What follows belongs to an exercise in optimizing a design on an open flow for small area; a production flow would make more cautious choices.
At most, simulation tests tie the RTL to the original design; equivalence was not proved.
Some runs may be left out. An edit can pass the tests and still lose a function that they never use.
The RTL of runs 2, 10 and 11 was laid out without a check of its function.
Power and IR drop assume default switching activity.

`flow/design.v`:
```
module clkDivider(input clk, input reset, output tick);
    parameter DIVISOR = 10;
    reg[3:0] counter;
    always@(posedge clk) begin
        if(reset) counter <= 0;
        else if(counter == DIVISOR - 1) counter <= 0;
        else counter <= counter + 1;
    end
    assign tick = (counter == DIVISOR - 1);
endmodule
module decodeState(
    input[2:0] state,
    output reg[2:0] led1,
    output reg[2:0] led2
);  
    parameter RR = 0;
    parameter GG = 1;
    parameter YY = 2;
    parameter GR = 3;
    parameter YR = 4;
    parameter RG = 5;
    parameter RY = 6;
    always@(*) begin
        case(state)
            RR: begin
                led1 = 3'b001;
                led2 = 3'b001;
            end
            GG: begin
                led1 = 3'b100;
                led2 = 3'b100;
            end
            YY: begin
                led1 = 3'b010;
                led2 = 3'b010;
            end
            GR: begin
                led1 = 3'b100;
                led2 = 3'b001;
            end
            YR: begin
                led1 = 3'b010;
                led2 = 3'b001;
            end
            RG: begin
                led1 = 3'b001;
                led2 = 3'b100;
            end
            RY: begin
                led1 = 3'b001;
                led2 = 3'b010;
            end
            default: begin
                led1 = 3'b000;
                led2 = 3'b000;
            end
        endcase
    end
endmodule
module sevenSegmentDisplay(input[6:0] dataIn, output[6:0] dataOut1, output[6:0] dataOut2);
    parameter NONE = 7'b111_1111;    
    parameter ZERO = 7'b000_0001;    
    parameter ONE = 7'b100_1111;     
    parameter TWO = 7'b001_0010;     
    parameter THREE = 7'b000_0110;   
    parameter FOUR = 7'b100_1100;    
    parameter FIVE = 7'b010_0100;    
    parameter SIX = 7'b010_0000;     
    parameter SEVEN = 7'b000_1111;   
    parameter EIGHT = 7'b000_0000;   
    parameter NINE = 7'b000_0100;    
    reg [6:0] led_1;  
    reg [6:0] led_2;  
    wire [3:0] temp[1:0];  
    assign temp[0] = dataIn == 7'b1111111 ? 10 : dataIn % 10;  
    assign temp[1] = dataIn == 7'b1111111 ? 10 : dataIn / 10;  
    always@(*)
        begin
                case(temp[0])
                    4'd0: led_1 = ZERO;
                    4'd1: led_1 = ONE;
                    4'd2: led_1 = TWO;
                    4'd3: led_1 = THREE;
                    4'd4: led_1 = FOUR;
                    4'd5: led_1 = FIVE;
                    4'd6: led_1 = SIX;
                    4'd7: led_1 = SEVEN;
                    4'd8: led_1 = EIGHT;
                    4'd9: led_1 = NINE;
                    default: led_1 = NONE;
                endcase
                case(temp[1])
                    4'd0: led_2 = ZERO;
                    4'd1: led_2 = ONE;
                    4'd2: led_2 = TWO;
                    4'd3: led_2 = THREE;
                    4'd4: led_2 = FOUR;
                    4'd5: led_2 = FIVE;
                    4'd6: led_2 = SIX;
                    4'd7: led_2 = SEVEN;
                    4'd8: led_2 = EIGHT;
                    4'd9: led_2 = NINE;
                    default: led_2 = NONE;
                endcase
            end
        assign dataOut1 = led_1;
        assign dataOut2 = led_2;    
endmodule
module autoMode(
    input clk,
    input tick,
    input reset,
    input enable,
    input[6:0] greenTime,
    input[6:0] yellowTime,
    input[6:0] redTime,
    output reg[6:0] timeLane1,
    output reg[6:0] timeLane2,
    output reg[2:0] state 
);
    parameter GR = 3;
    parameter YR = 4;
    parameter RG = 5;
    parameter RY = 6;    
    always @(posedge clk) begin
        if (reset) begin
            state <= GR;
            timeLane1 <= 5;
            timeLane2 <= 9;
        end else if (tick) begin
        if (enable == 1) begin
            case (state)
                GR: begin
                    if (timeLane1 == 0) begin
                        state <= YR;
                        timeLane1 <= yellowTime - 1;
                    end else begin
                        timeLane1 <= timeLane1 - 1;
                        timeLane2 <= timeLane2 - 1;
                    end 
                end
                YR: begin
                    if (timeLane1 == 0) begin
                        state <= RG;
                        timeLane2 <= greenTime - 1;
                        timeLane1 <= redTime - 1;
                    end else begin
                        timeLane1 <= timeLane1 - 1;
                        timeLane2 <= timeLane2 - 1;
                    end
                end
                RG: begin
                    if (timeLane2 == 0) begin
                        state <= RY;
                        timeLane2 <= yellowTime - 1;
                    end else begin
                        timeLane1 <= timeLane1 - 1;
                        timeLane2 <= timeLane2 - 1;                    
                    end 
                end
                RY: begin
                    if (timeLane2 == 0) begin
                        state <= GR;
                        timeLane1 <= greenTime - 1;
                        timeLane2 <= redTime - 1;
                    end else begin
                        timeLane1 <= timeLane1 - 1;
                        timeLane2 <= timeLane2 - 1; 
                    end
                end
                default: begin
                    state <= GR;
                    timeLane1 <= greenTime - 1;
                    timeLane2 <= redTime - 1;
                end
            endcase
        end else begin
            state <= GR;
            timeLane1 <= greenTime;
            timeLane2 <= redTime;
        end
        end
    end
endmodule
module mannualMode(
    input clk,
    input tick,
    input reset,
    input enable,
    input buttonChangeLight,
    input[6:0] greenTime,
    input[6:0] yellowTime,
    input[6:0] redTime,    
    output reg[6:0] timeLane1,
    output reg[6:0] timeLane2,
    output reg[2:0] state
);
    parameter GR = 3;
    parameter YR = 4;
    parameter RG = 5;
    parameter RY = 6; 
    reg[6:0] tempYellowTime;
    always@(posedge clk) begin
        if(reset) begin
            tempYellowTime <= 4;
            state <= GR;
            timeLane1 <= 7'b1111111;
            timeLane2 <= 7'b1111111;
        end else if(tick) begin
        if(enable == 1) begin
            case (state)
                GR: begin
                    if(buttonChangeLight == 1) state <= YR;
                end
                YR: begin
                    if(tempYellowTime == 1) begin
                        tempYellowTime <= yellowTime;
                        state <= RG;
                    end else tempYellowTime <= tempYellowTime - 1;
                end
                RG: begin
                    if(buttonChangeLight == 1) state <= RY;
                end
                RY: begin
                    if(tempYellowTime == 1) begin
                        tempYellowTime <= yellowTime;
                        state <= GR;
                    end else tempYellowTime <= tempYellowTime - 1;
                end
                default: state <= GR;                
            endcase
        end else begin
            tempYellowTime <= yellowTime;
            state <= GR;    
            timeLane1 <= 7'b1111111;
            timeLane2 <= 7'b1111111;
        end
        end
    end
endmodule
module configMode(
    input clk,
    input tick,
    input reset,
    input enable,
    input buttonChangeLight,
    input buttonIncreaseTime,
    input buttonDecreaseTime,
    input buttonConfirm,
    input[6:0] greenTime,
    input[6:0] yellowTime,
    input[6:0] redTime,
    output reg[6:0] greenTimeModified,
    output reg[6:0] yellowTimeModified,
    output reg[6:0] redTimeModified,
    output reg[6:0] timeLane1,
    output reg[6:0] timeLane2,
    output reg[2:0] state 
);
    parameter RR = 0;
    parameter GG = 1;
    parameter YY = 2;   
    reg[6:0] redTemp;
    reg[6:0] greenTemp;
    reg[6:0] yellowTemp;
    reg[2:0] state_n;
    reg[6:0] redTemp_n;
    reg[6:0] greenTemp_n;
    reg[6:0] yellowTemp_n;
    reg[6:0] greenTimeModified_n;
    reg[6:0] yellowTimeModified_n;
    reg[6:0] redTimeModified_n;
    reg[6:0] timeLane1_n;
    reg[6:0] timeLane2_n;
    always@(*) begin
        state_n = state;
        redTemp_n = redTemp;
        greenTemp_n = greenTemp;
        yellowTemp_n = yellowTemp;
        greenTimeModified_n = greenTimeModified;
        yellowTimeModified_n = yellowTimeModified;
        redTimeModified_n = redTimeModified;
        timeLane1_n = timeLane1;
        timeLane2_n = timeLane2;
        if(enable == 1) begin
            case(state)
                RR: begin
                    if(buttonChangeLight) begin
                        state_n = GG;
                        timeLane1_n = greenTimeModified_n;
                        timeLane2_n = greenTimeModified_n;                            
                    end
                    if(buttonIncreaseTime) begin
                        redTemp_n = redTemp_n + 1; 
                        timeLane1_n = redTemp_n;
                        timeLane2_n = redTemp_n;
                        if(redTemp_n > 99) begin
                            redTemp_n = 1;
                            timeLane1_n = redTemp_n;
                            timeLane2_n = redTemp_n;
                        end
                    end
                    if(buttonDecreaseTime) begin
                        redTemp_n = redTemp_n - 1;
                        timeLane1_n = redTemp_n;
                        timeLane2_n = redTemp_n;
                        if(redTemp_n == 0) begin
                            redTemp_n = 99;
                            timeLane1_n = redTemp_n;
                            timeLane2_n = redTemp_n;                            
                        end
                    end
                    if(buttonConfirm) begin
                        if(redTemp_n > greenTemp_n && redTemp_n > yellowTemp_n && redTemp_n == greenTemp_n + yellowTemp_n) begin
                            redTimeModified_n = redTemp_n;
                            greenTimeModified_n = greenTemp_n;
                            yellowTimeModified_n = yellowTemp_n;
                        end
                    end
                end
                GG: begin
                    if(buttonChangeLight) begin 
                        state_n = YY;
                        timeLane1_n = yellowTimeModified_n;
                        timeLane2_n = yellowTimeModified_n;                        
                    end
                    if(buttonIncreaseTime) begin
                        greenTemp_n = greenTemp_n + 1; 
                        timeLane1_n = greenTemp_n;
                        timeLane2_n = greenTemp_n;
                        if(greenTemp_n > 99) begin
                            greenTemp_n = 1;
                            timeLane1_n = greenTemp_n;
                            timeLane2_n = greenTemp_n;                            
                        end
                    end
                    if(buttonDecreaseTime) begin
                        greenTemp_n = greenTemp_n - 1;
                        timeLane1_n = greenTemp_n;
                        timeLane2_n = greenTemp_n;                        
                        if(greenTemp_n == 0) begin
                            greenTemp_n = 99;
                            timeLane1_n = greenTemp_n;
                            timeLane2_n = greenTemp_n;                            
                        end
                    end
                    if(buttonConfirm) begin
                        if(redTemp_n > greenTemp_n && redTemp_n > yellowTemp_n && redTemp_n == greenTemp_n + yellowTemp_n) begin
                            redTimeModified_n = redTemp_n;
                            greenTimeModified_n = greenTemp_n;
                            yellowTimeModified_n = yellowTemp_n;
                        end
                    end                    
                end
                YY: begin
                    if(buttonChangeLight) begin
                        state_n = RR;
                        timeLane1_n = redTimeModified_n;
                        timeLane2_n = redTimeModified_n;                        
                    end 
                    if(buttonIncreaseTime) begin
                        yellowTemp_n = yellowTemp_n + 1; 
                        timeLane1_n = yellowTemp_n;
                        timeLane2_n = yellowTemp_n;
                        if(yellowTemp_n > 99) begin
                            yellowTemp_n = 1;
                            timeLane1_n = yellowTemp_n;
                            timeLane2_n = yellowTemp_n;                            
                        end
                    end
                    if(buttonDecreaseTime) begin
                        yellowTemp_n = yellowTemp_n - 1;
                        timeLane1_n = yellowTemp_n;
                        timeLane2_n = yellowTemp_n;                        
                        if(yellowTemp_n == 0) begin
                            yellowTemp_n = 99;
                            timeLane1_n = yellowTemp_n;
                            timeLane2_n = yellowTemp_n;                            
                        end
                    end
                    if(buttonConfirm) begin
                        if(redTemp_n > greenTemp_n && redTemp_n > yellowTemp_n && redTemp_n == greenTemp_n + yellowTemp_n) begin
                            redTimeModified_n = redTemp_n;
                            greenTimeModified_n = greenTemp_n;
                            yellowTimeModified_n = yellowTemp_n;
                        end
                    end                    
                end
                default: state_n = RR;
            endcase
        end else begin
            state_n = RR;
            redTemp_n = redTime;
            greenTemp_n = greenTime;
            yellowTemp_n = yellowTime;
            greenTimeModified_n = greenTime;
            redTimeModified_n = redTime;
            yellowTimeModified_n = yellowTime;
            timeLane1_n = redTime;
            timeLane2_n = redTime;
        end
    end
    always@(posedge clk) begin
        if(reset) begin
            state <= RR;
            redTemp <= 9;
            greenTemp <= 5;
            yellowTemp <= 4;
            greenTimeModified <= 5;
            redTimeModified <= 9;
            yellowTimeModified <= 4;
            timeLane1 <= 9;
            timeLane2 <= 9;
        end else if(tick) begin
            state <= state_n;
            redTemp <= redTemp_n;
            greenTemp <= greenTemp_n;
            yellowTemp <= yellowTemp_n;
            greenTimeModified <= greenTimeModified_n;
            redTimeModified <= redTimeModified_n;
            yellowTimeModified <= yellowTimeModified_n;
            timeLane1 <= timeLane1_n;
            timeLane2 <= timeLane2_n;
        end
    end
endmodule
module main(
    input clk,   
    input reset,
    input buttonChangeMode,  
    input buttonConfig,  
    input buttonChangeLight,  
    input buttonIncreaseTime,  
    input buttonDecreaseTime,  
    input buttonConfirm,  
    output[6:0] led7_1,
    output[6:0] led7_2,
    output[6:0] led7_3,
    output[6:0] led7_4,
    output[2:0] led1,
    output[2:0] led2
);
    reg[2:0] enable;
    parameter autoMode = 3'b100;
    parameter configMode = 3'b010;
    parameter mannualMode = 3'b001;
    wire[2:0] stateAuto;
    wire[2:0] stateMannual;
    wire[2:0] stateConfig;
    wire[2:0] state;
    reg[6:0] greenTime;
    reg[6:0] redTime;
    reg[6:0] yellowTime;
    wire[6:0] redTimeModified;
    wire[6:0] greenTimeModified;
    wire[6:0] yellowTimeModified;
    wire[6:0] timeLane1;
    wire[6:0] timeLane1Auto;
    wire[6:0] timeLane1Mannual;
    wire[6:0] timeLane1Config;
    wire[6:0] timeLane2;
    wire[6:0] timeLane2Auto;
    wire[6:0] timeLane2Mannual;  
    wire[6:0] timeLane2Config;  
    always@(posedge clk) begin
        if(reset) begin
            enable <= autoMode;
            greenTime <= 5;
            redTime <= 9;
            yellowTime <= 4;
        end else begin
            case(enable)
                autoMode: begin 
                    if(buttonChangeMode == 1) enable <= mannualMode;
                    else if (buttonConfig == 1) enable <= configMode;
                end 
                mannualMode: begin
                    if(buttonChangeMode == 1) enable <= autoMode;
                end
                configMode: begin
                    if(buttonConfig == 1) begin
                        greenTime <= greenTimeModified;
                        redTime <= redTimeModified;
                        yellowTime <= yellowTimeModified;
                        enable <= autoMode;
                    end
                end
                default: enable <= autoMode;
            endcase
        end
    end
    wire tick;
    decodeState decode(state, led1, led2);
    sevenSegmentDisplay display7Led1(timeLane1, led7_1, led7_2);
    sevenSegmentDisplay display7Led2(timeLane2, led7_3, led7_4);
    clkDivider clkDiv(clk, reset, tick);
    assign state     = enable == autoMode    ? stateAuto :
                       enable == mannualMode ? stateMannual : 
                                               stateConfig;
    assign timeLane1 = enable == autoMode    ? timeLane1Auto :
                       enable == mannualMode ? timeLane1Mannual : 
                                               timeLane1Config;
    assign timeLane2 = enable == autoMode    ? timeLane2Auto : 
                       enable == mannualMode ? timeLane2Mannual : 
                                               timeLane2Config;
    autoMode auto(
        .clk(clk),
        .tick(tick),
        .reset(reset),
        .enable(enable[2]),
        .greenTime(greenTime),
        .yellowTime(yellowTime),
        .redTime(redTime),
        .timeLane1(timeLane1Auto),
        .timeLane2(timeLane2Auto),
        .state(stateAuto) 
    );
    mannualMode mannual(
        .clk(clk),
        .tick(tick),
        .reset(reset),
        .enable(enable[0]),
        .buttonChangeLight(buttonChangeLight),
        .greenTime(greenTime),
        .yellowTime(yellowTime),
        .redTime(redTime),    
        .timeLane1(timeLane1Mannual),
        .timeLane2(timeLane2Mannual),
        .state(stateMannual)
    );
    configMode configuration(
        .clk(clk),
        .tick(tick),
        .reset(reset),
        .enable(enable[1]),
        .buttonChangeLight(buttonChangeLight),
        .buttonIncreaseTime(buttonIncreaseTime),
        .buttonDecreaseTime(buttonDecreaseTime),
        .buttonConfirm(buttonConfirm),
        .greenTime(greenTime),
        .yellowTime(yellowTime),
        .redTime(redTime),
        .greenTimeModified(greenTimeModified),
        .yellowTimeModified(yellowTimeModified),
        .redTimeModified(redTimeModified),
        .timeLane1(timeLane1Config),
        .timeLane2(timeLane2Config),
        .state(stateConfig) 
    );
endmodule
```
`flow/run.sh`:
```
#!/bin/bash
# synth_recipe.tcl (not shown) runs the flow's synth.tcl, then flattens the netlist and writes it again
# the make line also repeats each setting of config.mk as NAME=value (left out here)
make -C /OpenROAD-flow-scripts/flow DESIGN_CONFIG=/design/flow/config.mk WORK_HOME=/design/flow/orfs CLKGATE_MAP_FILE= SYNTH_SCRIPT=/design/flow/synth_recipe.tcl finish
```
`flow/config.mk`:
```
export PLATFORM = sky130hd
export DESIGN_NAME = main
export DESIGN_NICKNAME = main
export VERILOG_FILES = /design/flow/design.v
export SDC_FILE = /design/flow/constraint.sdc
export NUM_CORES = 4
export LEC_CHECK = 0
export CAP_MARGIN = 20
export CORE_MARGIN = 2
export CORE_UTILIZATION = 40
export SLEW_MARGIN = 20
```
`flow/constraint.sdc`:
```
create_clock -name core_clock -period 10.0 [get_ports {clk}]
set_input_delay 2.0000 -clock core_clock [delete_from_list [all_inputs] [get_ports {clk}]]
set_output_delay 2.0000 -clock core_clock [all_outputs]
set_load 0.01 [all_outputs]
```
**Run 1: close-up of the layout**

Window x 36 to 56, y 36 to 56 microns. Cells in gray, sequential cells in the stronger gray; small squares are vias.
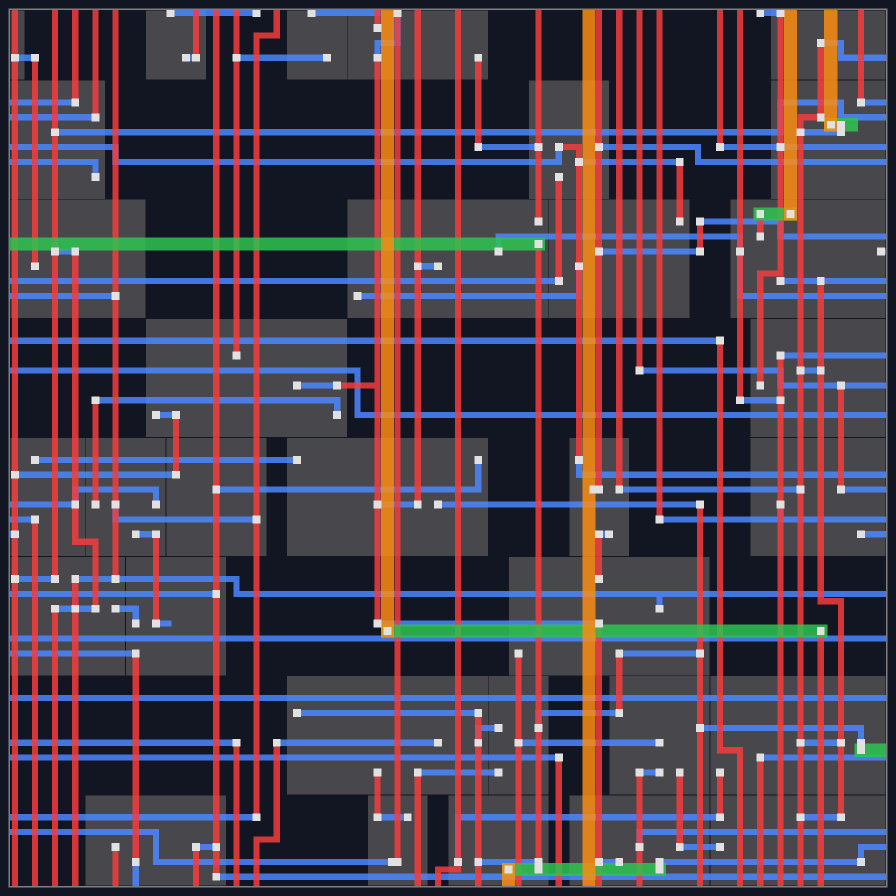
Key: blue = met1; orange = met4; red = met2; green = met3
Sequential cells in the window: 0. Most frequent: ha_1 (8). 30 logic cells have their middle in the window.

**Run 1: metal layers overlaid**

Only two layers are drawn.
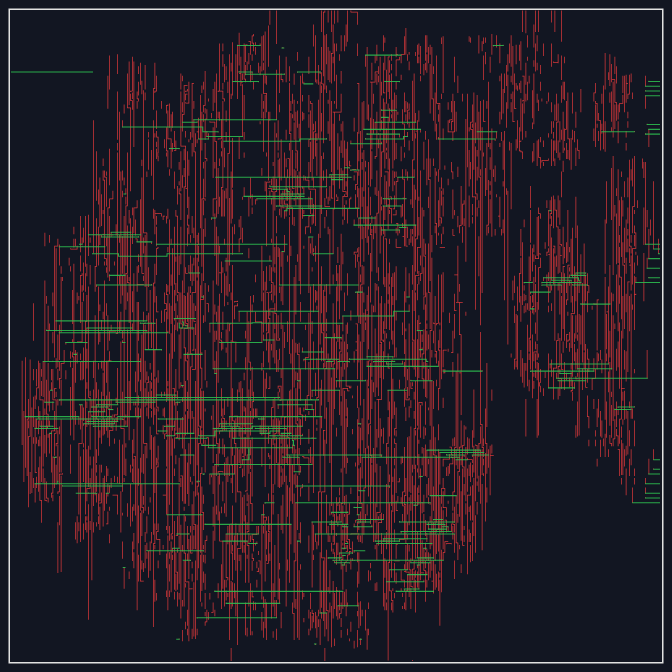
Key: red = met2 [wire length 20.3 mm]; green = met3 [wire length 2470 microns]
gr usage total: 25.57%
total routed wirelength: 43630 microns

==> summary.md, run 1 <==
| Metric | Value |
|---|---|
| Status | finished clean |
| Fmax | 110.0 MHz |
| Hold endpoint | redTime[2] |
| Routed Antenna Nets | 0 |
| Leak pwr | 5.271 nW |
| Worst path arrival time | 7.09 ns |
| Metal3 WL | 2471 microns |
| Avg Vias per Cell | 6.046 |
| Combinational power | 1.19 mW |
| WP depth | 27 |
| Post-layout worst setup margin | 0.9062 ns |
| Routing usage on met2 | 43.07% |
| Synthesized area | 13130 sq um |
| Setup Skew | 0.009904 ns |
| Yosys warns | 7 |
| Compound-cell area share of the yosys netlist | 30.68% |
| Fin crit share | 90.94% |
| Dpl cells | 2221 |
| Leading cell type in the layout, fill and taps excluded | nand2_1 |
| Die H | 185.2 microns |
| WHS | 0.4786 ns |
| Dominant class by area | multi-input combinational cells |
| P&R area growth vs syn | 7.554% |
| Starting Density | 40.47% |
| Adder-cell area share of the yosys netlist | 12.38% |
| Register area | 2127 sq um |
**Run 1: the clock tree on the layout**

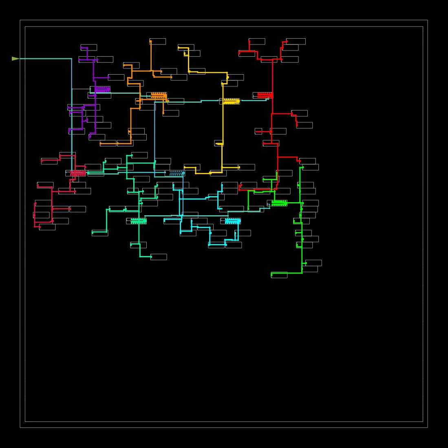
Seq cells: 106
CTS sink count: 106

==> run 2: a larger rewrite; changed files in full <==
removed: flow/run.sh
==> flow/design.v <==
module sevenSegmentDisplay(input [6:0] dataIn, output reg [6:0] dataOut1, output reg [6:0] dataOut2);
    function [6:0] seg(input [3:0] d);
        case (d)
            4'd0: seg = 7'b000_0001;
            4'd1: seg = 7'b100_1111;
            4'd2: seg = 7'b001_0010;
            4'd3: seg = 7'b000_0110;
            4'd4: seg = 7'b100_1100;
            4'd5: seg = 7'b010_0100;
            4'd6: seg = 7'b010_0000;
            4'd7: seg = 7'b000_1111;
            4'd8: seg = 7'b000_0000;
            4'd9: seg = 7'b000_0100;
            default: seg = 7'b111_1111;
        endcase
    endfunction
    always @(*) begin
        if (dataIn == 7'b1111111) begin
            dataOut1 = 7'b111_1111;
            dataOut2 = 7'b111_1111;
        end else begin
            dataOut1 = seg(dataIn % 10);
            dataOut2 = seg(dataIn / 10);
        end
    end
endmodule
module main(
    input clk,
    input reset,
    input buttonChangeMode,
    input buttonConfig,
    input buttonChangeLight,
    input buttonIncreaseTime,
    input buttonDecreaseTime,
    input buttonConfirm,
    output [6:0] led7_1,
    output [6:0] led7_2,
    output [6:0] led7_3,
    output [6:0] led7_4,
    output reg [2:0] led1,
    output reg [2:0] led2
);
    localparam M_AUTO = 2'd0, M_CONF = 2'd1, M_MAN = 2'd2;
    reg [1:0] mode;
    wire inAuto = (mode == M_AUTO);
    wire inConf = (mode == M_CONF);
    wire inMan  = (mode == M_MAN);
    wire leave  = inConf & buttonConfig;     
    always @(posedge clk) begin
        if (reset) mode <= M_AUTO;
        else case (mode)
            M_AUTO: if (buttonChangeMode) mode <= M_MAN;
                    else if (buttonConfig) mode <= M_CONF;
            M_MAN:  if (buttonChangeMode) mode <= M_AUTO;
            default: if (buttonConfig) mode <= M_AUTO;
        endcase
    end
    reg [3:0] cnt;
    wire tick = cnt[3] & cnt[0];     
    always @(posedge clk) begin
        if (reset | tick) cnt <= 4'd0;
        else cnt <= cnt + 4'd1;
    end
    reg L;       
    reg X;       
    reg P;       
    wire useBank = inConf & L & ~X;
    always @(posedge clk) begin
        if (reset) L <= 1'b0;
        else if (tick) L <= inConf;
    end
    always @(posedge clk) begin      
        if (tick) X <= leave;
        else if (leave) X <= 1'b1;
    end
    reg [6:0] mg, my;                
    wire [6:0] mr = mg + my;
    reg [1:0] aPh;
    reg [6:0] a1, a2;
    wire aZero = ((aPh[1] ? a2 : a1) == 7'd0);
    wire aRel = ~inAuto;
    reg [6:0] s1, s2;
    always @(*) begin
        s1 = a1; s2 = a2;
        if (aRel) begin
            s1 = mg; s2 = mr;
        end else if (aZero) begin
            case (aPh)
                2'd0: s1 = my;
                2'd1: begin s1 = mr; s2 = mg; end
                2'd2: s2 = my;
                default: begin s1 = mg; s2 = mr; end
            endcase
        end
    end
    wire dn1 = ~aRel & ~(aZero & (aPh == 2'd2));
    wire dn2 = ~aRel & ~(aZero & (aPh == 2'd0));
    always @(posedge clk) begin
        if (reset) begin
            aPh <= 2'd0; a1 <= 7'd5; a2 <= 7'd9;
        end else if (tick & ~(aRel & useBank)) begin
            a1 <= s1 - {6'd0, dn1};
            a2 <= s2 - {6'd0, dn2};
            if (aRel) aPh <= 2'd0;
            else if (aZero) aPh <= aPh + 2'd1;
        end
    end
    reg [1:0] nPh;
    reg [6:0] nY;
    always @(posedge clk) begin
        if (reset) begin
            nPh <= 2'd0; nY <= 7'd4;
        end else if (tick) begin
            if (!inMan) begin
                if (!useBank) begin
                    nPh <= 2'd0; nY <= my;
                end
            end else if (!nPh[0]) begin
                if (buttonChangeLight) nPh <= nPh + 2'd1;
            end else if (nY == 7'd1) begin
                nY <= my; nPh <= nPh + 2'd1;
            end else nY <= nY - 7'd1;
        end
    end
    reg [1:0] cPh;
    reg [6:0] tg, ty, tr;
    reg [6:0] cD;
    wire [6:0] cur = cPh[1] ? ty : cPh[0] ? tg : tr;
    wire incB = buttonIncreaseTime, decB = buttonDecreaseTime;
    wire edit = incB ^ decB;
    wire [6:0] run = incB ? cur : ~cur;
    wire [6:0] tgl = {&run[5:0], &run[4:0], &run[3:0], &run[2:0], &run[1:0], run[0], 1'b1};
    wire wrap = incB ? (cur == 7'd99) : (cur == 7'd1);
    wire [6:0] curN = ~edit ? cur : wrap ? (incB ? 7'd1 : 7'd99) : (cur ^ tgl);
    wire selR = (cPh == 2'd0), selG = (cPh == 2'd1), selY = cPh[1];
    wire [6:0] trN = selR ? curN : tr;
    wire [6:0] tgN = selG ? curN : tg;
    wire [6:0] tyN = selY ? curN : ty;
    wire ok = buttonConfirm & ({1'b0, trN} == {1'b0, tgN} + {1'b0, tyN});
    wire [6:0] eg = P ? tg : mg;
    wire [6:0] ey = P ? ty : my;
    wire [6:0] er = P ? tr : mr;
    wire [6:0] nextMod = cPh[1] ? er : cPh[0] ? ey : eg;
    wire cTick = tick & inConf;
    wire takeNew = cTick & ok & ~buttonConfig;
    wire loadM = takeNew | (P & inConf & (tick | buttonConfig));
    wire [6:0] z = takeNew ? curN : cur;
    always @(posedge clk) begin
        if (reset) begin
            mg <= 7'd5; my <= 7'd4;
        end else if (loadM) begin
            mg <= selG ? z : tg;
            my <= selY ? z : ty;
        end
    end
    wire cRel = ~inConf & (tick | ~L);
    always @(posedge clk) begin
        if (cRel) begin
            cPh <= 2'd0;
            tr <= mr; tg <= mg; ty <= my;
            cD <= mr;
        end else if (cTick) begin
            if (buttonChangeLight) cPh <= cPh[1] ? 2'd0 : cPh + 2'd1;
            if (incB | decB) cD <= curN;
            else if (buttonChangeLight) cD <= nextMod;
            tr <= trN; tg <= tgN; ty <= tyN;
        end
    end
    always @(posedge clk) begin
        if (tick) P <= cTick & buttonConfig & ok;
        else if (leave) P <= 1'b0;
    end
    wire [6:0] lane1 = inAuto ? a1 : inConf ? cD : 7'h7f;
    wire [6:0] lane2 = inAuto ? a2 : inConf ? cD : 7'h7f;
    sevenSegmentDisplay d1(lane1, led7_1, led7_2);
    sevenSegmentDisplay d2(lane2, led7_3, led7_4);
    always @(*) begin
        if (inConf) begin
            led1 = cPh[1] ? 3'b010 : cPh[0] ? 3'b100 : 3'b001;
            led2 = led1;
        end else begin : lights
            reg [1:0] ph;
            ph = inAuto ? aPh : nPh;
            case (ph)
                2'd0: begin led1 = 3'b100; led2 = 3'b001; end
                2'd1: begin led1 = 3'b010; led2 = 3'b001; end
                2'd2: begin led1 = 3'b001; led2 = 3'b100; end
                default: begin led1 = 3'b001; led2 = 3'b010; end
            endcase
        end
    end
endmodule
==> flow/flow/run.sh <==
#!/bin/bash
# Own layout flow: the standard ORFS flow (standard.sh) with
#  - an area-oriented synthesis mapping (see synth.tcl),
#  - the smallest buffer for the port buffers,
#  - clock tree built from small clock buffers, without dummy loads.
# Each tool's output goes to its own log under orfs/logs/; make's output to flow_make.log.
set -euo pipefail
HERE=$(pwd)
bash standard.sh \
  SYNTH_SCRIPT="$HERE/flow/synth.tcl" \
  ADDER_MAP_FILE= \
  BUFFER_PORTS_ARGS="-buffer_cell sky130_fd_sc_hd__buf_1" \
  CTS_ARGS="-sink_clustering_enable -repair_clock_nets -dont_use_dummy_load -buf_list {sky130_fd_sc_hd__clkbuf_8}" \
  finish > "$HERE/flow_make.log" 2>&1
==> flow/flow/abc.script <==
strash
dc2
balance -l
resub -K 6 -l
rewrite -l
resub -K 6 -N 2 -l
refactor -l
resub -K 8 -l
balance -l
resub -K 8 -N 2 -l
rewrite -l
resub -K 10 -l
rewrite -z -l
resub -K 10 -N 2 -l
balance -l
resub -K 12 -l
refactor -z -l
resub -K 12 -N 2 -l
rewrite -z -l
balance -l
balance -l
resub -K 6 -l
rewrite -l
resub -K 6 -N 2 -l
refactor -l
resub -K 8 -l
balance -l
resub -K 8 -N 2 -l
rewrite -l
resub -K 10 -l
rewrite -z -l
resub -K 10 -N 2 -l
balance -l
resub -K 12 -l
refactor -z -l
resub -K 12 -N 2 -l
rewrite -z -l
balance -l
dc2
dch -f
amap
==> flow/flow/synth.tcl <==
set ::my_abc_script [file join [file dirname [file normalize [info script]]] abc.script]
proc synth {args} { yosys synth -nofsm -noshare {*}$args }
proc abc {args} {
  foreach opt {-script -D -constr} {
    set i [lsearch -exact $args $opt]
    if {$i >= 0} { set args [lreplace $args $i [expr {$i + 1}]] }
  }
  yosys abc -script $::my_abc_script {*}$args
}
source $::env(SCRIPTS_DIR)/synth.tcl
# left out here: clear keep_hierarchy, flatten, clean up, hide names made inside functions, write 1_2_yosys.v
==> flow/standard.sh <==
#!/bin/bash
# synth_recipe.tcl (not shown) runs the flow's synth.tcl, then flattens the netlist and writes it again
# the make line also repeats each setting of config.mk as NAME=value (left out here)
make -C /OpenROAD-flow-scripts/flow DESIGN_CONFIG=/design/flow/config.mk WORK_HOME=/design/flow/orfs CLKGATE_MAP_FILE= SYNTH_SCRIPT=/design/flow/synth_recipe.tcl "${@:-finish}"
**Run 2: close-up of the layout**

Window x 21 to 41, y 21 to 41 microns. Cells in gray, sequential cells in the stronger gray; small squares are vias.
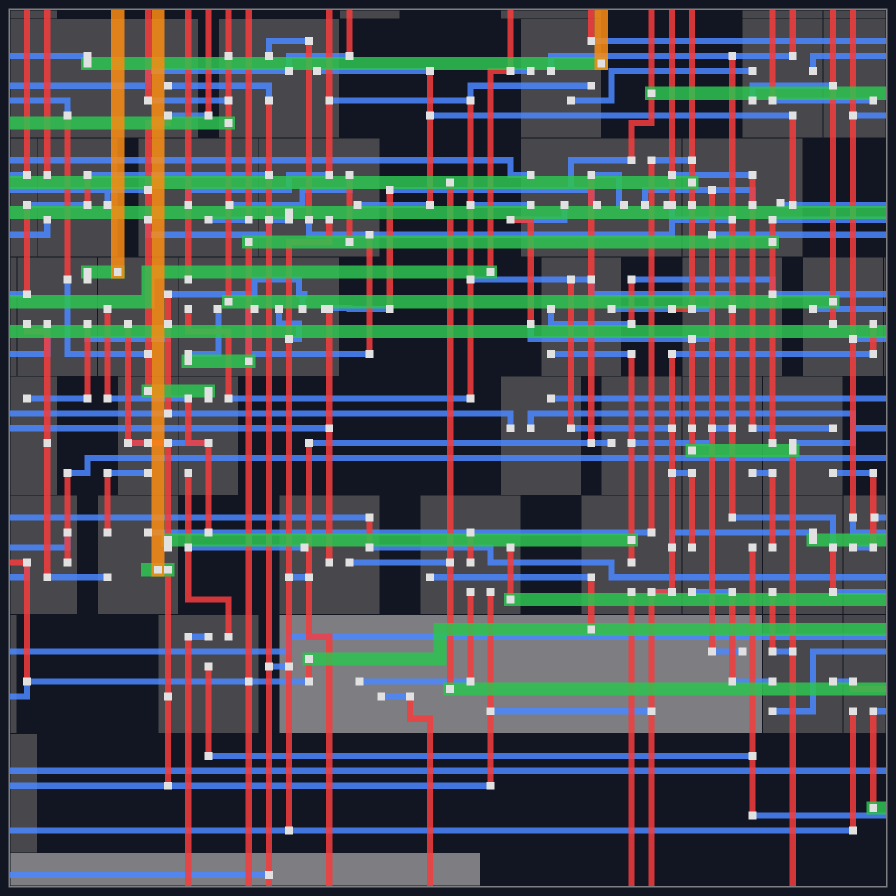
Key: red = met2; green = met3; orange = met4; blue = met1
Sequential cells in the window: 1. Most frequent: o21ai_0 (9), a21oi_1 (7). Netlist names of flops here include tg (1). 34 logic cells have their middle in the window.

**Run 2: placement density heat map**

The bar under the picture is 20 microns long. The die is cut into 12 by 12 equal tiles; dark blue is low, red is high, 0 to 100% covered.
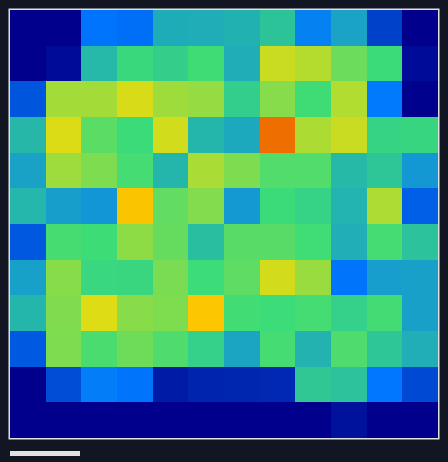
The mean over all tiles is 40%. 2.1% of the tiles are over 75% full. 12% of the tiles are nearly empty.
fin util: 45.20%
Starting Density: 40.95%

==> summary.md, run 2 <==
| Metric | Value |
|---|---|
| Fmax | 113.5 MHz (+3.2%) |
| Total routed wirelength | 18450 microns (-58%) |
| Post-synthesis cell count | 807 |
| Internal Pwr Total | 558.6 uW |
| Die H | 123.0 microns (-34%) |
| Setup Skew | 0.02381 ns (+0.01391 ns) |
| Leading cell type in the layout, fill and taps excluded | nor2_1 |
| Leak pwr | 2.023 nW (-62%) |
| Synthesized area | 5662 sq um (-57%) |
| RSZ-0062 raised after global routing | no |
| Hold endpoint | cnt[0] |
| Yosys warns | 2 (-5) |
| Fillers | 1468 |
| Pwr/cell area | 152.2 nW/um^2 |
| Status | finished clean |
| Register area | 1862 sq um (-12%) |
| DIE AREA | 15120 sq um |
| Critical path type | reg2out |
| Post-CTS Setup Bufs | 0 |
| Worst path arrival time | 6.81 ns (-0.28 ns) |
| Worst r2r src | cPh[1] |
| Dominant class by area | multi-input combinational cells |
| Dpl cells | 1039 (-53%) |
| Clkbuf count | 9 |
| Max IR drop VDD | 98.41 uV |
| CTS sink count | 78 (-26%) |
| Grt total ovfl | 0 |
| Combinational power | 401 uW (-66%) |
| DR WL met2 | 8105 microns |
| Maxcap violations | 0 |
| Reg2Reg Depth | 37 |
| WHS | 0.4798 ns (+0.001145 ns) |
| Compound-cell area share of the yosys netlist | 39.98% (+9.3 points) |
| Fin crit share | 88.09% (-2.8 points) |
| Metal3 WL | 1395 microns (-44%) |
| Avg Vias per Cell | 6.148 (+1.7%) |
| P&R area growth vs syn | 10.39% |
| Share of layout cells above drive strength 1 | 2.419% |
| Mux contribution to synthesized area | 0% |
| WP depth | 32 (+19%) |
| Adder-cell area share of the yosys netlist | 0% (-12 points) |
| Routing usage on met2 | 39.16% (-3.9 points) |
| Critical Path Max Stage Delay | 0.64 ns |
| Seq cells | 78 (-26%) |
| CTS tree | yes |
| # diodes | 0 |
| Routed Antenna Nets | 0 (unchanged) |
| Critical-path top delay cell | clkinv_1 |
| Commonest cells after routing, fill and taps aside | nor2_1, o21ai_0, clkinv_1 |
| Iter 0 DRT Violations | 660 |
| CP required | 8.00 ns |
| Sw Ratio | 41.29% |
| Gr usage total | 25.11% (-0.45 points) |
| Clock root buffer | clkbuf_8 |
| Post-layout worst setup margin | 1.191 ns (+0.2843 ns) |
==> inputs of run 3 (changes only) <==
--- a/flow/design.v
+++ b/flow/design.v
@@ -76,31 +76,21 @@
     reg [6:0] mg, my;                
     wire [6:0] mr = mg + my;
     reg [1:0] aPh;
-    reg [6:0] a1, a2;
-    wire aZero = ((aPh[1] ? a2 : a1) == 7'd0);
+    reg [6:0] act, oth;
+    wire [6:0] a1 = aPh[1] ? oth : act;
+    wire [6:0] a2 = aPh[1] ? act : oth;
+    wire aZero = (act == 7'd0);
     wire aRel = ~inAuto;
-    reg [6:0] s1, s2;
-    always @(*) begin
-        s1 = a1; s2 = a2;
-        if (aRel) begin
-            s1 = mg; s2 = mr;
-        end else if (aZero) begin
-            case (aPh)
-                2'd0: s1 = my;
-                2'd1: begin s1 = mr; s2 = mg; end
-                2'd2: s2 = my;
-                default: begin s1 = mg; s2 = mr; end
-            endcase
-        end
-    end
-    wire dn1 = ~aRel & ~(aZero & (aPh == 2'd2));
-    wire dn2 = ~aRel & ~(aZero & (aPh == 2'd0));
+    wire [6:0] sA = aRel ? mg : aZero ? (aPh[0] ? mg : my) : act;
+    wire [6:0] sO = (aRel | (aZero & aPh[0])) ? mr : oth;
+    wire dnA = ~aRel;
+    wire dnO = ~aRel & ~(aZero & ~aPh[0]);
     always @(posedge clk) begin
         if (reset) begin
-            aPh <= 2'd0; a1 <= 7'd5; a2 <= 7'd9;
+            aPh <= 2'd0; act <= 7'd5; oth <= 7'd9;
         end else if (tick & ~(aRel & useBank)) begin
-            a1 <= s1 - {6'd0, dn1};
-            a2 <= s2 - {6'd0, dn2};
+            act <= sA - {6'd0, dnA};
+            oth <= sO - {6'd0, dnO};
             if (aRel) aPh <= 2'd0;
             else if (aZero) aPh <= aPh + 2'd1;
         end
==> flow/config.mk (replaced) <==
export PLATFORM = sky130hd
export DESIGN_NAME = main
export DESIGN_NICKNAME = main
export VERILOG_FILES = /design/flow/design.v
export SDC_FILE = /design/flow/constraint.sdc
export NUM_CORES = 4
export LEC_CHECK = 0
export CAP_MARGIN = 0
export CORE_MARGIN = 2
export CORE_UTILIZATION = 70
export SLEW_MARGIN = 0
**Run 3: the clock tree on the layout**

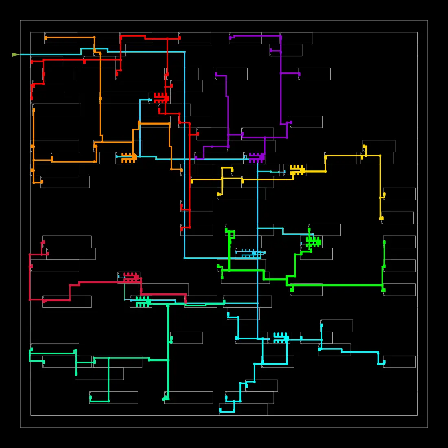
Seq cells: 78
clock root buffer: clkbuf_8
CTS H-Tree Depth: 3
Num CTS Buffers: 9

==> summary.md, run 3 <==
| Metric | Value |
|---|---|
| Mux contribution to synthesized area | 0% (unchanged) |
| Critical Path Max Stage Delay | 0.70 ns (+0.06 ns) |
| Post-synthesis cell count | 764 (-5.3%) |
| Dominant class by area | multi-input combinational cells |
| Routed Antenna Nets | 0 (unchanged) |
| Sw Ratio | 38.91% (-2.4 points) |
| Max IR drop VDD | 92.79 uV (-5.7%) |
| Die H | 92.42 microns (-25%) |
| Yosys warns | 2 (unchanged) |
| DIE AREA | 8541 sq um (-44%) |
| Share of layout cells above drive strength 1 | 2.542% (+0.12 points) |
| Post-layout worst setup margin | 0.8534 ns (-0.3372 ns) |
| Metal3 WL | 2311 microns (+66%) |
| Commonest cells after routing, fill and taps aside | nor2_1, clkinv_1, o21ai_0 |
| CTS tree | yes |
| Maxcap violations | 0 (unchanged) |
| CP required | 8.00 ns (about the same) |
| Grt total ovfl | 0 (unchanged) |
| Post-CTS Setup Bufs | 0 (unchanged) |
| Synthesized area | 5473 sq um (-3.3%) |
| Status | finished clean |
| Worst r2r src | cPh[1] |
| Hold endpoint | cnt[3] |
| Critical-path top delay cell | nor2_1 |
| P&R area growth vs syn | 9.053% |
| Total routed wirelength | 17400 microns (-5.7%) |
| Critical path type | reg2out |
| Routing usage on met2 | 65.63% (+26 points) |
| Adder-cell area share of the yosys netlist | 0% (unchanged) |
| Compound-cell area share of the yosys netlist | 39.87% (-0.11 points) |
| Avg Vias per Cell | 7.042 (+15%) |
**Run 3: metal layers overlaid**

Only two layers are drawn.
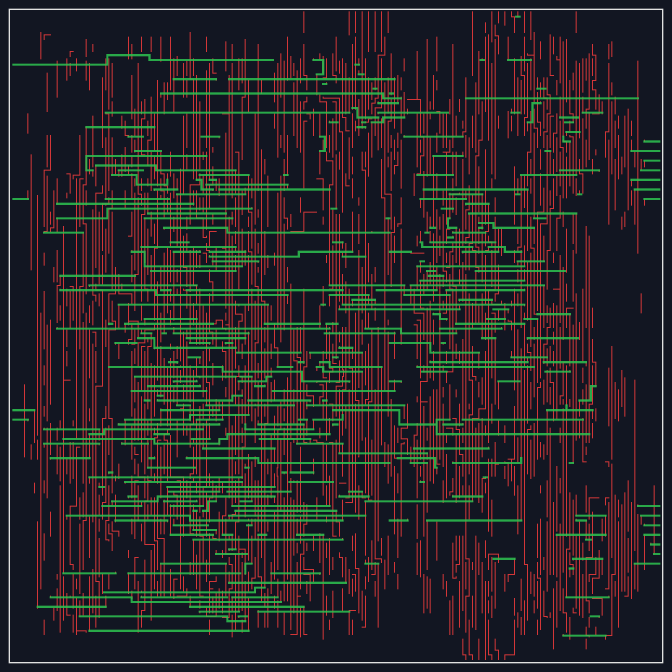
Key: green = met3 [wire length 2310 microns]; red = met2 [wire length 7800 microns]

**Run 3: routed metal per tile**

The bar under the picture is 20 microns long. The die is cut into 18 by 18 equal tiles; dark blue is low, red is high, scaled to the fullest tile. Values are wire area over tile area, all layers added.
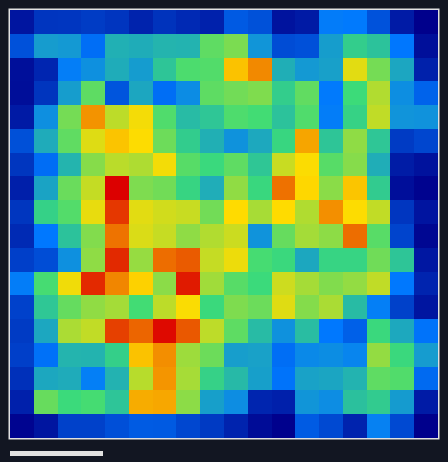

==> inputs of run 4 (changes only) <==
==> flow/config.mk (replaced) <==
export PLATFORM = sky130hd
export DESIGN_NAME = main
export DESIGN_NICKNAME = main
export VERILOG_FILES = /design/flow/design.v
export SDC_FILE = /design/flow/constraint.sdc
export NUM_CORES = 4
export LEC_CHECK = 0
export CAP_MARGIN = 20
export CORE_MARGIN = 2
export CORE_UTILIZATION = 40
export SLEW_MARGIN = 20
**Run 4: routed metal per tile**

The bar under the picture is 20 microns long. The die is cut into 24 by 24 equal tiles; dark blue is low, red is high, scaled to the fullest tile. Values are wire area over tile area, all layers added.
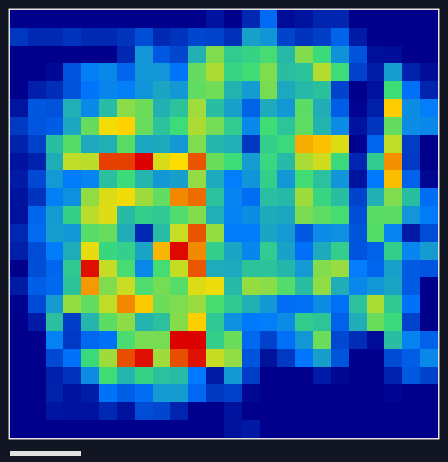
The densest ninth of the die: center. The mean over all tiles is 0.21. 19% of the tiles are nearly empty.

==> summary.md, run 4 <==
| Metric | Value |
|---|---|
| Share of layout cells above drive strength 1 | 2.663% (+0.12 points) |
| Worst r2r src | cPh[1] |
| CTS H-Tree Depth | 3 (unchanged) |
| Seq cells | 78 (unchanged) |
| CTS tree | yes |
| Status | finished clean |
| WP depth | 30 |
| Grt total ovfl | 0 (unchanged) |
| DIE AREA | 14630 sq um (+71%) |
| Routing usage on met2 | 41.68% (-24 points) |
| Post-synthesis cell count | 764 (unchanged) |
| Critical-path top delay cell | nor2_1 |
| Synthesized area | 5473 sq um (unchanged) |
| Post-layout worst setup margin | 0.7421 ns (-0.1113 ns) |
| Adder-cell area share of the yosys netlist | 0% (unchanged) |
| Critical Path Max Stage Delay | 0.70 ns (about the same) |
| Avg Vias per Cell | 6.319 (-10%) |
| Num CTS Buffers | 9 (unchanged) |
| Yosys warns | 2 (unchanged) |
| Post-CTS Setup Bufs | 0 (unchanged) |
| Max IR drop VDD | 58.59 uV (-37%) |
| Mux contribution to synthesized area | 0% (unchanged) |
| Fillers | 1376 |
| CP required | 8.00 ns (about the same) |
| Metal3 WL | 1513 microns (-35%) |
| Clock root buffer | clkbuf_8 |
| P&R area growth vs syn | 10.79% |
| Dominant class by area | multi-input combinational cells |
| Die H | 121.0 microns (+31%) |
| Maxcap violations | 0 (unchanged) |
| Critical path type | reg2out |
| Sw Ratio | 38.97% (+0.060 points) |
| Compound-cell area share of the yosys netlist | 39.87% (unchanged) |
**Run 4: the clock tree on the layout**

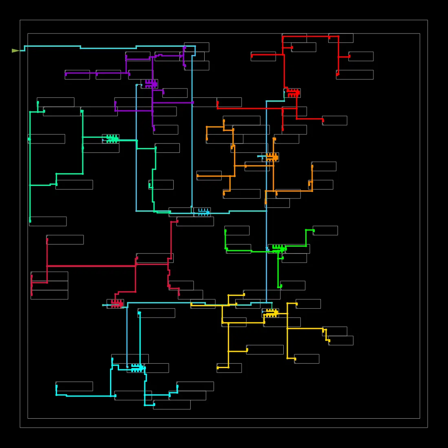
CTS sink count: 78

==> inputs of run 5 (changes only) <==
--- a/flow/design.v
+++ b/flow/design.v
@@ -132,15 +132,13 @@
     wire [6:0] er = P ? tr : mr;
     wire [6:0] nextMod = cPh[1] ? er : cPh[0] ? ey : eg;
     wire cTick = tick & inConf;
-    wire takeNew = cTick & ok & ~buttonConfig;
-    wire loadM = takeNew | (P & inConf & (tick | buttonConfig));
-    wire [6:0] z = takeNew ? curN : cur;
+    wire loadM = P & inConf & (tick | buttonConfig);
     always @(posedge clk) begin
         if (reset) begin
             mg <= 7'd5; my <= 7'd4;
         end else if (loadM) begin
-            mg <= selG ? z : tg;
-            my <= selY ? z : ty;
+            mg <= tg;
+            my <= ty;
         end
     end
     wire cRel = ~inConf & (tick | ~L);
@@ -157,7 +155,7 @@
         end
     end
     always @(posedge clk) begin
-        if (tick) P <= cTick & buttonConfig & ok;
+        if (tick) P <= cTick & ok;
         else if (leave) P <= 1'b0;
     end
     wire [6:0] lane1 = inAuto ? a1 : inConf ? cD : 7'h7f;
--- a/flow/config.mk
+++ b/flow/config.mk
@@ -8,4 +8,5 @@
 export CAP_MARGIN = 20
 export CORE_MARGIN = 2
 export CORE_UTILIZATION = 40
+export GPL_TIMING_DRIVEN = 0
 export SLEW_MARGIN = 20
**Run 5: close-up of the layout**

Window x 20 to 40, y 20 to 40 microns. Cells in gray, sequential cells in the stronger gray; small squares are vias.
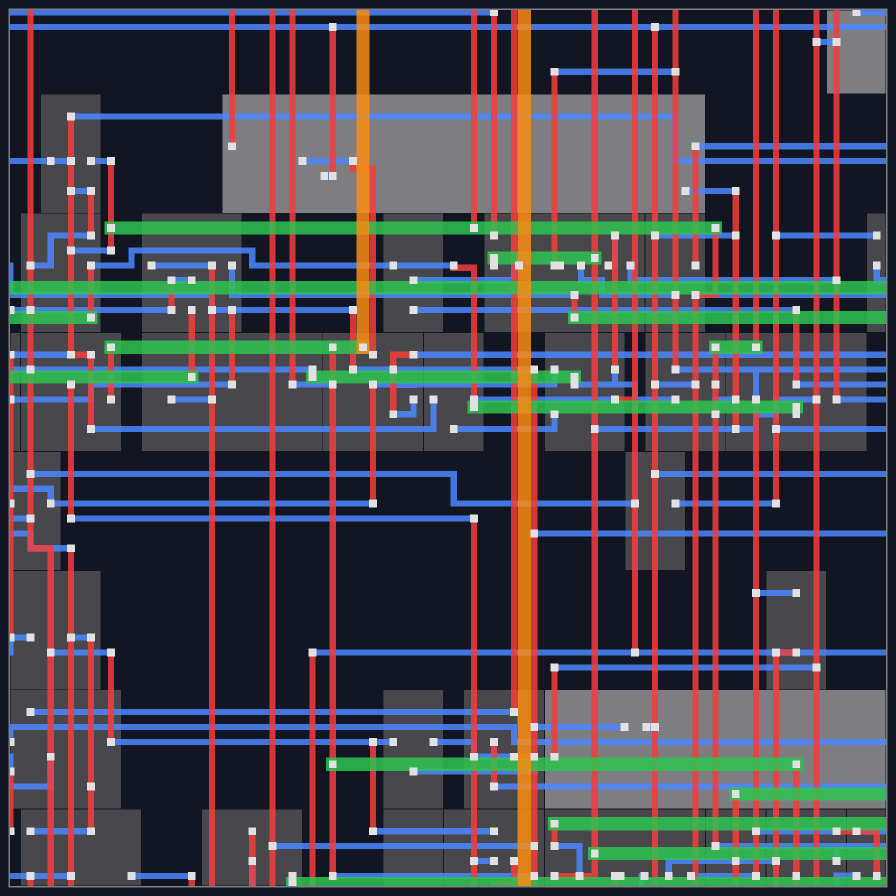
Key: blue = met1; green = met3; orange = met4; red = met2
29 logic cells have their middle in the window. Most frequent: clkinv_1 (5), o22ai_1 (5), nor2_1 (4). Sequential cells in the window: 2. Netlist names of flops here include tg (1), tr (1).

**Run 5: placement density heat map**

The bar under the picture is 20 microns long. The die is cut into 12 by 12 equal tiles; dark blue is low, red is high, 0 to 100% covered.
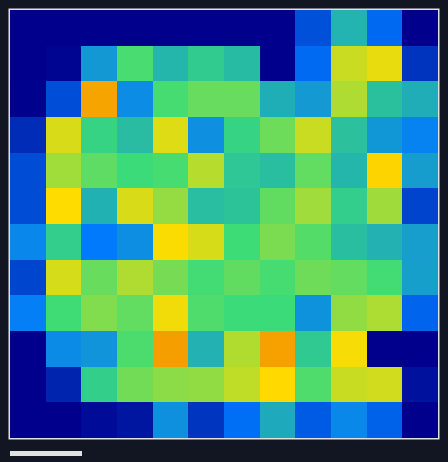
14% of the tiles are nearly empty. The fullest tile reaches 82%. The mean over all tiles is 40%.

==> summary.md, run 5 <==
| Metric | Value |
|---|---|
| Dpl cells | 967 |
| Critical path type | reg2out |
| Clock root buffer | clkbuf_8 |
| Grt total ovfl | 0 (unchanged) |
| Ranking of synthesized cells by area | dfxtp_1, edfxtp_1, o21ai_0, nor2_1, clkinv_1 |
| Post-layout worst setup margin | 0.9572 ns (+0.2150 ns) |
| DIE AREA | 14290 sq um (-2.4%) |
| Routing usage on met2 | 37.32% (-4.4 points) |
| Num CTS Buffers | 9 (unchanged) |
| Status | finished clean |
| Die H | 119.5 microns (-1.2%) |
| Yosys warns | 2 (unchanged) |
| P&R area growth vs syn | 10.24% |
| Share of layout cells above drive strength 1 | 2.122% (-0.54 points) |
| Metal3 WL | 1022 microns (-32%) |
| Mux contribution to synthesized area | 0% (unchanged) |
| Post-synthesis cell count | 748 (-2.1%) |
| Critical-path top delay cell | nor2_2 |
| Synthesized area | 5339 sq um (-2.4%) |
| Area of the multi-input gates | 3079 sq um |
| Compound-cell area share of the yosys netlist | 39.30% (-0.57 points) |
| CTS H-Tree Depth | 3 (unchanged) |
| Critical Path Max Stage Delay | 0.63 ns (-0.07 ns) |
| Flop2flop setup slack | 2.40 ns |
| Avg Vias per Cell | 6.055 (-4.2%) |
| Sw Ratio | 39.16% (+0.19 points) |
| Starting Density | 40.64% |
| Dominant class by area | multi-input combinational cells |
| Fillers | 1346 (-2.2%) |
| WP depth | 29 (-3.3%) |
| CTS sink count | 78 (unchanged) |
| R2r endpoint | P |
| CTS tree | yes |
| Max IR drop VDD | 52.87 uV (-9.8%) |
| Post-CTS Setup Bufs | 0 (unchanged) |
==> inputs of run 6 (changes only) <==
--- a/flow/config.mk
+++ b/flow/config.mk
@@ -8,5 +8,4 @@
 export CAP_MARGIN = 20
 export CORE_MARGIN = 2
 export CORE_UTILIZATION = 40
-export GPL_TIMING_DRIVEN = 0
 export SLEW_MARGIN = 20
==> summary.md, run 6 <==
| Metric | Value |
|---|---|
| Status | finished clean |
| Compound-cell area share of the yosys netlist | 39.30% (unchanged) |
| Avg Vias per Cell | 6.146 (+1.5%) |
| Critical path type | reg2out |
| Seq power | 347 uW |
| Crit path capture | led7_3[4] |
| P&R area growth vs syn | 10.17% (about the same) |
| Synth Area per Inst | 7.138 sq um |
| Mux contribution to synthesized area | 0% (unchanged) |
| DR WL met2 | 8110 microns |
| Reg2Reg Depth | 30 |
| Post-synthesis cell count | 748 (unchanged) |
| Number of synthesized flops with an enable pin | 30 |
| DIE AREA | 14290 sq um (unchanged) |
| Vias in the first global route | 5312 |
| R2r endpoint | P |
| Critical path launch point | mode[1] |
| # hold bufs at CTS | 0 |
| Die H | 119.5 microns (unchanged) |
| Yosys warns | 2 (unchanged) |
| Critical-path top delay cell | nor2_1 |
| Max IR drop VDD | 65.91 uV (+25%) |
| CTS tree | yes |
| Worst r2r src | cPh[1] |
| Least-Margin Pin Slew | 1.031 ns |
| First-pass GRT wire length | 27180 microns |
| Clock buffer depth | 2 |
| Maxcap violations | 0 |
| WP depth | 29 (unchanged) |
| Flop2flop setup slack | 2.52 ns (+0.12 ns) |
| Sw Ratio | 39.20% (+0.041 points) |
| Post-layout worst setup margin | 0.9394 ns (-0.01779 ns) |
| Dpl cells | 970 (+0.31%) |
| Share of layout cells above drive strength 1 | 1.990% (-0.13 points) |
| Num CTS Buffers | 9 (unchanged) |
| Grt total ovfl | 0 (unchanged) |
| GR Layer Usage met1 | 31.33% |
| Synthesized area | 5339 sq um (unchanged) |
| Critical Path Max Stage Delay | 0.79 ns (+0.16 ns) |
| Starting Density | 40.64% (unchanged) |
| Metal3 WL | 1400 microns (+37%) |
| Commonest cells after routing, fill and taps aside | nor2_1, clkinv_1, o21ai_0 |
| Routing usage on met2 | 40.79% (+3.5 points) |
| CTS H-Tree Depth | 3 (unchanged) |
| Clock root buffer | clkbuf_8 |
| CTS sink count | 78 (unchanged) |
| # diodes | 0 |
| Fillers | 1345 (-0.074%) |
| Dominant class by area | multi-input combinational cells |
| Ranking of synthesized cells by area | dfxtp_1, edfxtp_1, o21ai_0, nor2_1, clkinv_1 |
**Run 6: the clock tree on the layout**

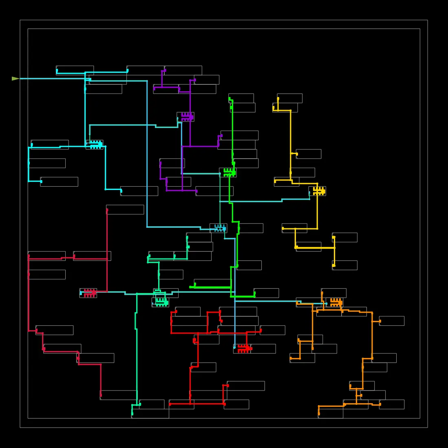

**Run 6: close-up of the layout**

Window x 20 to 40, y 20 to 40 microns. Cells in gray, sequential cells in the stronger gray; small squares are vias.
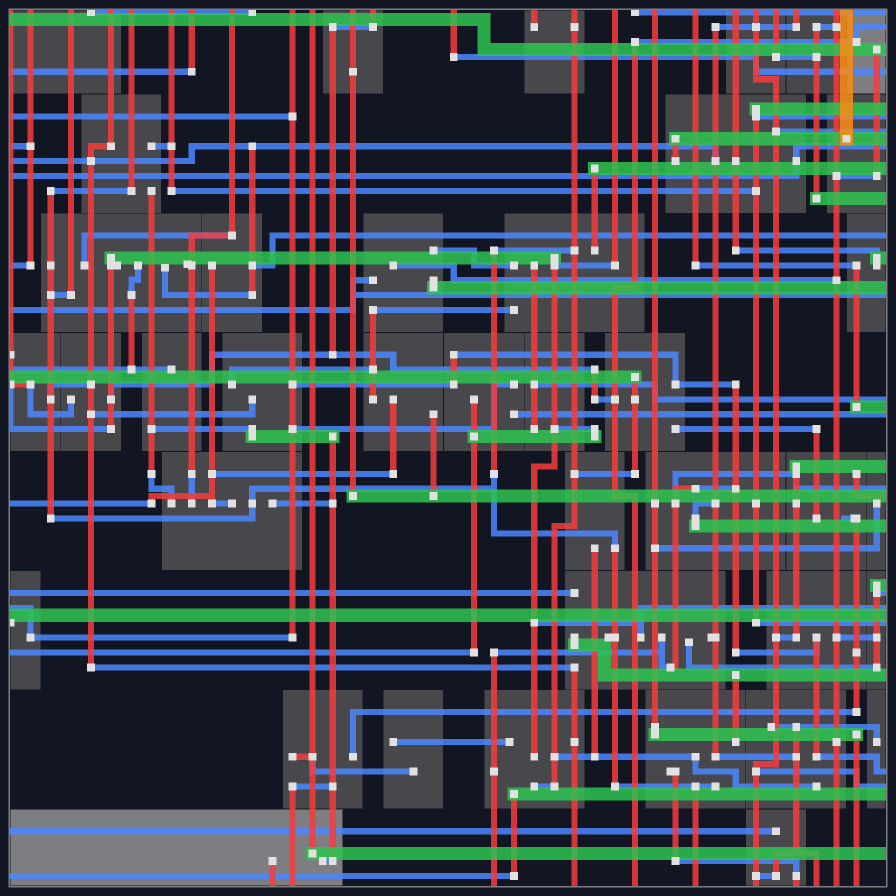
Key: orange = met4; red = met2; blue = met1; green = met3
Most frequent: clkinv_1 (7), o21ai_0 (7). 33 logic cells have their middle in the window. Sequential cells in the window: 1. Netlist names of flops here include tr (1).

==> inputs of run 7 (changes only) <==
--- a/flow/flow/abc.script
+++ b/flow/flow/abc.script
@@ -36,6 +36,5 @@
 resub -K 12 -N 2 -l
 rewrite -z -l
 balance -l
-dc2
 dch -f
-amap
+amap -F 8 -A 16 -C 1000
==> summary.md, run 7 <==
| Metric | Value |
|---|---|
| Vias in the first global route | 5405 (+1.8%) |
| Routing usage on met2 | 40.16% (-0.63 points) |
| Status | finished clean |
| Die W | 119.1 microns |
| P&R area growth vs syn | 10.32% |
| Endpoints failing setup | 0 |
| Critical Path Max Stage Delay | 0.48 ns (-0.31 ns) |
| Fillers | 1339 (-0.45%) |
| Share of layout cells above drive strength 1 | 2.041% (+0.051 points) |
| Max IR drop VDD | 56.17 uV (-15%) |
| Critical-path top delay cell | nor2_1 |
| DR WL met2 | 7923 microns (-2.3%) |
| Worst r2r src | cPh[1] |
| Starting Density | 40.49% (-0.15 points) |
| Grt total ovfl | 0 (unchanged) |
| First-pass GRT wire length | 27200 microns (about the same) |
| Metal3 WL | 1210 microns (-14%) |
| CTS H-Tree Depth | 3 (unchanged) |
| Sw Ratio | 39.29% (+0.091 points) |
| Compound-cell area share of the yosys netlist | 39.91% (+0.61 points) |
| Ranking of synthesized cells by area | dfxtp_1, edfxtp_1, o21ai_0, o22ai_1, clkinv_1 |
| Post-synthesis cell count | 728 (-2.7%) |
| WP depth | 30 (+3.4%) |
| Mux contribution to synthesized area | 0% (unchanged) |
| Synthesized area | 5298 sq um (-0.77%) |
| Post-layout worst setup margin | 1.047 ns (+0.1077 ns) |
| Dominant class by area | multi-input combinational cells |
| R2r endpoint | P |
| Clock root buffer | clkbuf_8 |
| Flop2flop setup slack | 2.49 ns (-0.03 ns) |
| Num CTS Buffers | 9 (unchanged) |
| Number of synthesized flops with an enable pin | 30 (unchanged) |
| Reg2Reg Depth | 26 (-13%) |
| Die H | 119.1 microns (-0.38%) |
| DIE AREA | 14180 sq um (-0.75%) |
| Clock buffer depth | 2 (unchanged) |
| Maxcap violations | 0 (unchanged) |
| Yosys warns | 2 (unchanged) |
| GR Layer Usage met1 | 30.95% (-0.38 points) |
| Synth Area per Inst | 7.277 sq um (+2.0%) |
| # diodes | 0 (unchanged) |
| # hold bufs at CTS | 0 (unchanged) |
**Run 7: metal layers overlaid**

Only two layers are drawn.
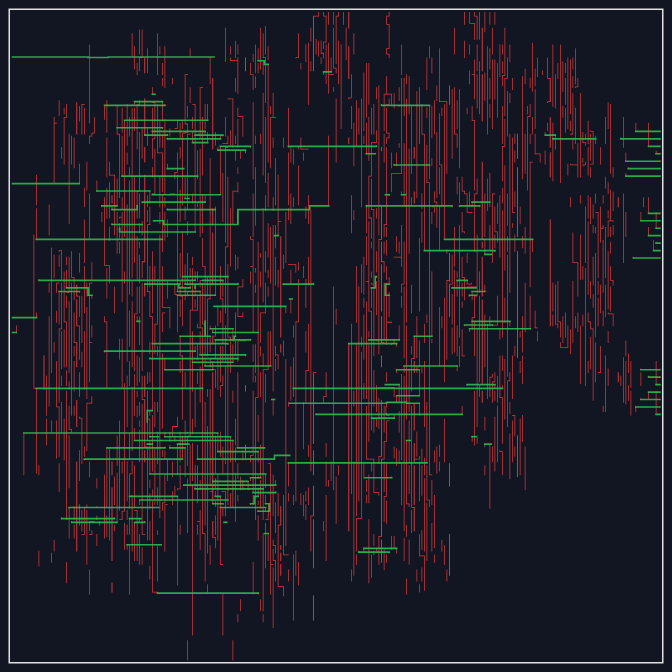
Key: green = met3 [wire length 1210 microns]; red = met2 [wire length 7920 microns]
total routed wirelength: 16940 microns
vias post-DR: 5985
gr usage total: 23.78%
wire per inst: 17.64 microns

**Run 7: routed metal per tile**

The bar under the picture is 20 microns long. The die is cut into 24 by 24 equal tiles; dark blue is low, red is high, scaled to the fullest tile. Values are wire area over tile area, all layers added.
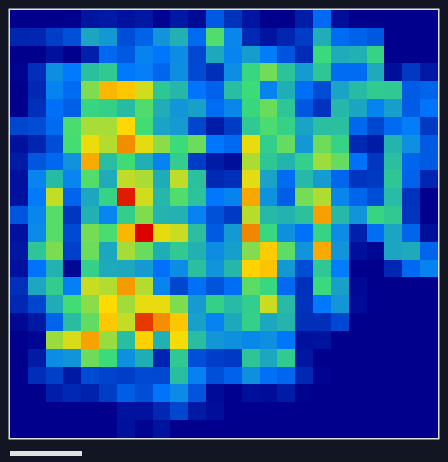
The mean over all tiles is 0.20. The fullest tile reaches 0.74. The emptiest ninth of the die: south-east.

**Run 7: placement density heat map**

The bar under the picture is 20 microns long. The die is cut into 12 by 12 equal tiles; dark blue is low, red is high, 0 to 100% covered.
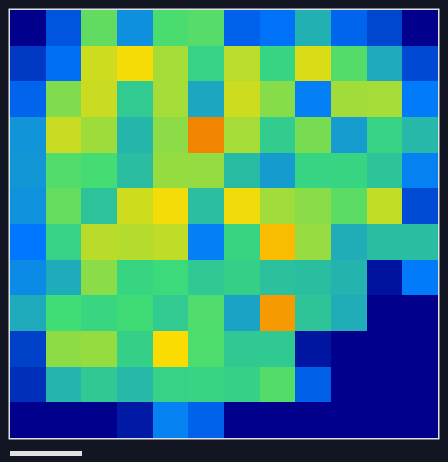

==> inputs of run 8 (changes only) <==
--- a/flow/design.v
+++ b/flow/design.v
@@ -115,22 +115,20 @@
     reg [1:0] cPh;
     reg [6:0] tg, ty, tr;
     reg [6:0] cD;
-    wire [6:0] cur = cPh[1] ? ty : cPh[0] ? tg : tr;
     wire incB = buttonIncreaseTime, decB = buttonDecreaseTime;
+    wire [1:0] cIdx = (incB | decB) ? cPh : (cPh[1] ? 2'd0 : cPh + 2'd1);
+    wire [6:0] cur = cIdx[1] ? ty : cIdx[0] ? tg : tr;
     wire edit = incB ^ decB;
     wire [6:0] run = incB ? cur : ~cur;
     wire [6:0] tgl = {&run[5:0], &run[4:0], &run[3:0], &run[2:0], &run[1:0], run[0], 1'b1};
     wire wrap = incB ? (cur == 7'd99) : (cur == 7'd1);
     wire [6:0] curN = ~edit ? cur : wrap ? (incB ? 7'd1 : 7'd99) : (cur ^ tgl);
     wire selR = (cPh == 2'd0), selG = (cPh == 2'd1), selY = cPh[1];
-    wire [6:0] trN = selR ? curN : tr;
-    wire [6:0] tgN = selG ? curN : tg;
-    wire [6:0] tyN = selY ? curN : ty;
+    wire [6:0] trN = (selR & edit) ? curN : tr;
+    wire [6:0] tgN = (selG & edit) ? curN : tg;
+    wire [6:0] tyN = (selY & edit) ? curN : ty;
     wire ok = buttonConfirm & ({1'b0, trN} == {1'b0, tgN} + {1'b0, tyN});
-    wire [6:0] eg = P ? tg : mg;
-    wire [6:0] ey = P ? ty : my;
-    wire [6:0] er = P ? tr : mr;
-    wire [6:0] nextMod = cPh[1] ? er : cPh[0] ? ey : eg;
+    wire [6:0] nextMod = P ? cur : cPh[1] ? mr : cPh[0] ? my : mg;
     wire cTick = tick & inConf;
     wire loadM = P & inConf & (tick | buttonConfig);
     always @(posedge clk) begin
**Run 8: placement density heat map**

The bar under the picture is 20 microns long. The die is cut into 12 by 12 equal tiles; dark blue is low, red is high, 0 to 100% covered.
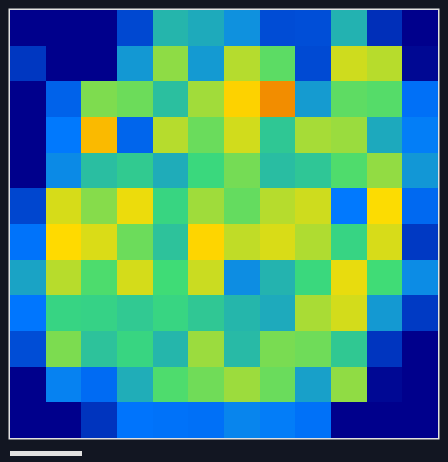
The fullest tile reaches 84%. 3.5% of the tiles are over 75% full. 13% of the tiles are nearly empty. The emptiest ninth of the die: north-west. The mean over all tiles is 40%.
core area: 12720 sq um
fin util: 45.57%

**Run 8: close-up of the layout**

Window x 20 to 40, y 20 to 40 microns. Cells in gray, sequential cells in the stronger gray; small squares are vias.
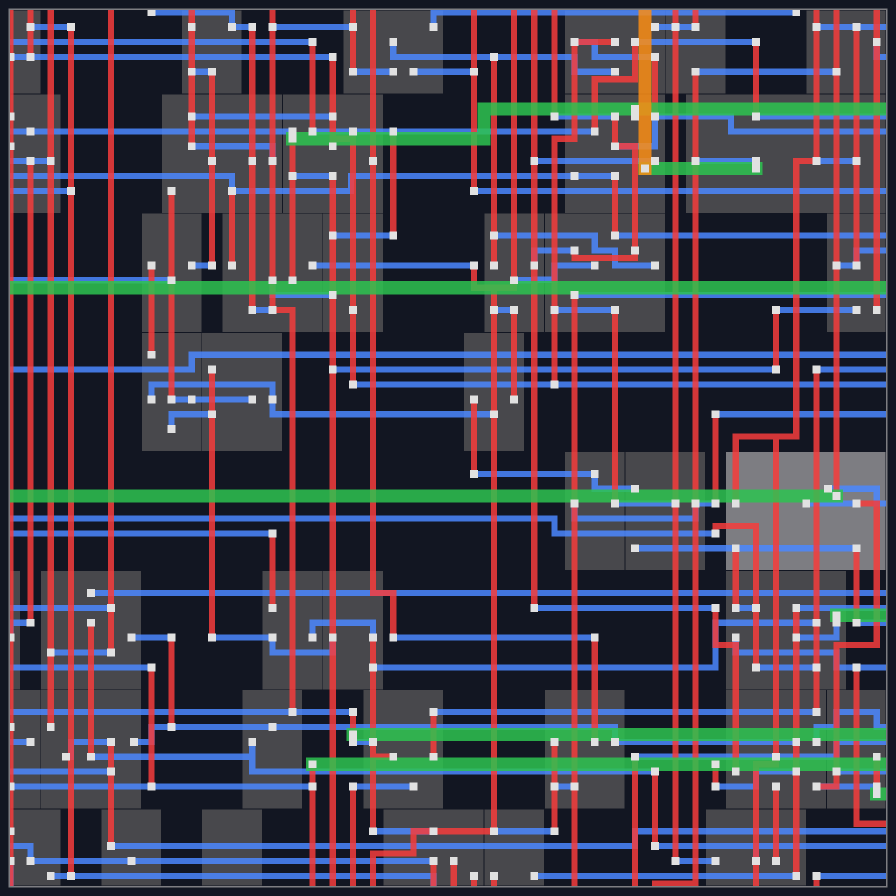
Key: orange = met4; blue = met1; red = met2; green = met3
36 logic cells have their middle in the window. Most frequent: o22ai_1 (13), nor2_1 (8), clkinv_1 (5). Sequential cells in the window: 0.

==> summary.md, run 8 <==
| Metric | Value |
|---|---|
| Max IR drop VDD | 80.21 uV (+43%) |
| Sw Ratio | 39.86% (+0.57 points) |
| Register area | 1862 sq um |
| Status | finished clean |
| Seq cells | 78 |
| # hold bufs at CTS | 0 (unchanged) |
| Critical Path Max Stage Delay | 0.39 ns (-0.09 ns) |
| IO Count | 42 |
| Die H | 118.5 microns (-0.47%) |
| Clock network area share | 2.136% |
| Die W | 118.5 microns (-0.47%) |
| WP depth | 30 (unchanged) |
| P&R area growth vs syn | 10.52% |
| Maxcap violations | 0 (unchanged) |
| Worst setup SP type | flop |
| Starting Density | 41.24% (+0.75 points) |
| Vias in the first global route | 5486 (+1.5%) |
| Metal3 WL | 1291 microns (+6.7%) |
| Worst r2r src | cPh[1] |
| Synthesized area | 5246 sq um (-0.97%) |
| Num CTS Buffers | 9 (unchanged) |
| Compound-cell area share of the yosys netlist | 39.16% (-0.75 points) |
| Endpoints failing setup | 0 (unchanged) |
| Fillers | 1357 (+1.3%) |
| Dominant class by area | multi-input combinational cells |
| Wire per inst | 18.08 microns (+2.5%) |
| Yosys warns | 2 (unchanged) |
| Vias post-DR | 5821 (-2.7%) |
| Share of layout cells above drive strength 1 | 2.311% (+0.27 points) |
| Clock root buffer | clkbuf_8 |
| Mux contribution to synthesized area | 0% (unchanged) |
| Tap Cells | 172 |
| Routing usage on met2 | 39.04% (-1.1 points) |
| Synth Area per Inst | 7.266 sq um (-0.15%) |
| Clock buffer depth | 2 (unchanged) |
| First-pass GRT wire length | 27550 microns (+1.3%) |
| GR Layer Usage met1 | 31.78% (+0.83 points) |
| Post-synthesis cell count | 722 (-0.82%) |
| R2r endpoint | P |
| Residual DRC | 0 |
| Adder-cell area share of the yosys netlist | 0% |
| DIE AREA | 14050 sq um (-0.93%) |
| Ranking of synthesized cells by area | dfxtp_1, edfxtp_1, nor2_1, o22ai_1, o21ai_0 |
| Reg2Reg Depth | 27 (+3.8%) |
| Gr usage total | 24.39% (+0.61 points) |
| Number of synthesized flops with an enable pin | 30 (unchanged) |
| # diodes | 0 (unchanged) |
| Flop2flop setup slack | 3.41 ns (+0.92 ns) |
| Total routed wirelength | 17190 microns (+1.5%) |
| Post-CTS Setup Bufs | 0 |
| Grt total ovfl | 0 (unchanged) |
| Post-layout worst setup margin | 1.073 ns (+0.02579 ns) |
| DR WL met2 | 7823 microns (-1.3%) |
| CTS H-Tree Depth | 3 (unchanged) |
**Run 8: the clock tree on the layout**

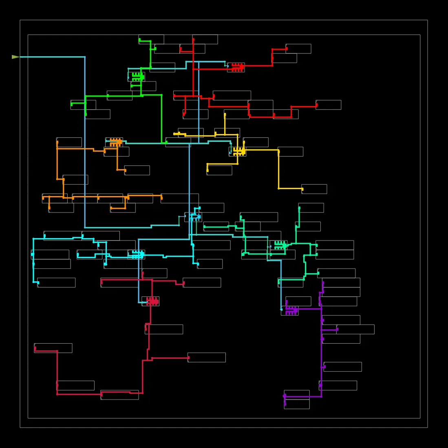

==> inputs of run 9 (changes only) <==
--- a/flow/design.v
+++ b/flow/design.v
@@ -77,8 +77,6 @@
     wire [6:0] mr = mg + my;
     reg [1:0] aPh;
     reg [6:0] act, oth;
-    wire [6:0] a1 = aPh[1] ? oth : act;
-    wire [6:0] a2 = aPh[1] ? act : oth;
     wire aZero = (act == 7'd0);
     wire aRel = ~inAuto;
     wire [6:0] sA = aRel ? mg : aZero ? (aPh[0] ? mg : my) : act;
@@ -156,8 +154,9 @@
         if (tick) P <= cTick & ok;
         else if (leave) P <= 1'b0;
     end
-    wire [6:0] lane1 = inAuto ? a1 : inConf ? cD : 7'h7f;
-    wire [6:0] lane2 = inAuto ? a2 : inConf ? cD : 7'h7f;
+    wire [6:0] laneC = inAuto ? act : inConf ? cD : 7'h7f;
+    wire [6:0] lane1 = (inAuto & aPh[1]) ? oth : laneC;
+    wire [6:0] lane2 = (inAuto & ~aPh[1]) ? oth : laneC;
     sevenSegmentDisplay d1(lane1, led7_1, led7_2);
     sevenSegmentDisplay d2(lane2, led7_3, led7_4);
     always @(*) begin
**Run 9: the clock tree on the layout**

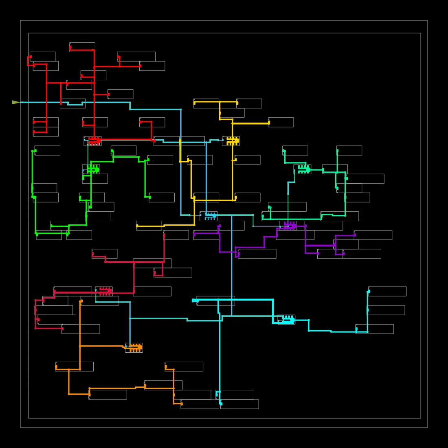

**Run 9: metal layers overlaid**

Only two layers are drawn.
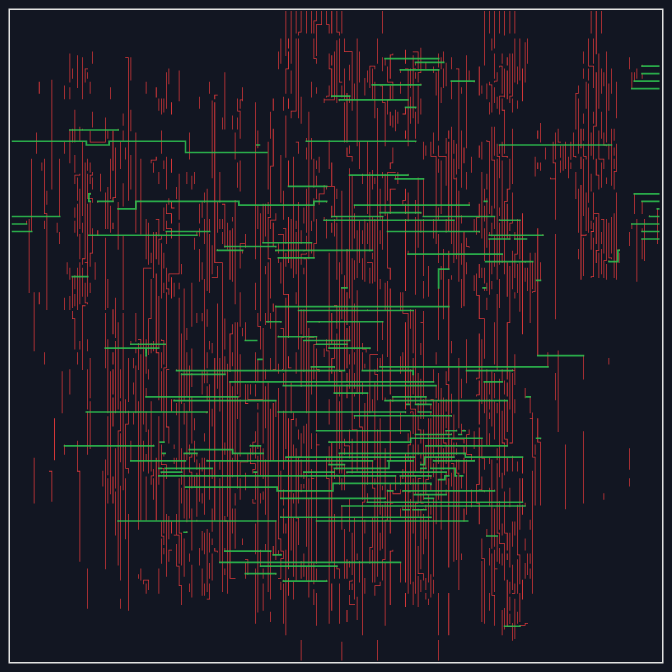
Key: green = met3 [wire length 1550 microns]; red = met2 [wire length 7790 microns]

==> summary.md, run 9 <==
| Metric | Value |
|---|---|
| Endpoints failing setup | 0 (unchanged) |
| DR WL met2 | 7794 microns (-0.37%) |
| Synth Area per Inst | 7.220 sq um (-0.64%) |
| Fillers | 1308 (-3.6%) |
| Maxcap violations | 0 (unchanged) |
| Worst r2r src | cPh[1] |
| Die W | 117.9 microns (-0.51%) |
| Tap Cells | 172 (unchanged) |
| Clkbuf count | 9 |
| Setup crit end kind | primary output |
| Yosys warns | 2 (unchanged) |
| Post-CTS Setup Bufs | 0 (unchanged) |
| DIE AREA | 13910 sq um (-1.0%) |
| First-pass GRT wire length | 28520 microns (+3.5%) |
| Clock network area share | 2.156% (+0.020 points) |
| Total routed wirelength | 17800 microns (+3.5%) |
| Gr usage total | 25.73% (+1.3 points) |
| # hold bufs at CTS | 0 (unchanged) |
| Clock root buffer | clkbuf_8 |
| Vias post-DR | 5853 (+0.55%) |
| Setup Skew | 0.02183 ns |
| Critical Path Max Stage Delay | 0.56 ns (+0.17 ns) |
| R2r endpoint | P |
| Mux contribution to synthesized area | 0% (unchanged) |
| WHS Path Cells | 2 |
| Metal3 WL | 1550 microns (+20%) |
| Starting Density | 40.97% (-0.27 points) |
| Share of layout cells above drive strength 1 | 2.317% (+0.0059 points) |
| Flop2flop setup slack | 2.99 ns (-0.42 ns) |
| Flop pwr share | 38.6% |
| Compound-cell area share of the yosys netlist | 38.73% (-0.43 points) |
| GR Layer Usage met1 | 37.88% (+6.1 points) |
| Reg2Reg Depth | 27 (unchanged) |
| Residual DRC | 0 (unchanged) |
| Post-synthesis cell count | 719 (-0.42%) |
| WP depth | 28 (-6.7%) |
| Post-layout worst setup margin | 1.095 ns (+0.02190 ns) |
| Grt total ovfl | 0 (unchanged) |
| Status | finished clean |
| Core area | 12670 sq um (-0.40%) |
| Dominant class by area | multi-input combinational cells |
| IO Count | 42 (unchanged) |
| Number of synthesized flops with an enable pin | 30 (unchanged) |
| Max IR drop VDD | 85.35 uV (+6.4%) |
| Die H | 117.9 microns (-0.51%) |
| Register area | 1862 sq um (unchanged) |
| Wire per inst | 18.76 microns (+3.8%) |
| Vias in the first global route | 5259 (-4.1%) |
| Adder-cell area share of the yosys netlist | 0% (unchanged) |
| Synthesized area | 5191 sq um (-1.0%) |
| Seq cells | 78 (unchanged) |
==> run 10: a larger rewrite; changed files in full <==
==> flow/design.v <==
module sevenSegmentDisplay(input [6:0] dataIn, output reg [6:0] dataOut1, output reg [6:0] dataOut2);
    function [6:0] seg(input [3:0] d);
        case (d)
            4'd0: seg = 7'b000_0001;
            4'd1: seg = 7'b100_1111;
            4'd2: seg = 7'b001_0010;
            4'd3: seg = 7'b000_0110;
            4'd4: seg = 7'b100_1100;
            4'd5: seg = 7'b010_0100;
            4'd6: seg = 7'b010_0000;
            4'd7: seg = 7'b000_1111;
            4'd8: seg = 7'b000_0000;
            4'd9: seg = 7'b000_0100;
            default: seg = 7'b111_1111;
        endcase
    endfunction
    always @(*) begin
        if (dataIn == 7'b1111111) begin
            dataOut1 = 7'b111_1111;
            dataOut2 = 7'b111_1111;
        end else begin
            dataOut1 = seg(dataIn % 10);
            dataOut2 = seg(dataIn / 10);
        end
    end
endmodule
module main(
    input clk,
    input reset,
    input buttonChangeMode,
    input buttonConfig,
    input buttonChangeLight,
    input buttonIncreaseTime,
    input buttonDecreaseTime,
    input buttonConfirm,
    output [6:0] led7_1,
    output [6:0] led7_2,
    output [6:0] led7_3,
    output [6:0] led7_4,
    output reg [2:0] led1,
    output reg [2:0] led2
);
    localparam M_AUTO = 2'd0, M_CONF = 2'd1, M_MAN = 2'd2;
    reg [1:0] mode;
    reg [6:0] gT, yT, rT;            
    reg [6:0] mg, my, mr;            
    wire inAuto = (mode == M_AUTO);
    wire inConf = (mode == M_CONF);
    wire inMan  = (mode == M_MAN);
    always @(posedge clk) begin
        if (reset) begin
            mode <= M_AUTO;
            gT <= 7'd5; yT <= 7'd4; rT <= 7'd9;
        end else begin
            case (mode)
                M_AUTO: if (buttonChangeMode) mode <= M_MAN;
                        else if (buttonConfig) mode <= M_CONF;
                M_MAN:  if (buttonChangeMode) mode <= M_AUTO;
                default: if (buttonConfig) begin
                        mode <= M_AUTO;
                        gT <= mg; yT <= my; rT <= mr;
                    end
            endcase
        end
    end
    reg [3:0] cnt;
    wire tick = cnt[3] & cnt[0];     
    always @(posedge clk) begin
        if (reset | tick) cnt <= 4'd0;
        else cnt <= cnt + 4'd1;
    end
    reg [1:0] aPh;
    reg [6:0] a1, a2;
    wire aLane2 = aPh[1];
    wire aZero = ((aLane2 ? a2 : a1) == 7'd0);
    always @(posedge clk) begin
        if (reset) begin
            aPh <= 2'd0; a1 <= 7'd5; a2 <= 7'd9;
        end else if (tick) begin
            if (!inAuto) begin
                aPh <= 2'd0; a1 <= gT; a2 <= rT;
            end else if (!aZero) begin
                a1 <= a1 - 7'd1; a2 <= a2 - 7'd1;
            end else begin
                aPh <= aPh + 2'd1;
                case (aPh)
                    2'd0: a1 <= yT - 7'd1;
                    2'd1: begin a1 <= rT - 7'd1; a2 <= gT - 7'd1; end
                    2'd2: a2 <= yT - 7'd1;
                    default: begin a1 <= gT - 7'd1; a2 <= rT - 7'd1; end
                endcase
            end
        end
    end
    reg [1:0] nPh;
    reg [6:0] nY;
    always @(posedge clk) begin
        if (reset) begin
            nPh <= 2'd0; nY <= 7'd4;
        end else if (tick) begin
            if (!inMan) begin
                nPh <= 2'd0; nY <= yT;
            end else if (!nPh[0]) begin
                if (buttonChangeLight) nPh <= nPh + 2'd1;
            end else if (nY == 7'd1) begin
                nY <= yT; nPh <= nPh + 2'd1;
            end else nY <= nY - 7'd1;
        end
    end
    reg [1:0] cPh;
    reg [6:0] tg, ty, tr;
    reg [6:0] cD;
    wire [6:0] cur = cPh[1] ? ty : cPh[0] ? tg : tr;
    wire incB = buttonIncreaseTime, decB = buttonDecreaseTime;
    wire [6:0] curN = (incB & ~decB) ? ((cur == 7'd99) ? 7'd1 : cur + 7'd1) :
                      (decB & ~incB) ? ((cur == 7'd1) ? 7'd99 : cur - 7'd1) : cur;
    wire [6:0] trN = (cPh == 2'd0) ? curN : tr;
    wire [6:0] tgN = (cPh == 2'd1) ? curN : tg;
    wire [6:0] tyN = cPh[1] ? curN : ty;
    wire ok = ({1'b0, trN} == {1'b0, tgN} + {1'b0, tyN});
    wire [6:0] nextMod = cPh[1] ? mr : cPh[0] ? my : mg;
    always @(posedge clk) begin
        if (reset) begin
            cPh <= 2'd0;
            tr <= 7'd9; tg <= 7'd5; ty <= 7'd4;
            mr <= 7'd9; mg <= 7'd5; my <= 7'd4;
            cD <= 7'd9;
        end else if (tick) begin
            if (!inConf) begin
                cPh <= 2'd0;
                tr <= rT; tg <= gT; ty <= yT;
                mr <= rT; mg <= gT; my <= yT;
                cD <= rT;
            end else begin
                if (buttonChangeLight) cPh <= cPh[1] ? 2'd0 : cPh + 2'd1;
                if (incB | decB) cD <= curN;
                else if (buttonChangeLight) cD <= nextMod;
                tr <= trN; tg <= tgN; ty <= tyN;
                if (buttonConfirm & ok) begin
                    mr <= trN; mg <= tgN; my <= tyN;
                end
            end
        end
    end
    wire [6:0] lane1 = inAuto ? a1 : inConf ? cD : 7'h7f;
    wire [6:0] lane2 = inAuto ? a2 : inConf ? cD : 7'h7f;
    sevenSegmentDisplay d1(lane1, led7_1, led7_2);
    sevenSegmentDisplay d2(lane2, led7_3, led7_4);
    always @(*) begin
        if (inConf) begin
            led1 = cPh[1] ? 3'b010 : cPh[0] ? 3'b100 : 3'b001;
            led2 = led1;
        end else begin : lights
            reg [1:0] ph;
            ph = inAuto ? aPh : nPh;
            case (ph)
                2'd0: begin led1 = 3'b100; led2 = 3'b001; end
                2'd1: begin led1 = 3'b010; led2 = 3'b001; end
                2'd2: begin led1 = 3'b001; led2 = 3'b100; end
                default: begin led1 = 3'b001; led2 = 3'b010; end
            endcase
        end
    end
endmodule
==> flow/flow/abc.script <==
strash
dc2
&get -n
&dch -f
&nf -R 1000
&put
==> summary.md, run 10 <==
| Metric | Value |
|---|---|
| Status | finished clean |
| WHS Path Cells | 2 (unchanged) |
| WP depth | 20 (-29%) |
| Number of synthesized flops with an enable pin | 0 (-100%) |
| Post-CTS Setup Bufs | 0 (unchanged) |
| Metal3 WL | 1482 microns (-4.4%) |
| Seq cells | 103 (+32%) |
| DR WL met2 | 9522 microns (+22%) |
| Vias post-DR | 7089 (+21%) |
| Clock network area share | 1.725% (-0.43 points) |
| Flop2flop setup slack | 3.21 ns (+0.22 ns) |
| Die W | 131.8 microns (+12%) |
| GR Layer Usage met1 | 33.15% (-4.7 points) |
| Core area | 15940 sq um (+26%) |
| Setup crit end kind | primary output |
| Setup Skew | 0.03419 ns (+0.01236 ns) |
| Post-synthesis cell count | 918 (+28%) |
| Compound-cell area share of the yosys netlist | 33.63% (-5.1 points) |
| Mux contribution to synthesized area | 0.4599% (+0.46 points) |
| Fillers | 1677 (+28%) |
| Starting Density | 40.96% (about the same) |
| Endpoints failing setup | 0 (unchanged) |
| Synth Area per Inst | 7.113 sq um (-1.5%) |
| Grt total ovfl | 0 (unchanged) |
| Dominant class by area | multi-input combinational cells |
| Worst r2r src | cPh[1] |
| Register area | 2062 sq um (+11%) |
**Run 10: metal layers overlaid**

Only two layers are drawn.
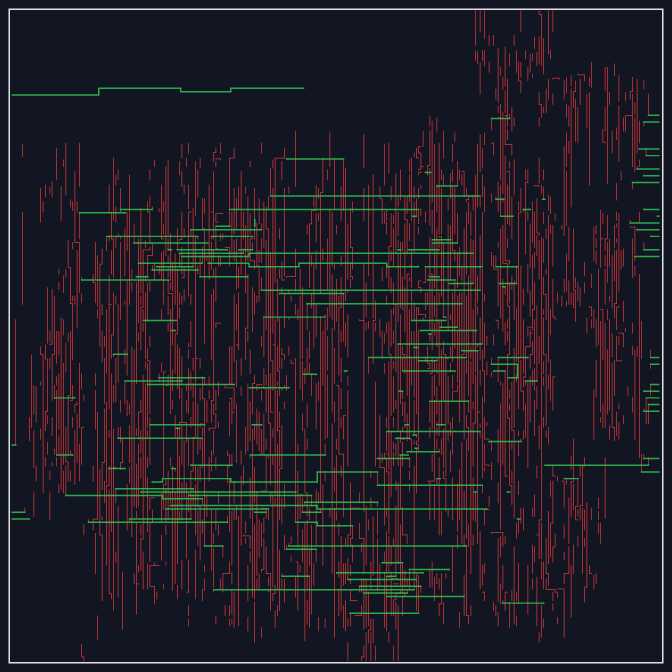
Key: red = met2 [wire length 9520 microns]; green = met3 [wire length 1480 microns]

**Run 10: routed metal per tile**

The bar under the picture is 50 microns long. The die is cut into 26 by 26 equal tiles; dark blue is low, red is high, scaled to the fullest tile. Values are wire area over tile area, all layers added.
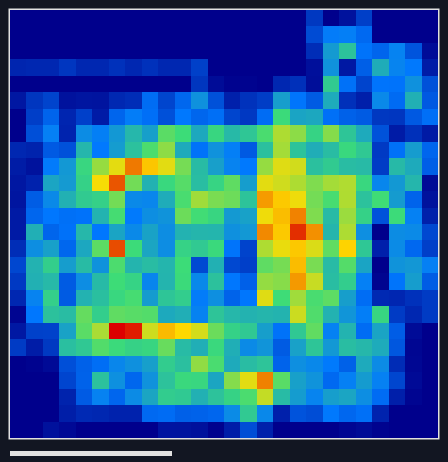
19% of the tiles are nearly empty. The fullest tile reaches 0.73. The densest ninth of the die: center.

**Run 10: placement density heat map**

The bar under the picture is 50 microns long. The die is cut into 13 by 13 equal tiles; dark blue is low, red is high, 0 to 100% covered.
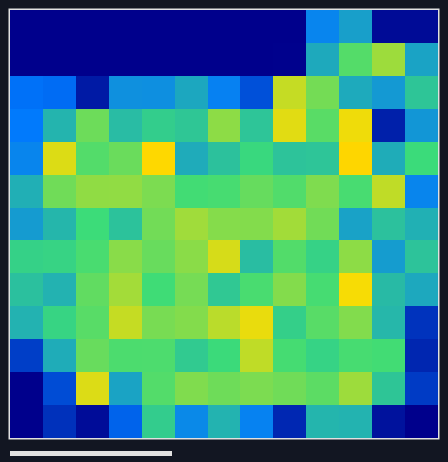

==> inputs of run 11 (changes only) <==
==> flow/flow/run.sh (replaced) <==
#!/bin/bash
# Own layout flow: the standard ORFS flow with an area-oriented synthesis mapping
# (see synth.tcl). Each tool's output goes to its own log under orfs/logs/; make's own
# output goes to flow_make.log in this folder.
set -euo pipefail
HERE=$(pwd)
bash standard.sh SYNTH_SCRIPT="$HERE/flow/synth.tcl" ADDER_MAP_FILE= finish > "$HERE/flow_make.log" 2>&1
**Run 11: placement density heat map**

The bar under the picture is 50 microns long. The die is cut into 13 by 13 equal tiles; dark blue is low, red is high, 0 to 100% covered.
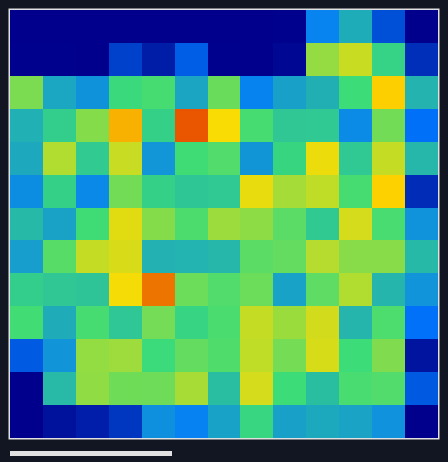
11% of the tiles are nearly empty. 3.0% of the tiles are over 75% full. The mean over all tiles is 42%. The fullest tile reaches 90%.
fin util: 47.70%
Starting Density: 40.96%
core area: 15940 sq um

==> summary.md, run 11 <==
| Metric | Value |
|---|---|
| Clkbuf count | 9 |
| Final hold violation count | 0 |
| Netlist cell types | 50 |
| Leading cell type in the layout, fill and taps excluded | nand2_1 |
| Setup Skew | 0.01515 ns (-0.01903 ns) |
| Clock network area share | 3.932% (+2.2 points) |
| Die H | 131.8 microns |
| Compound-cell area share of the yosys netlist | 33.63% (unchanged) |
| GR Layer Usage met1 | 32.26% (-0.89 points) |
| HP Class | reg2reg |
| Metal3 WL | 1333 microns (-10%) |
| Die W | 131.8 microns (unchanged) |
| Met3 global-route usage | 4.998% |
| Setup crit end kind | primary output |
| Number of synthesized flops with an enable pin | 0 (unchanged) |
| Flop2flop setup slack | 3.19 ns (-0.02 ns) |
| IO Count | 42 |
| Routing usage on met2 | 40.75% |
| Critical-path top delay cell | nor3_1 |
| Worst r2r src | cPh[1] |
| WHS | 0.4633 ns |
| Share of layout cells above drive strength 1 | 3.343% |
| Status | finished clean |
| Pre-CTS setup slack | 1.669 ns |
| Seq/Total Area, Yosys | 31.58% |
| Least-Margin Pin Slew | 0.9018 ns |
| Leak pwr | 2.688 nW |
| Synth Flop Type | dfxtp_1 |
| WP depth | 21 (+5.0%) |
| Critical Path Max Stage Delay | 0.75 ns |
| Vias post-DR | 7056 (-0.47%) |
| Total design power | 1.279 mW |
| Slew Viols, Final | 0 |
| Synth Area per Inst | 7.113 sq um (unchanged) |
| Post-CTS Setup Bufs | 0 (unchanged) |
| Worst path arrival time | 6.74 ns |
| Endpoints failing setup | 0 (unchanged) |
| Nonclk buf count | 53 |
| Routed Antenna Nets | 0 |
| Critical path launch point | mode[0] |
| DR WL met2 | 9927 microns (+4.3%) |
| Max_slew headroom | 39.24% |
| Flops & latches, synth | 103 |
| Grt total ovfl | 0 (unchanged) |
| Post-synthesis cell count | 918 (unchanged) |
| Critical path type | reg2out |
| P&R area growth vs syn | 16.46% |
| Fillers | 1661 (-0.95%) |
| Mux contribution to synthesized area | 0.4599% (unchanged) |
| Dominant class by area | multi-input combinational cells |
| Register area | 2062 sq um (unchanged) |
| Seq cells | 103 (unchanged) |
| WHS Path Cells | 2 (unchanged) |
**Run 11: metal layers overlaid**

Only two layers are drawn.
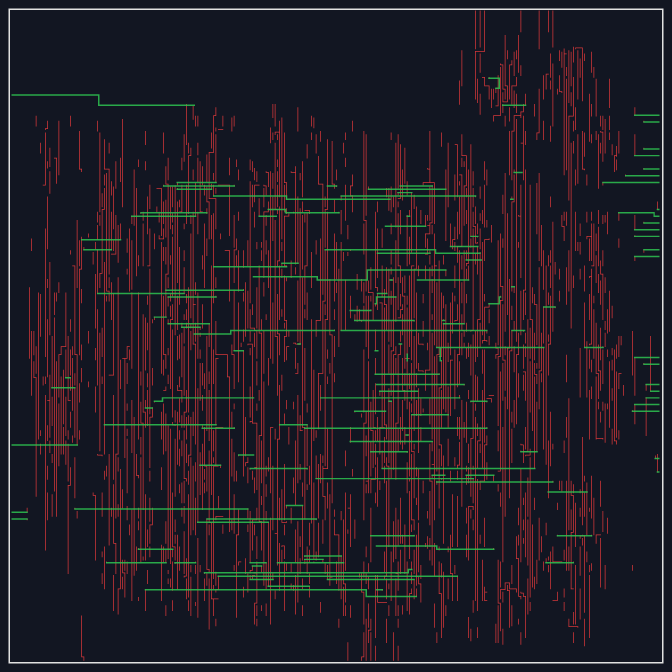
Key: red = met2 [wire length 9930 microns]; green = met3 [wire length 1330 microns]


==> gallery <==
Routed metal per tile.
(a)
The bar under the picture is 50 microns long. The die is cut into 37 by 37 equal tiles; dark blue is low, red is high, scaled to the fullest tile. Values are wire area over tile area, all layers added.
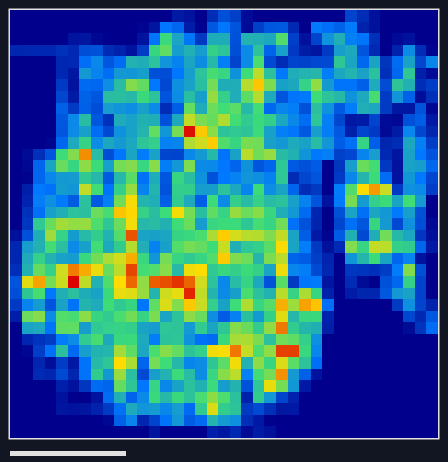
(b)
The bar under the picture is 20 microns long. The die is cut into 24 by 24 equal tiles; dark blue is low, red is high, scaled to the fullest tile. Values are wire area over tile area, all layers added.
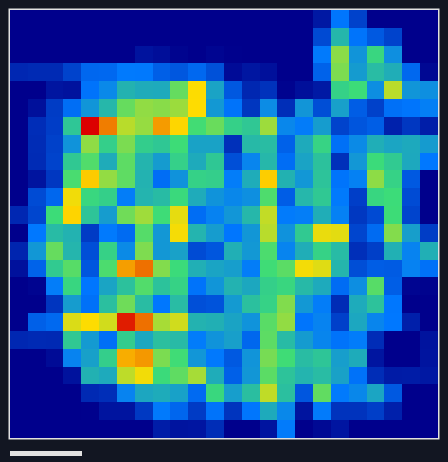
(c)
The bar under the picture is 20 microns long. The die is cut into 25 by 25 equal tiles; dark blue is low, red is high, scaled to the fullest tile. Values are wire area over tile area, all layers added.
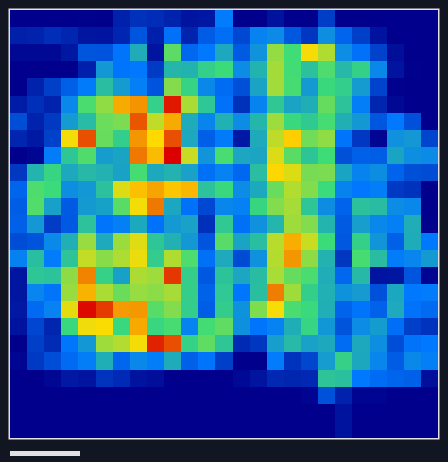
(d)
The bar under the picture is 50 microns long. The die is cut into 26 by 26 equal tiles; dark blue is low, red is high, scaled to the fullest tile. Values are wire area over tile area, all layers added.
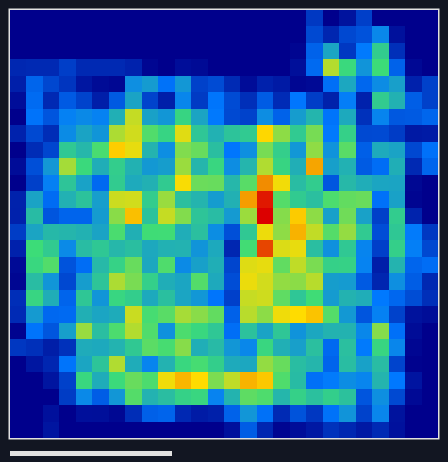
(e)
The bar under the picture is 20 microns long. The die is cut into 24 by 24 equal tiles; dark blue is low, red is high, scaled to the fullest tile. Values are wire area over tile area, all layers added.
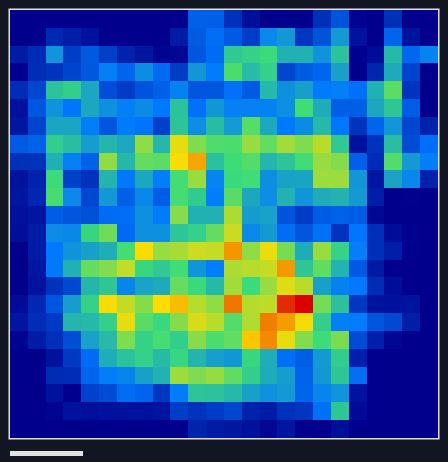
| picture | from |
|---|---|
| (b) | run 5 |
| (a) | run 1 |
| (d) | run 11 |
| (e) | run 9 |
| (c) | run 2 |

-- port drivers added, routing unchanged --
The flow's constraints put no driver on any port. The routed layouts listed below were extracted and timed again, unchanged, in two steps.
Step 1 (the two cells are an assumption about what drives the block):
set clk [get_ports {clk}]
set_driving_cell -lib_cell sky130_fd_sc_hd__clkbuf_16 $clk
set_driving_cell -lib_cell sky130_fd_sc_hd__buf_2 [delete_from_list [all_inputs] $clk]
Step 2 adds t to the input delays and takes it off the output delays; t is the mean of the earliest and latest rising clock arrival at the registers after step 1. Input paths then give back, and output paths get back, about the clock's delay inside the block.
Slacks: ideal / step 1 / step 2; pairs: ideal / step 1.
run | shift t [ns] | setup WS [ns] | hold WS [ns] | cell pins on the clock port's net
run 1 | 0.405 | 0.906 / 0.864 / 0.619 | 0.479 / 0.479 / 0.479 | 1
run 2 | 0.395 | 1.191 / 1.158 / 1.553 | 0.480 / 0.480 / 0.480 | 1
run 3 | 0.386 | 0.853 / 0.813 / 1.199 | 0.479 / 0.479 / 0.479 | 1
run 4 | 0.394 | 0.742 / 0.708 / 1.102 | 0.486 / 0.486 / 0.486 | 1
run 5 | 0.395 | 0.957 / 0.921 / 1.316 | 0.472 / 0.472 / 0.472 | 1
run 6 | 0.400 | 0.939 / 0.904 / 1.304 | 0.471 / 0.471 / 0.471 | 1
run 7 | 0.389 | 1.047 / 1.012 / 1.401 | 0.454 / 0.454 / 0.454 | 1
run 8 | 0.392 | 1.073 / 1.037 / 1.429 | 0.441 / 0.441 / 0.441 | 1
run 9 | 0.399 | 1.095 / 1.062 / 1.346 | 0.443 / 0.443 / 0.443 | 1
run 10 | 0.417 | 1.951 / 1.914 / 2.331 | 0.461 / 0.461 / 0.461 | 1
run 11 | 0.403 | 1.258 / 1.215 / 1.618 | 0.463 / 0.463 / 0.463 | 1
After both steps every run listed still meets setup and hold. The setup slack of run 1, which loses most, moves by -0.042 ns with the drivers and by -0.287 ns with both steps.
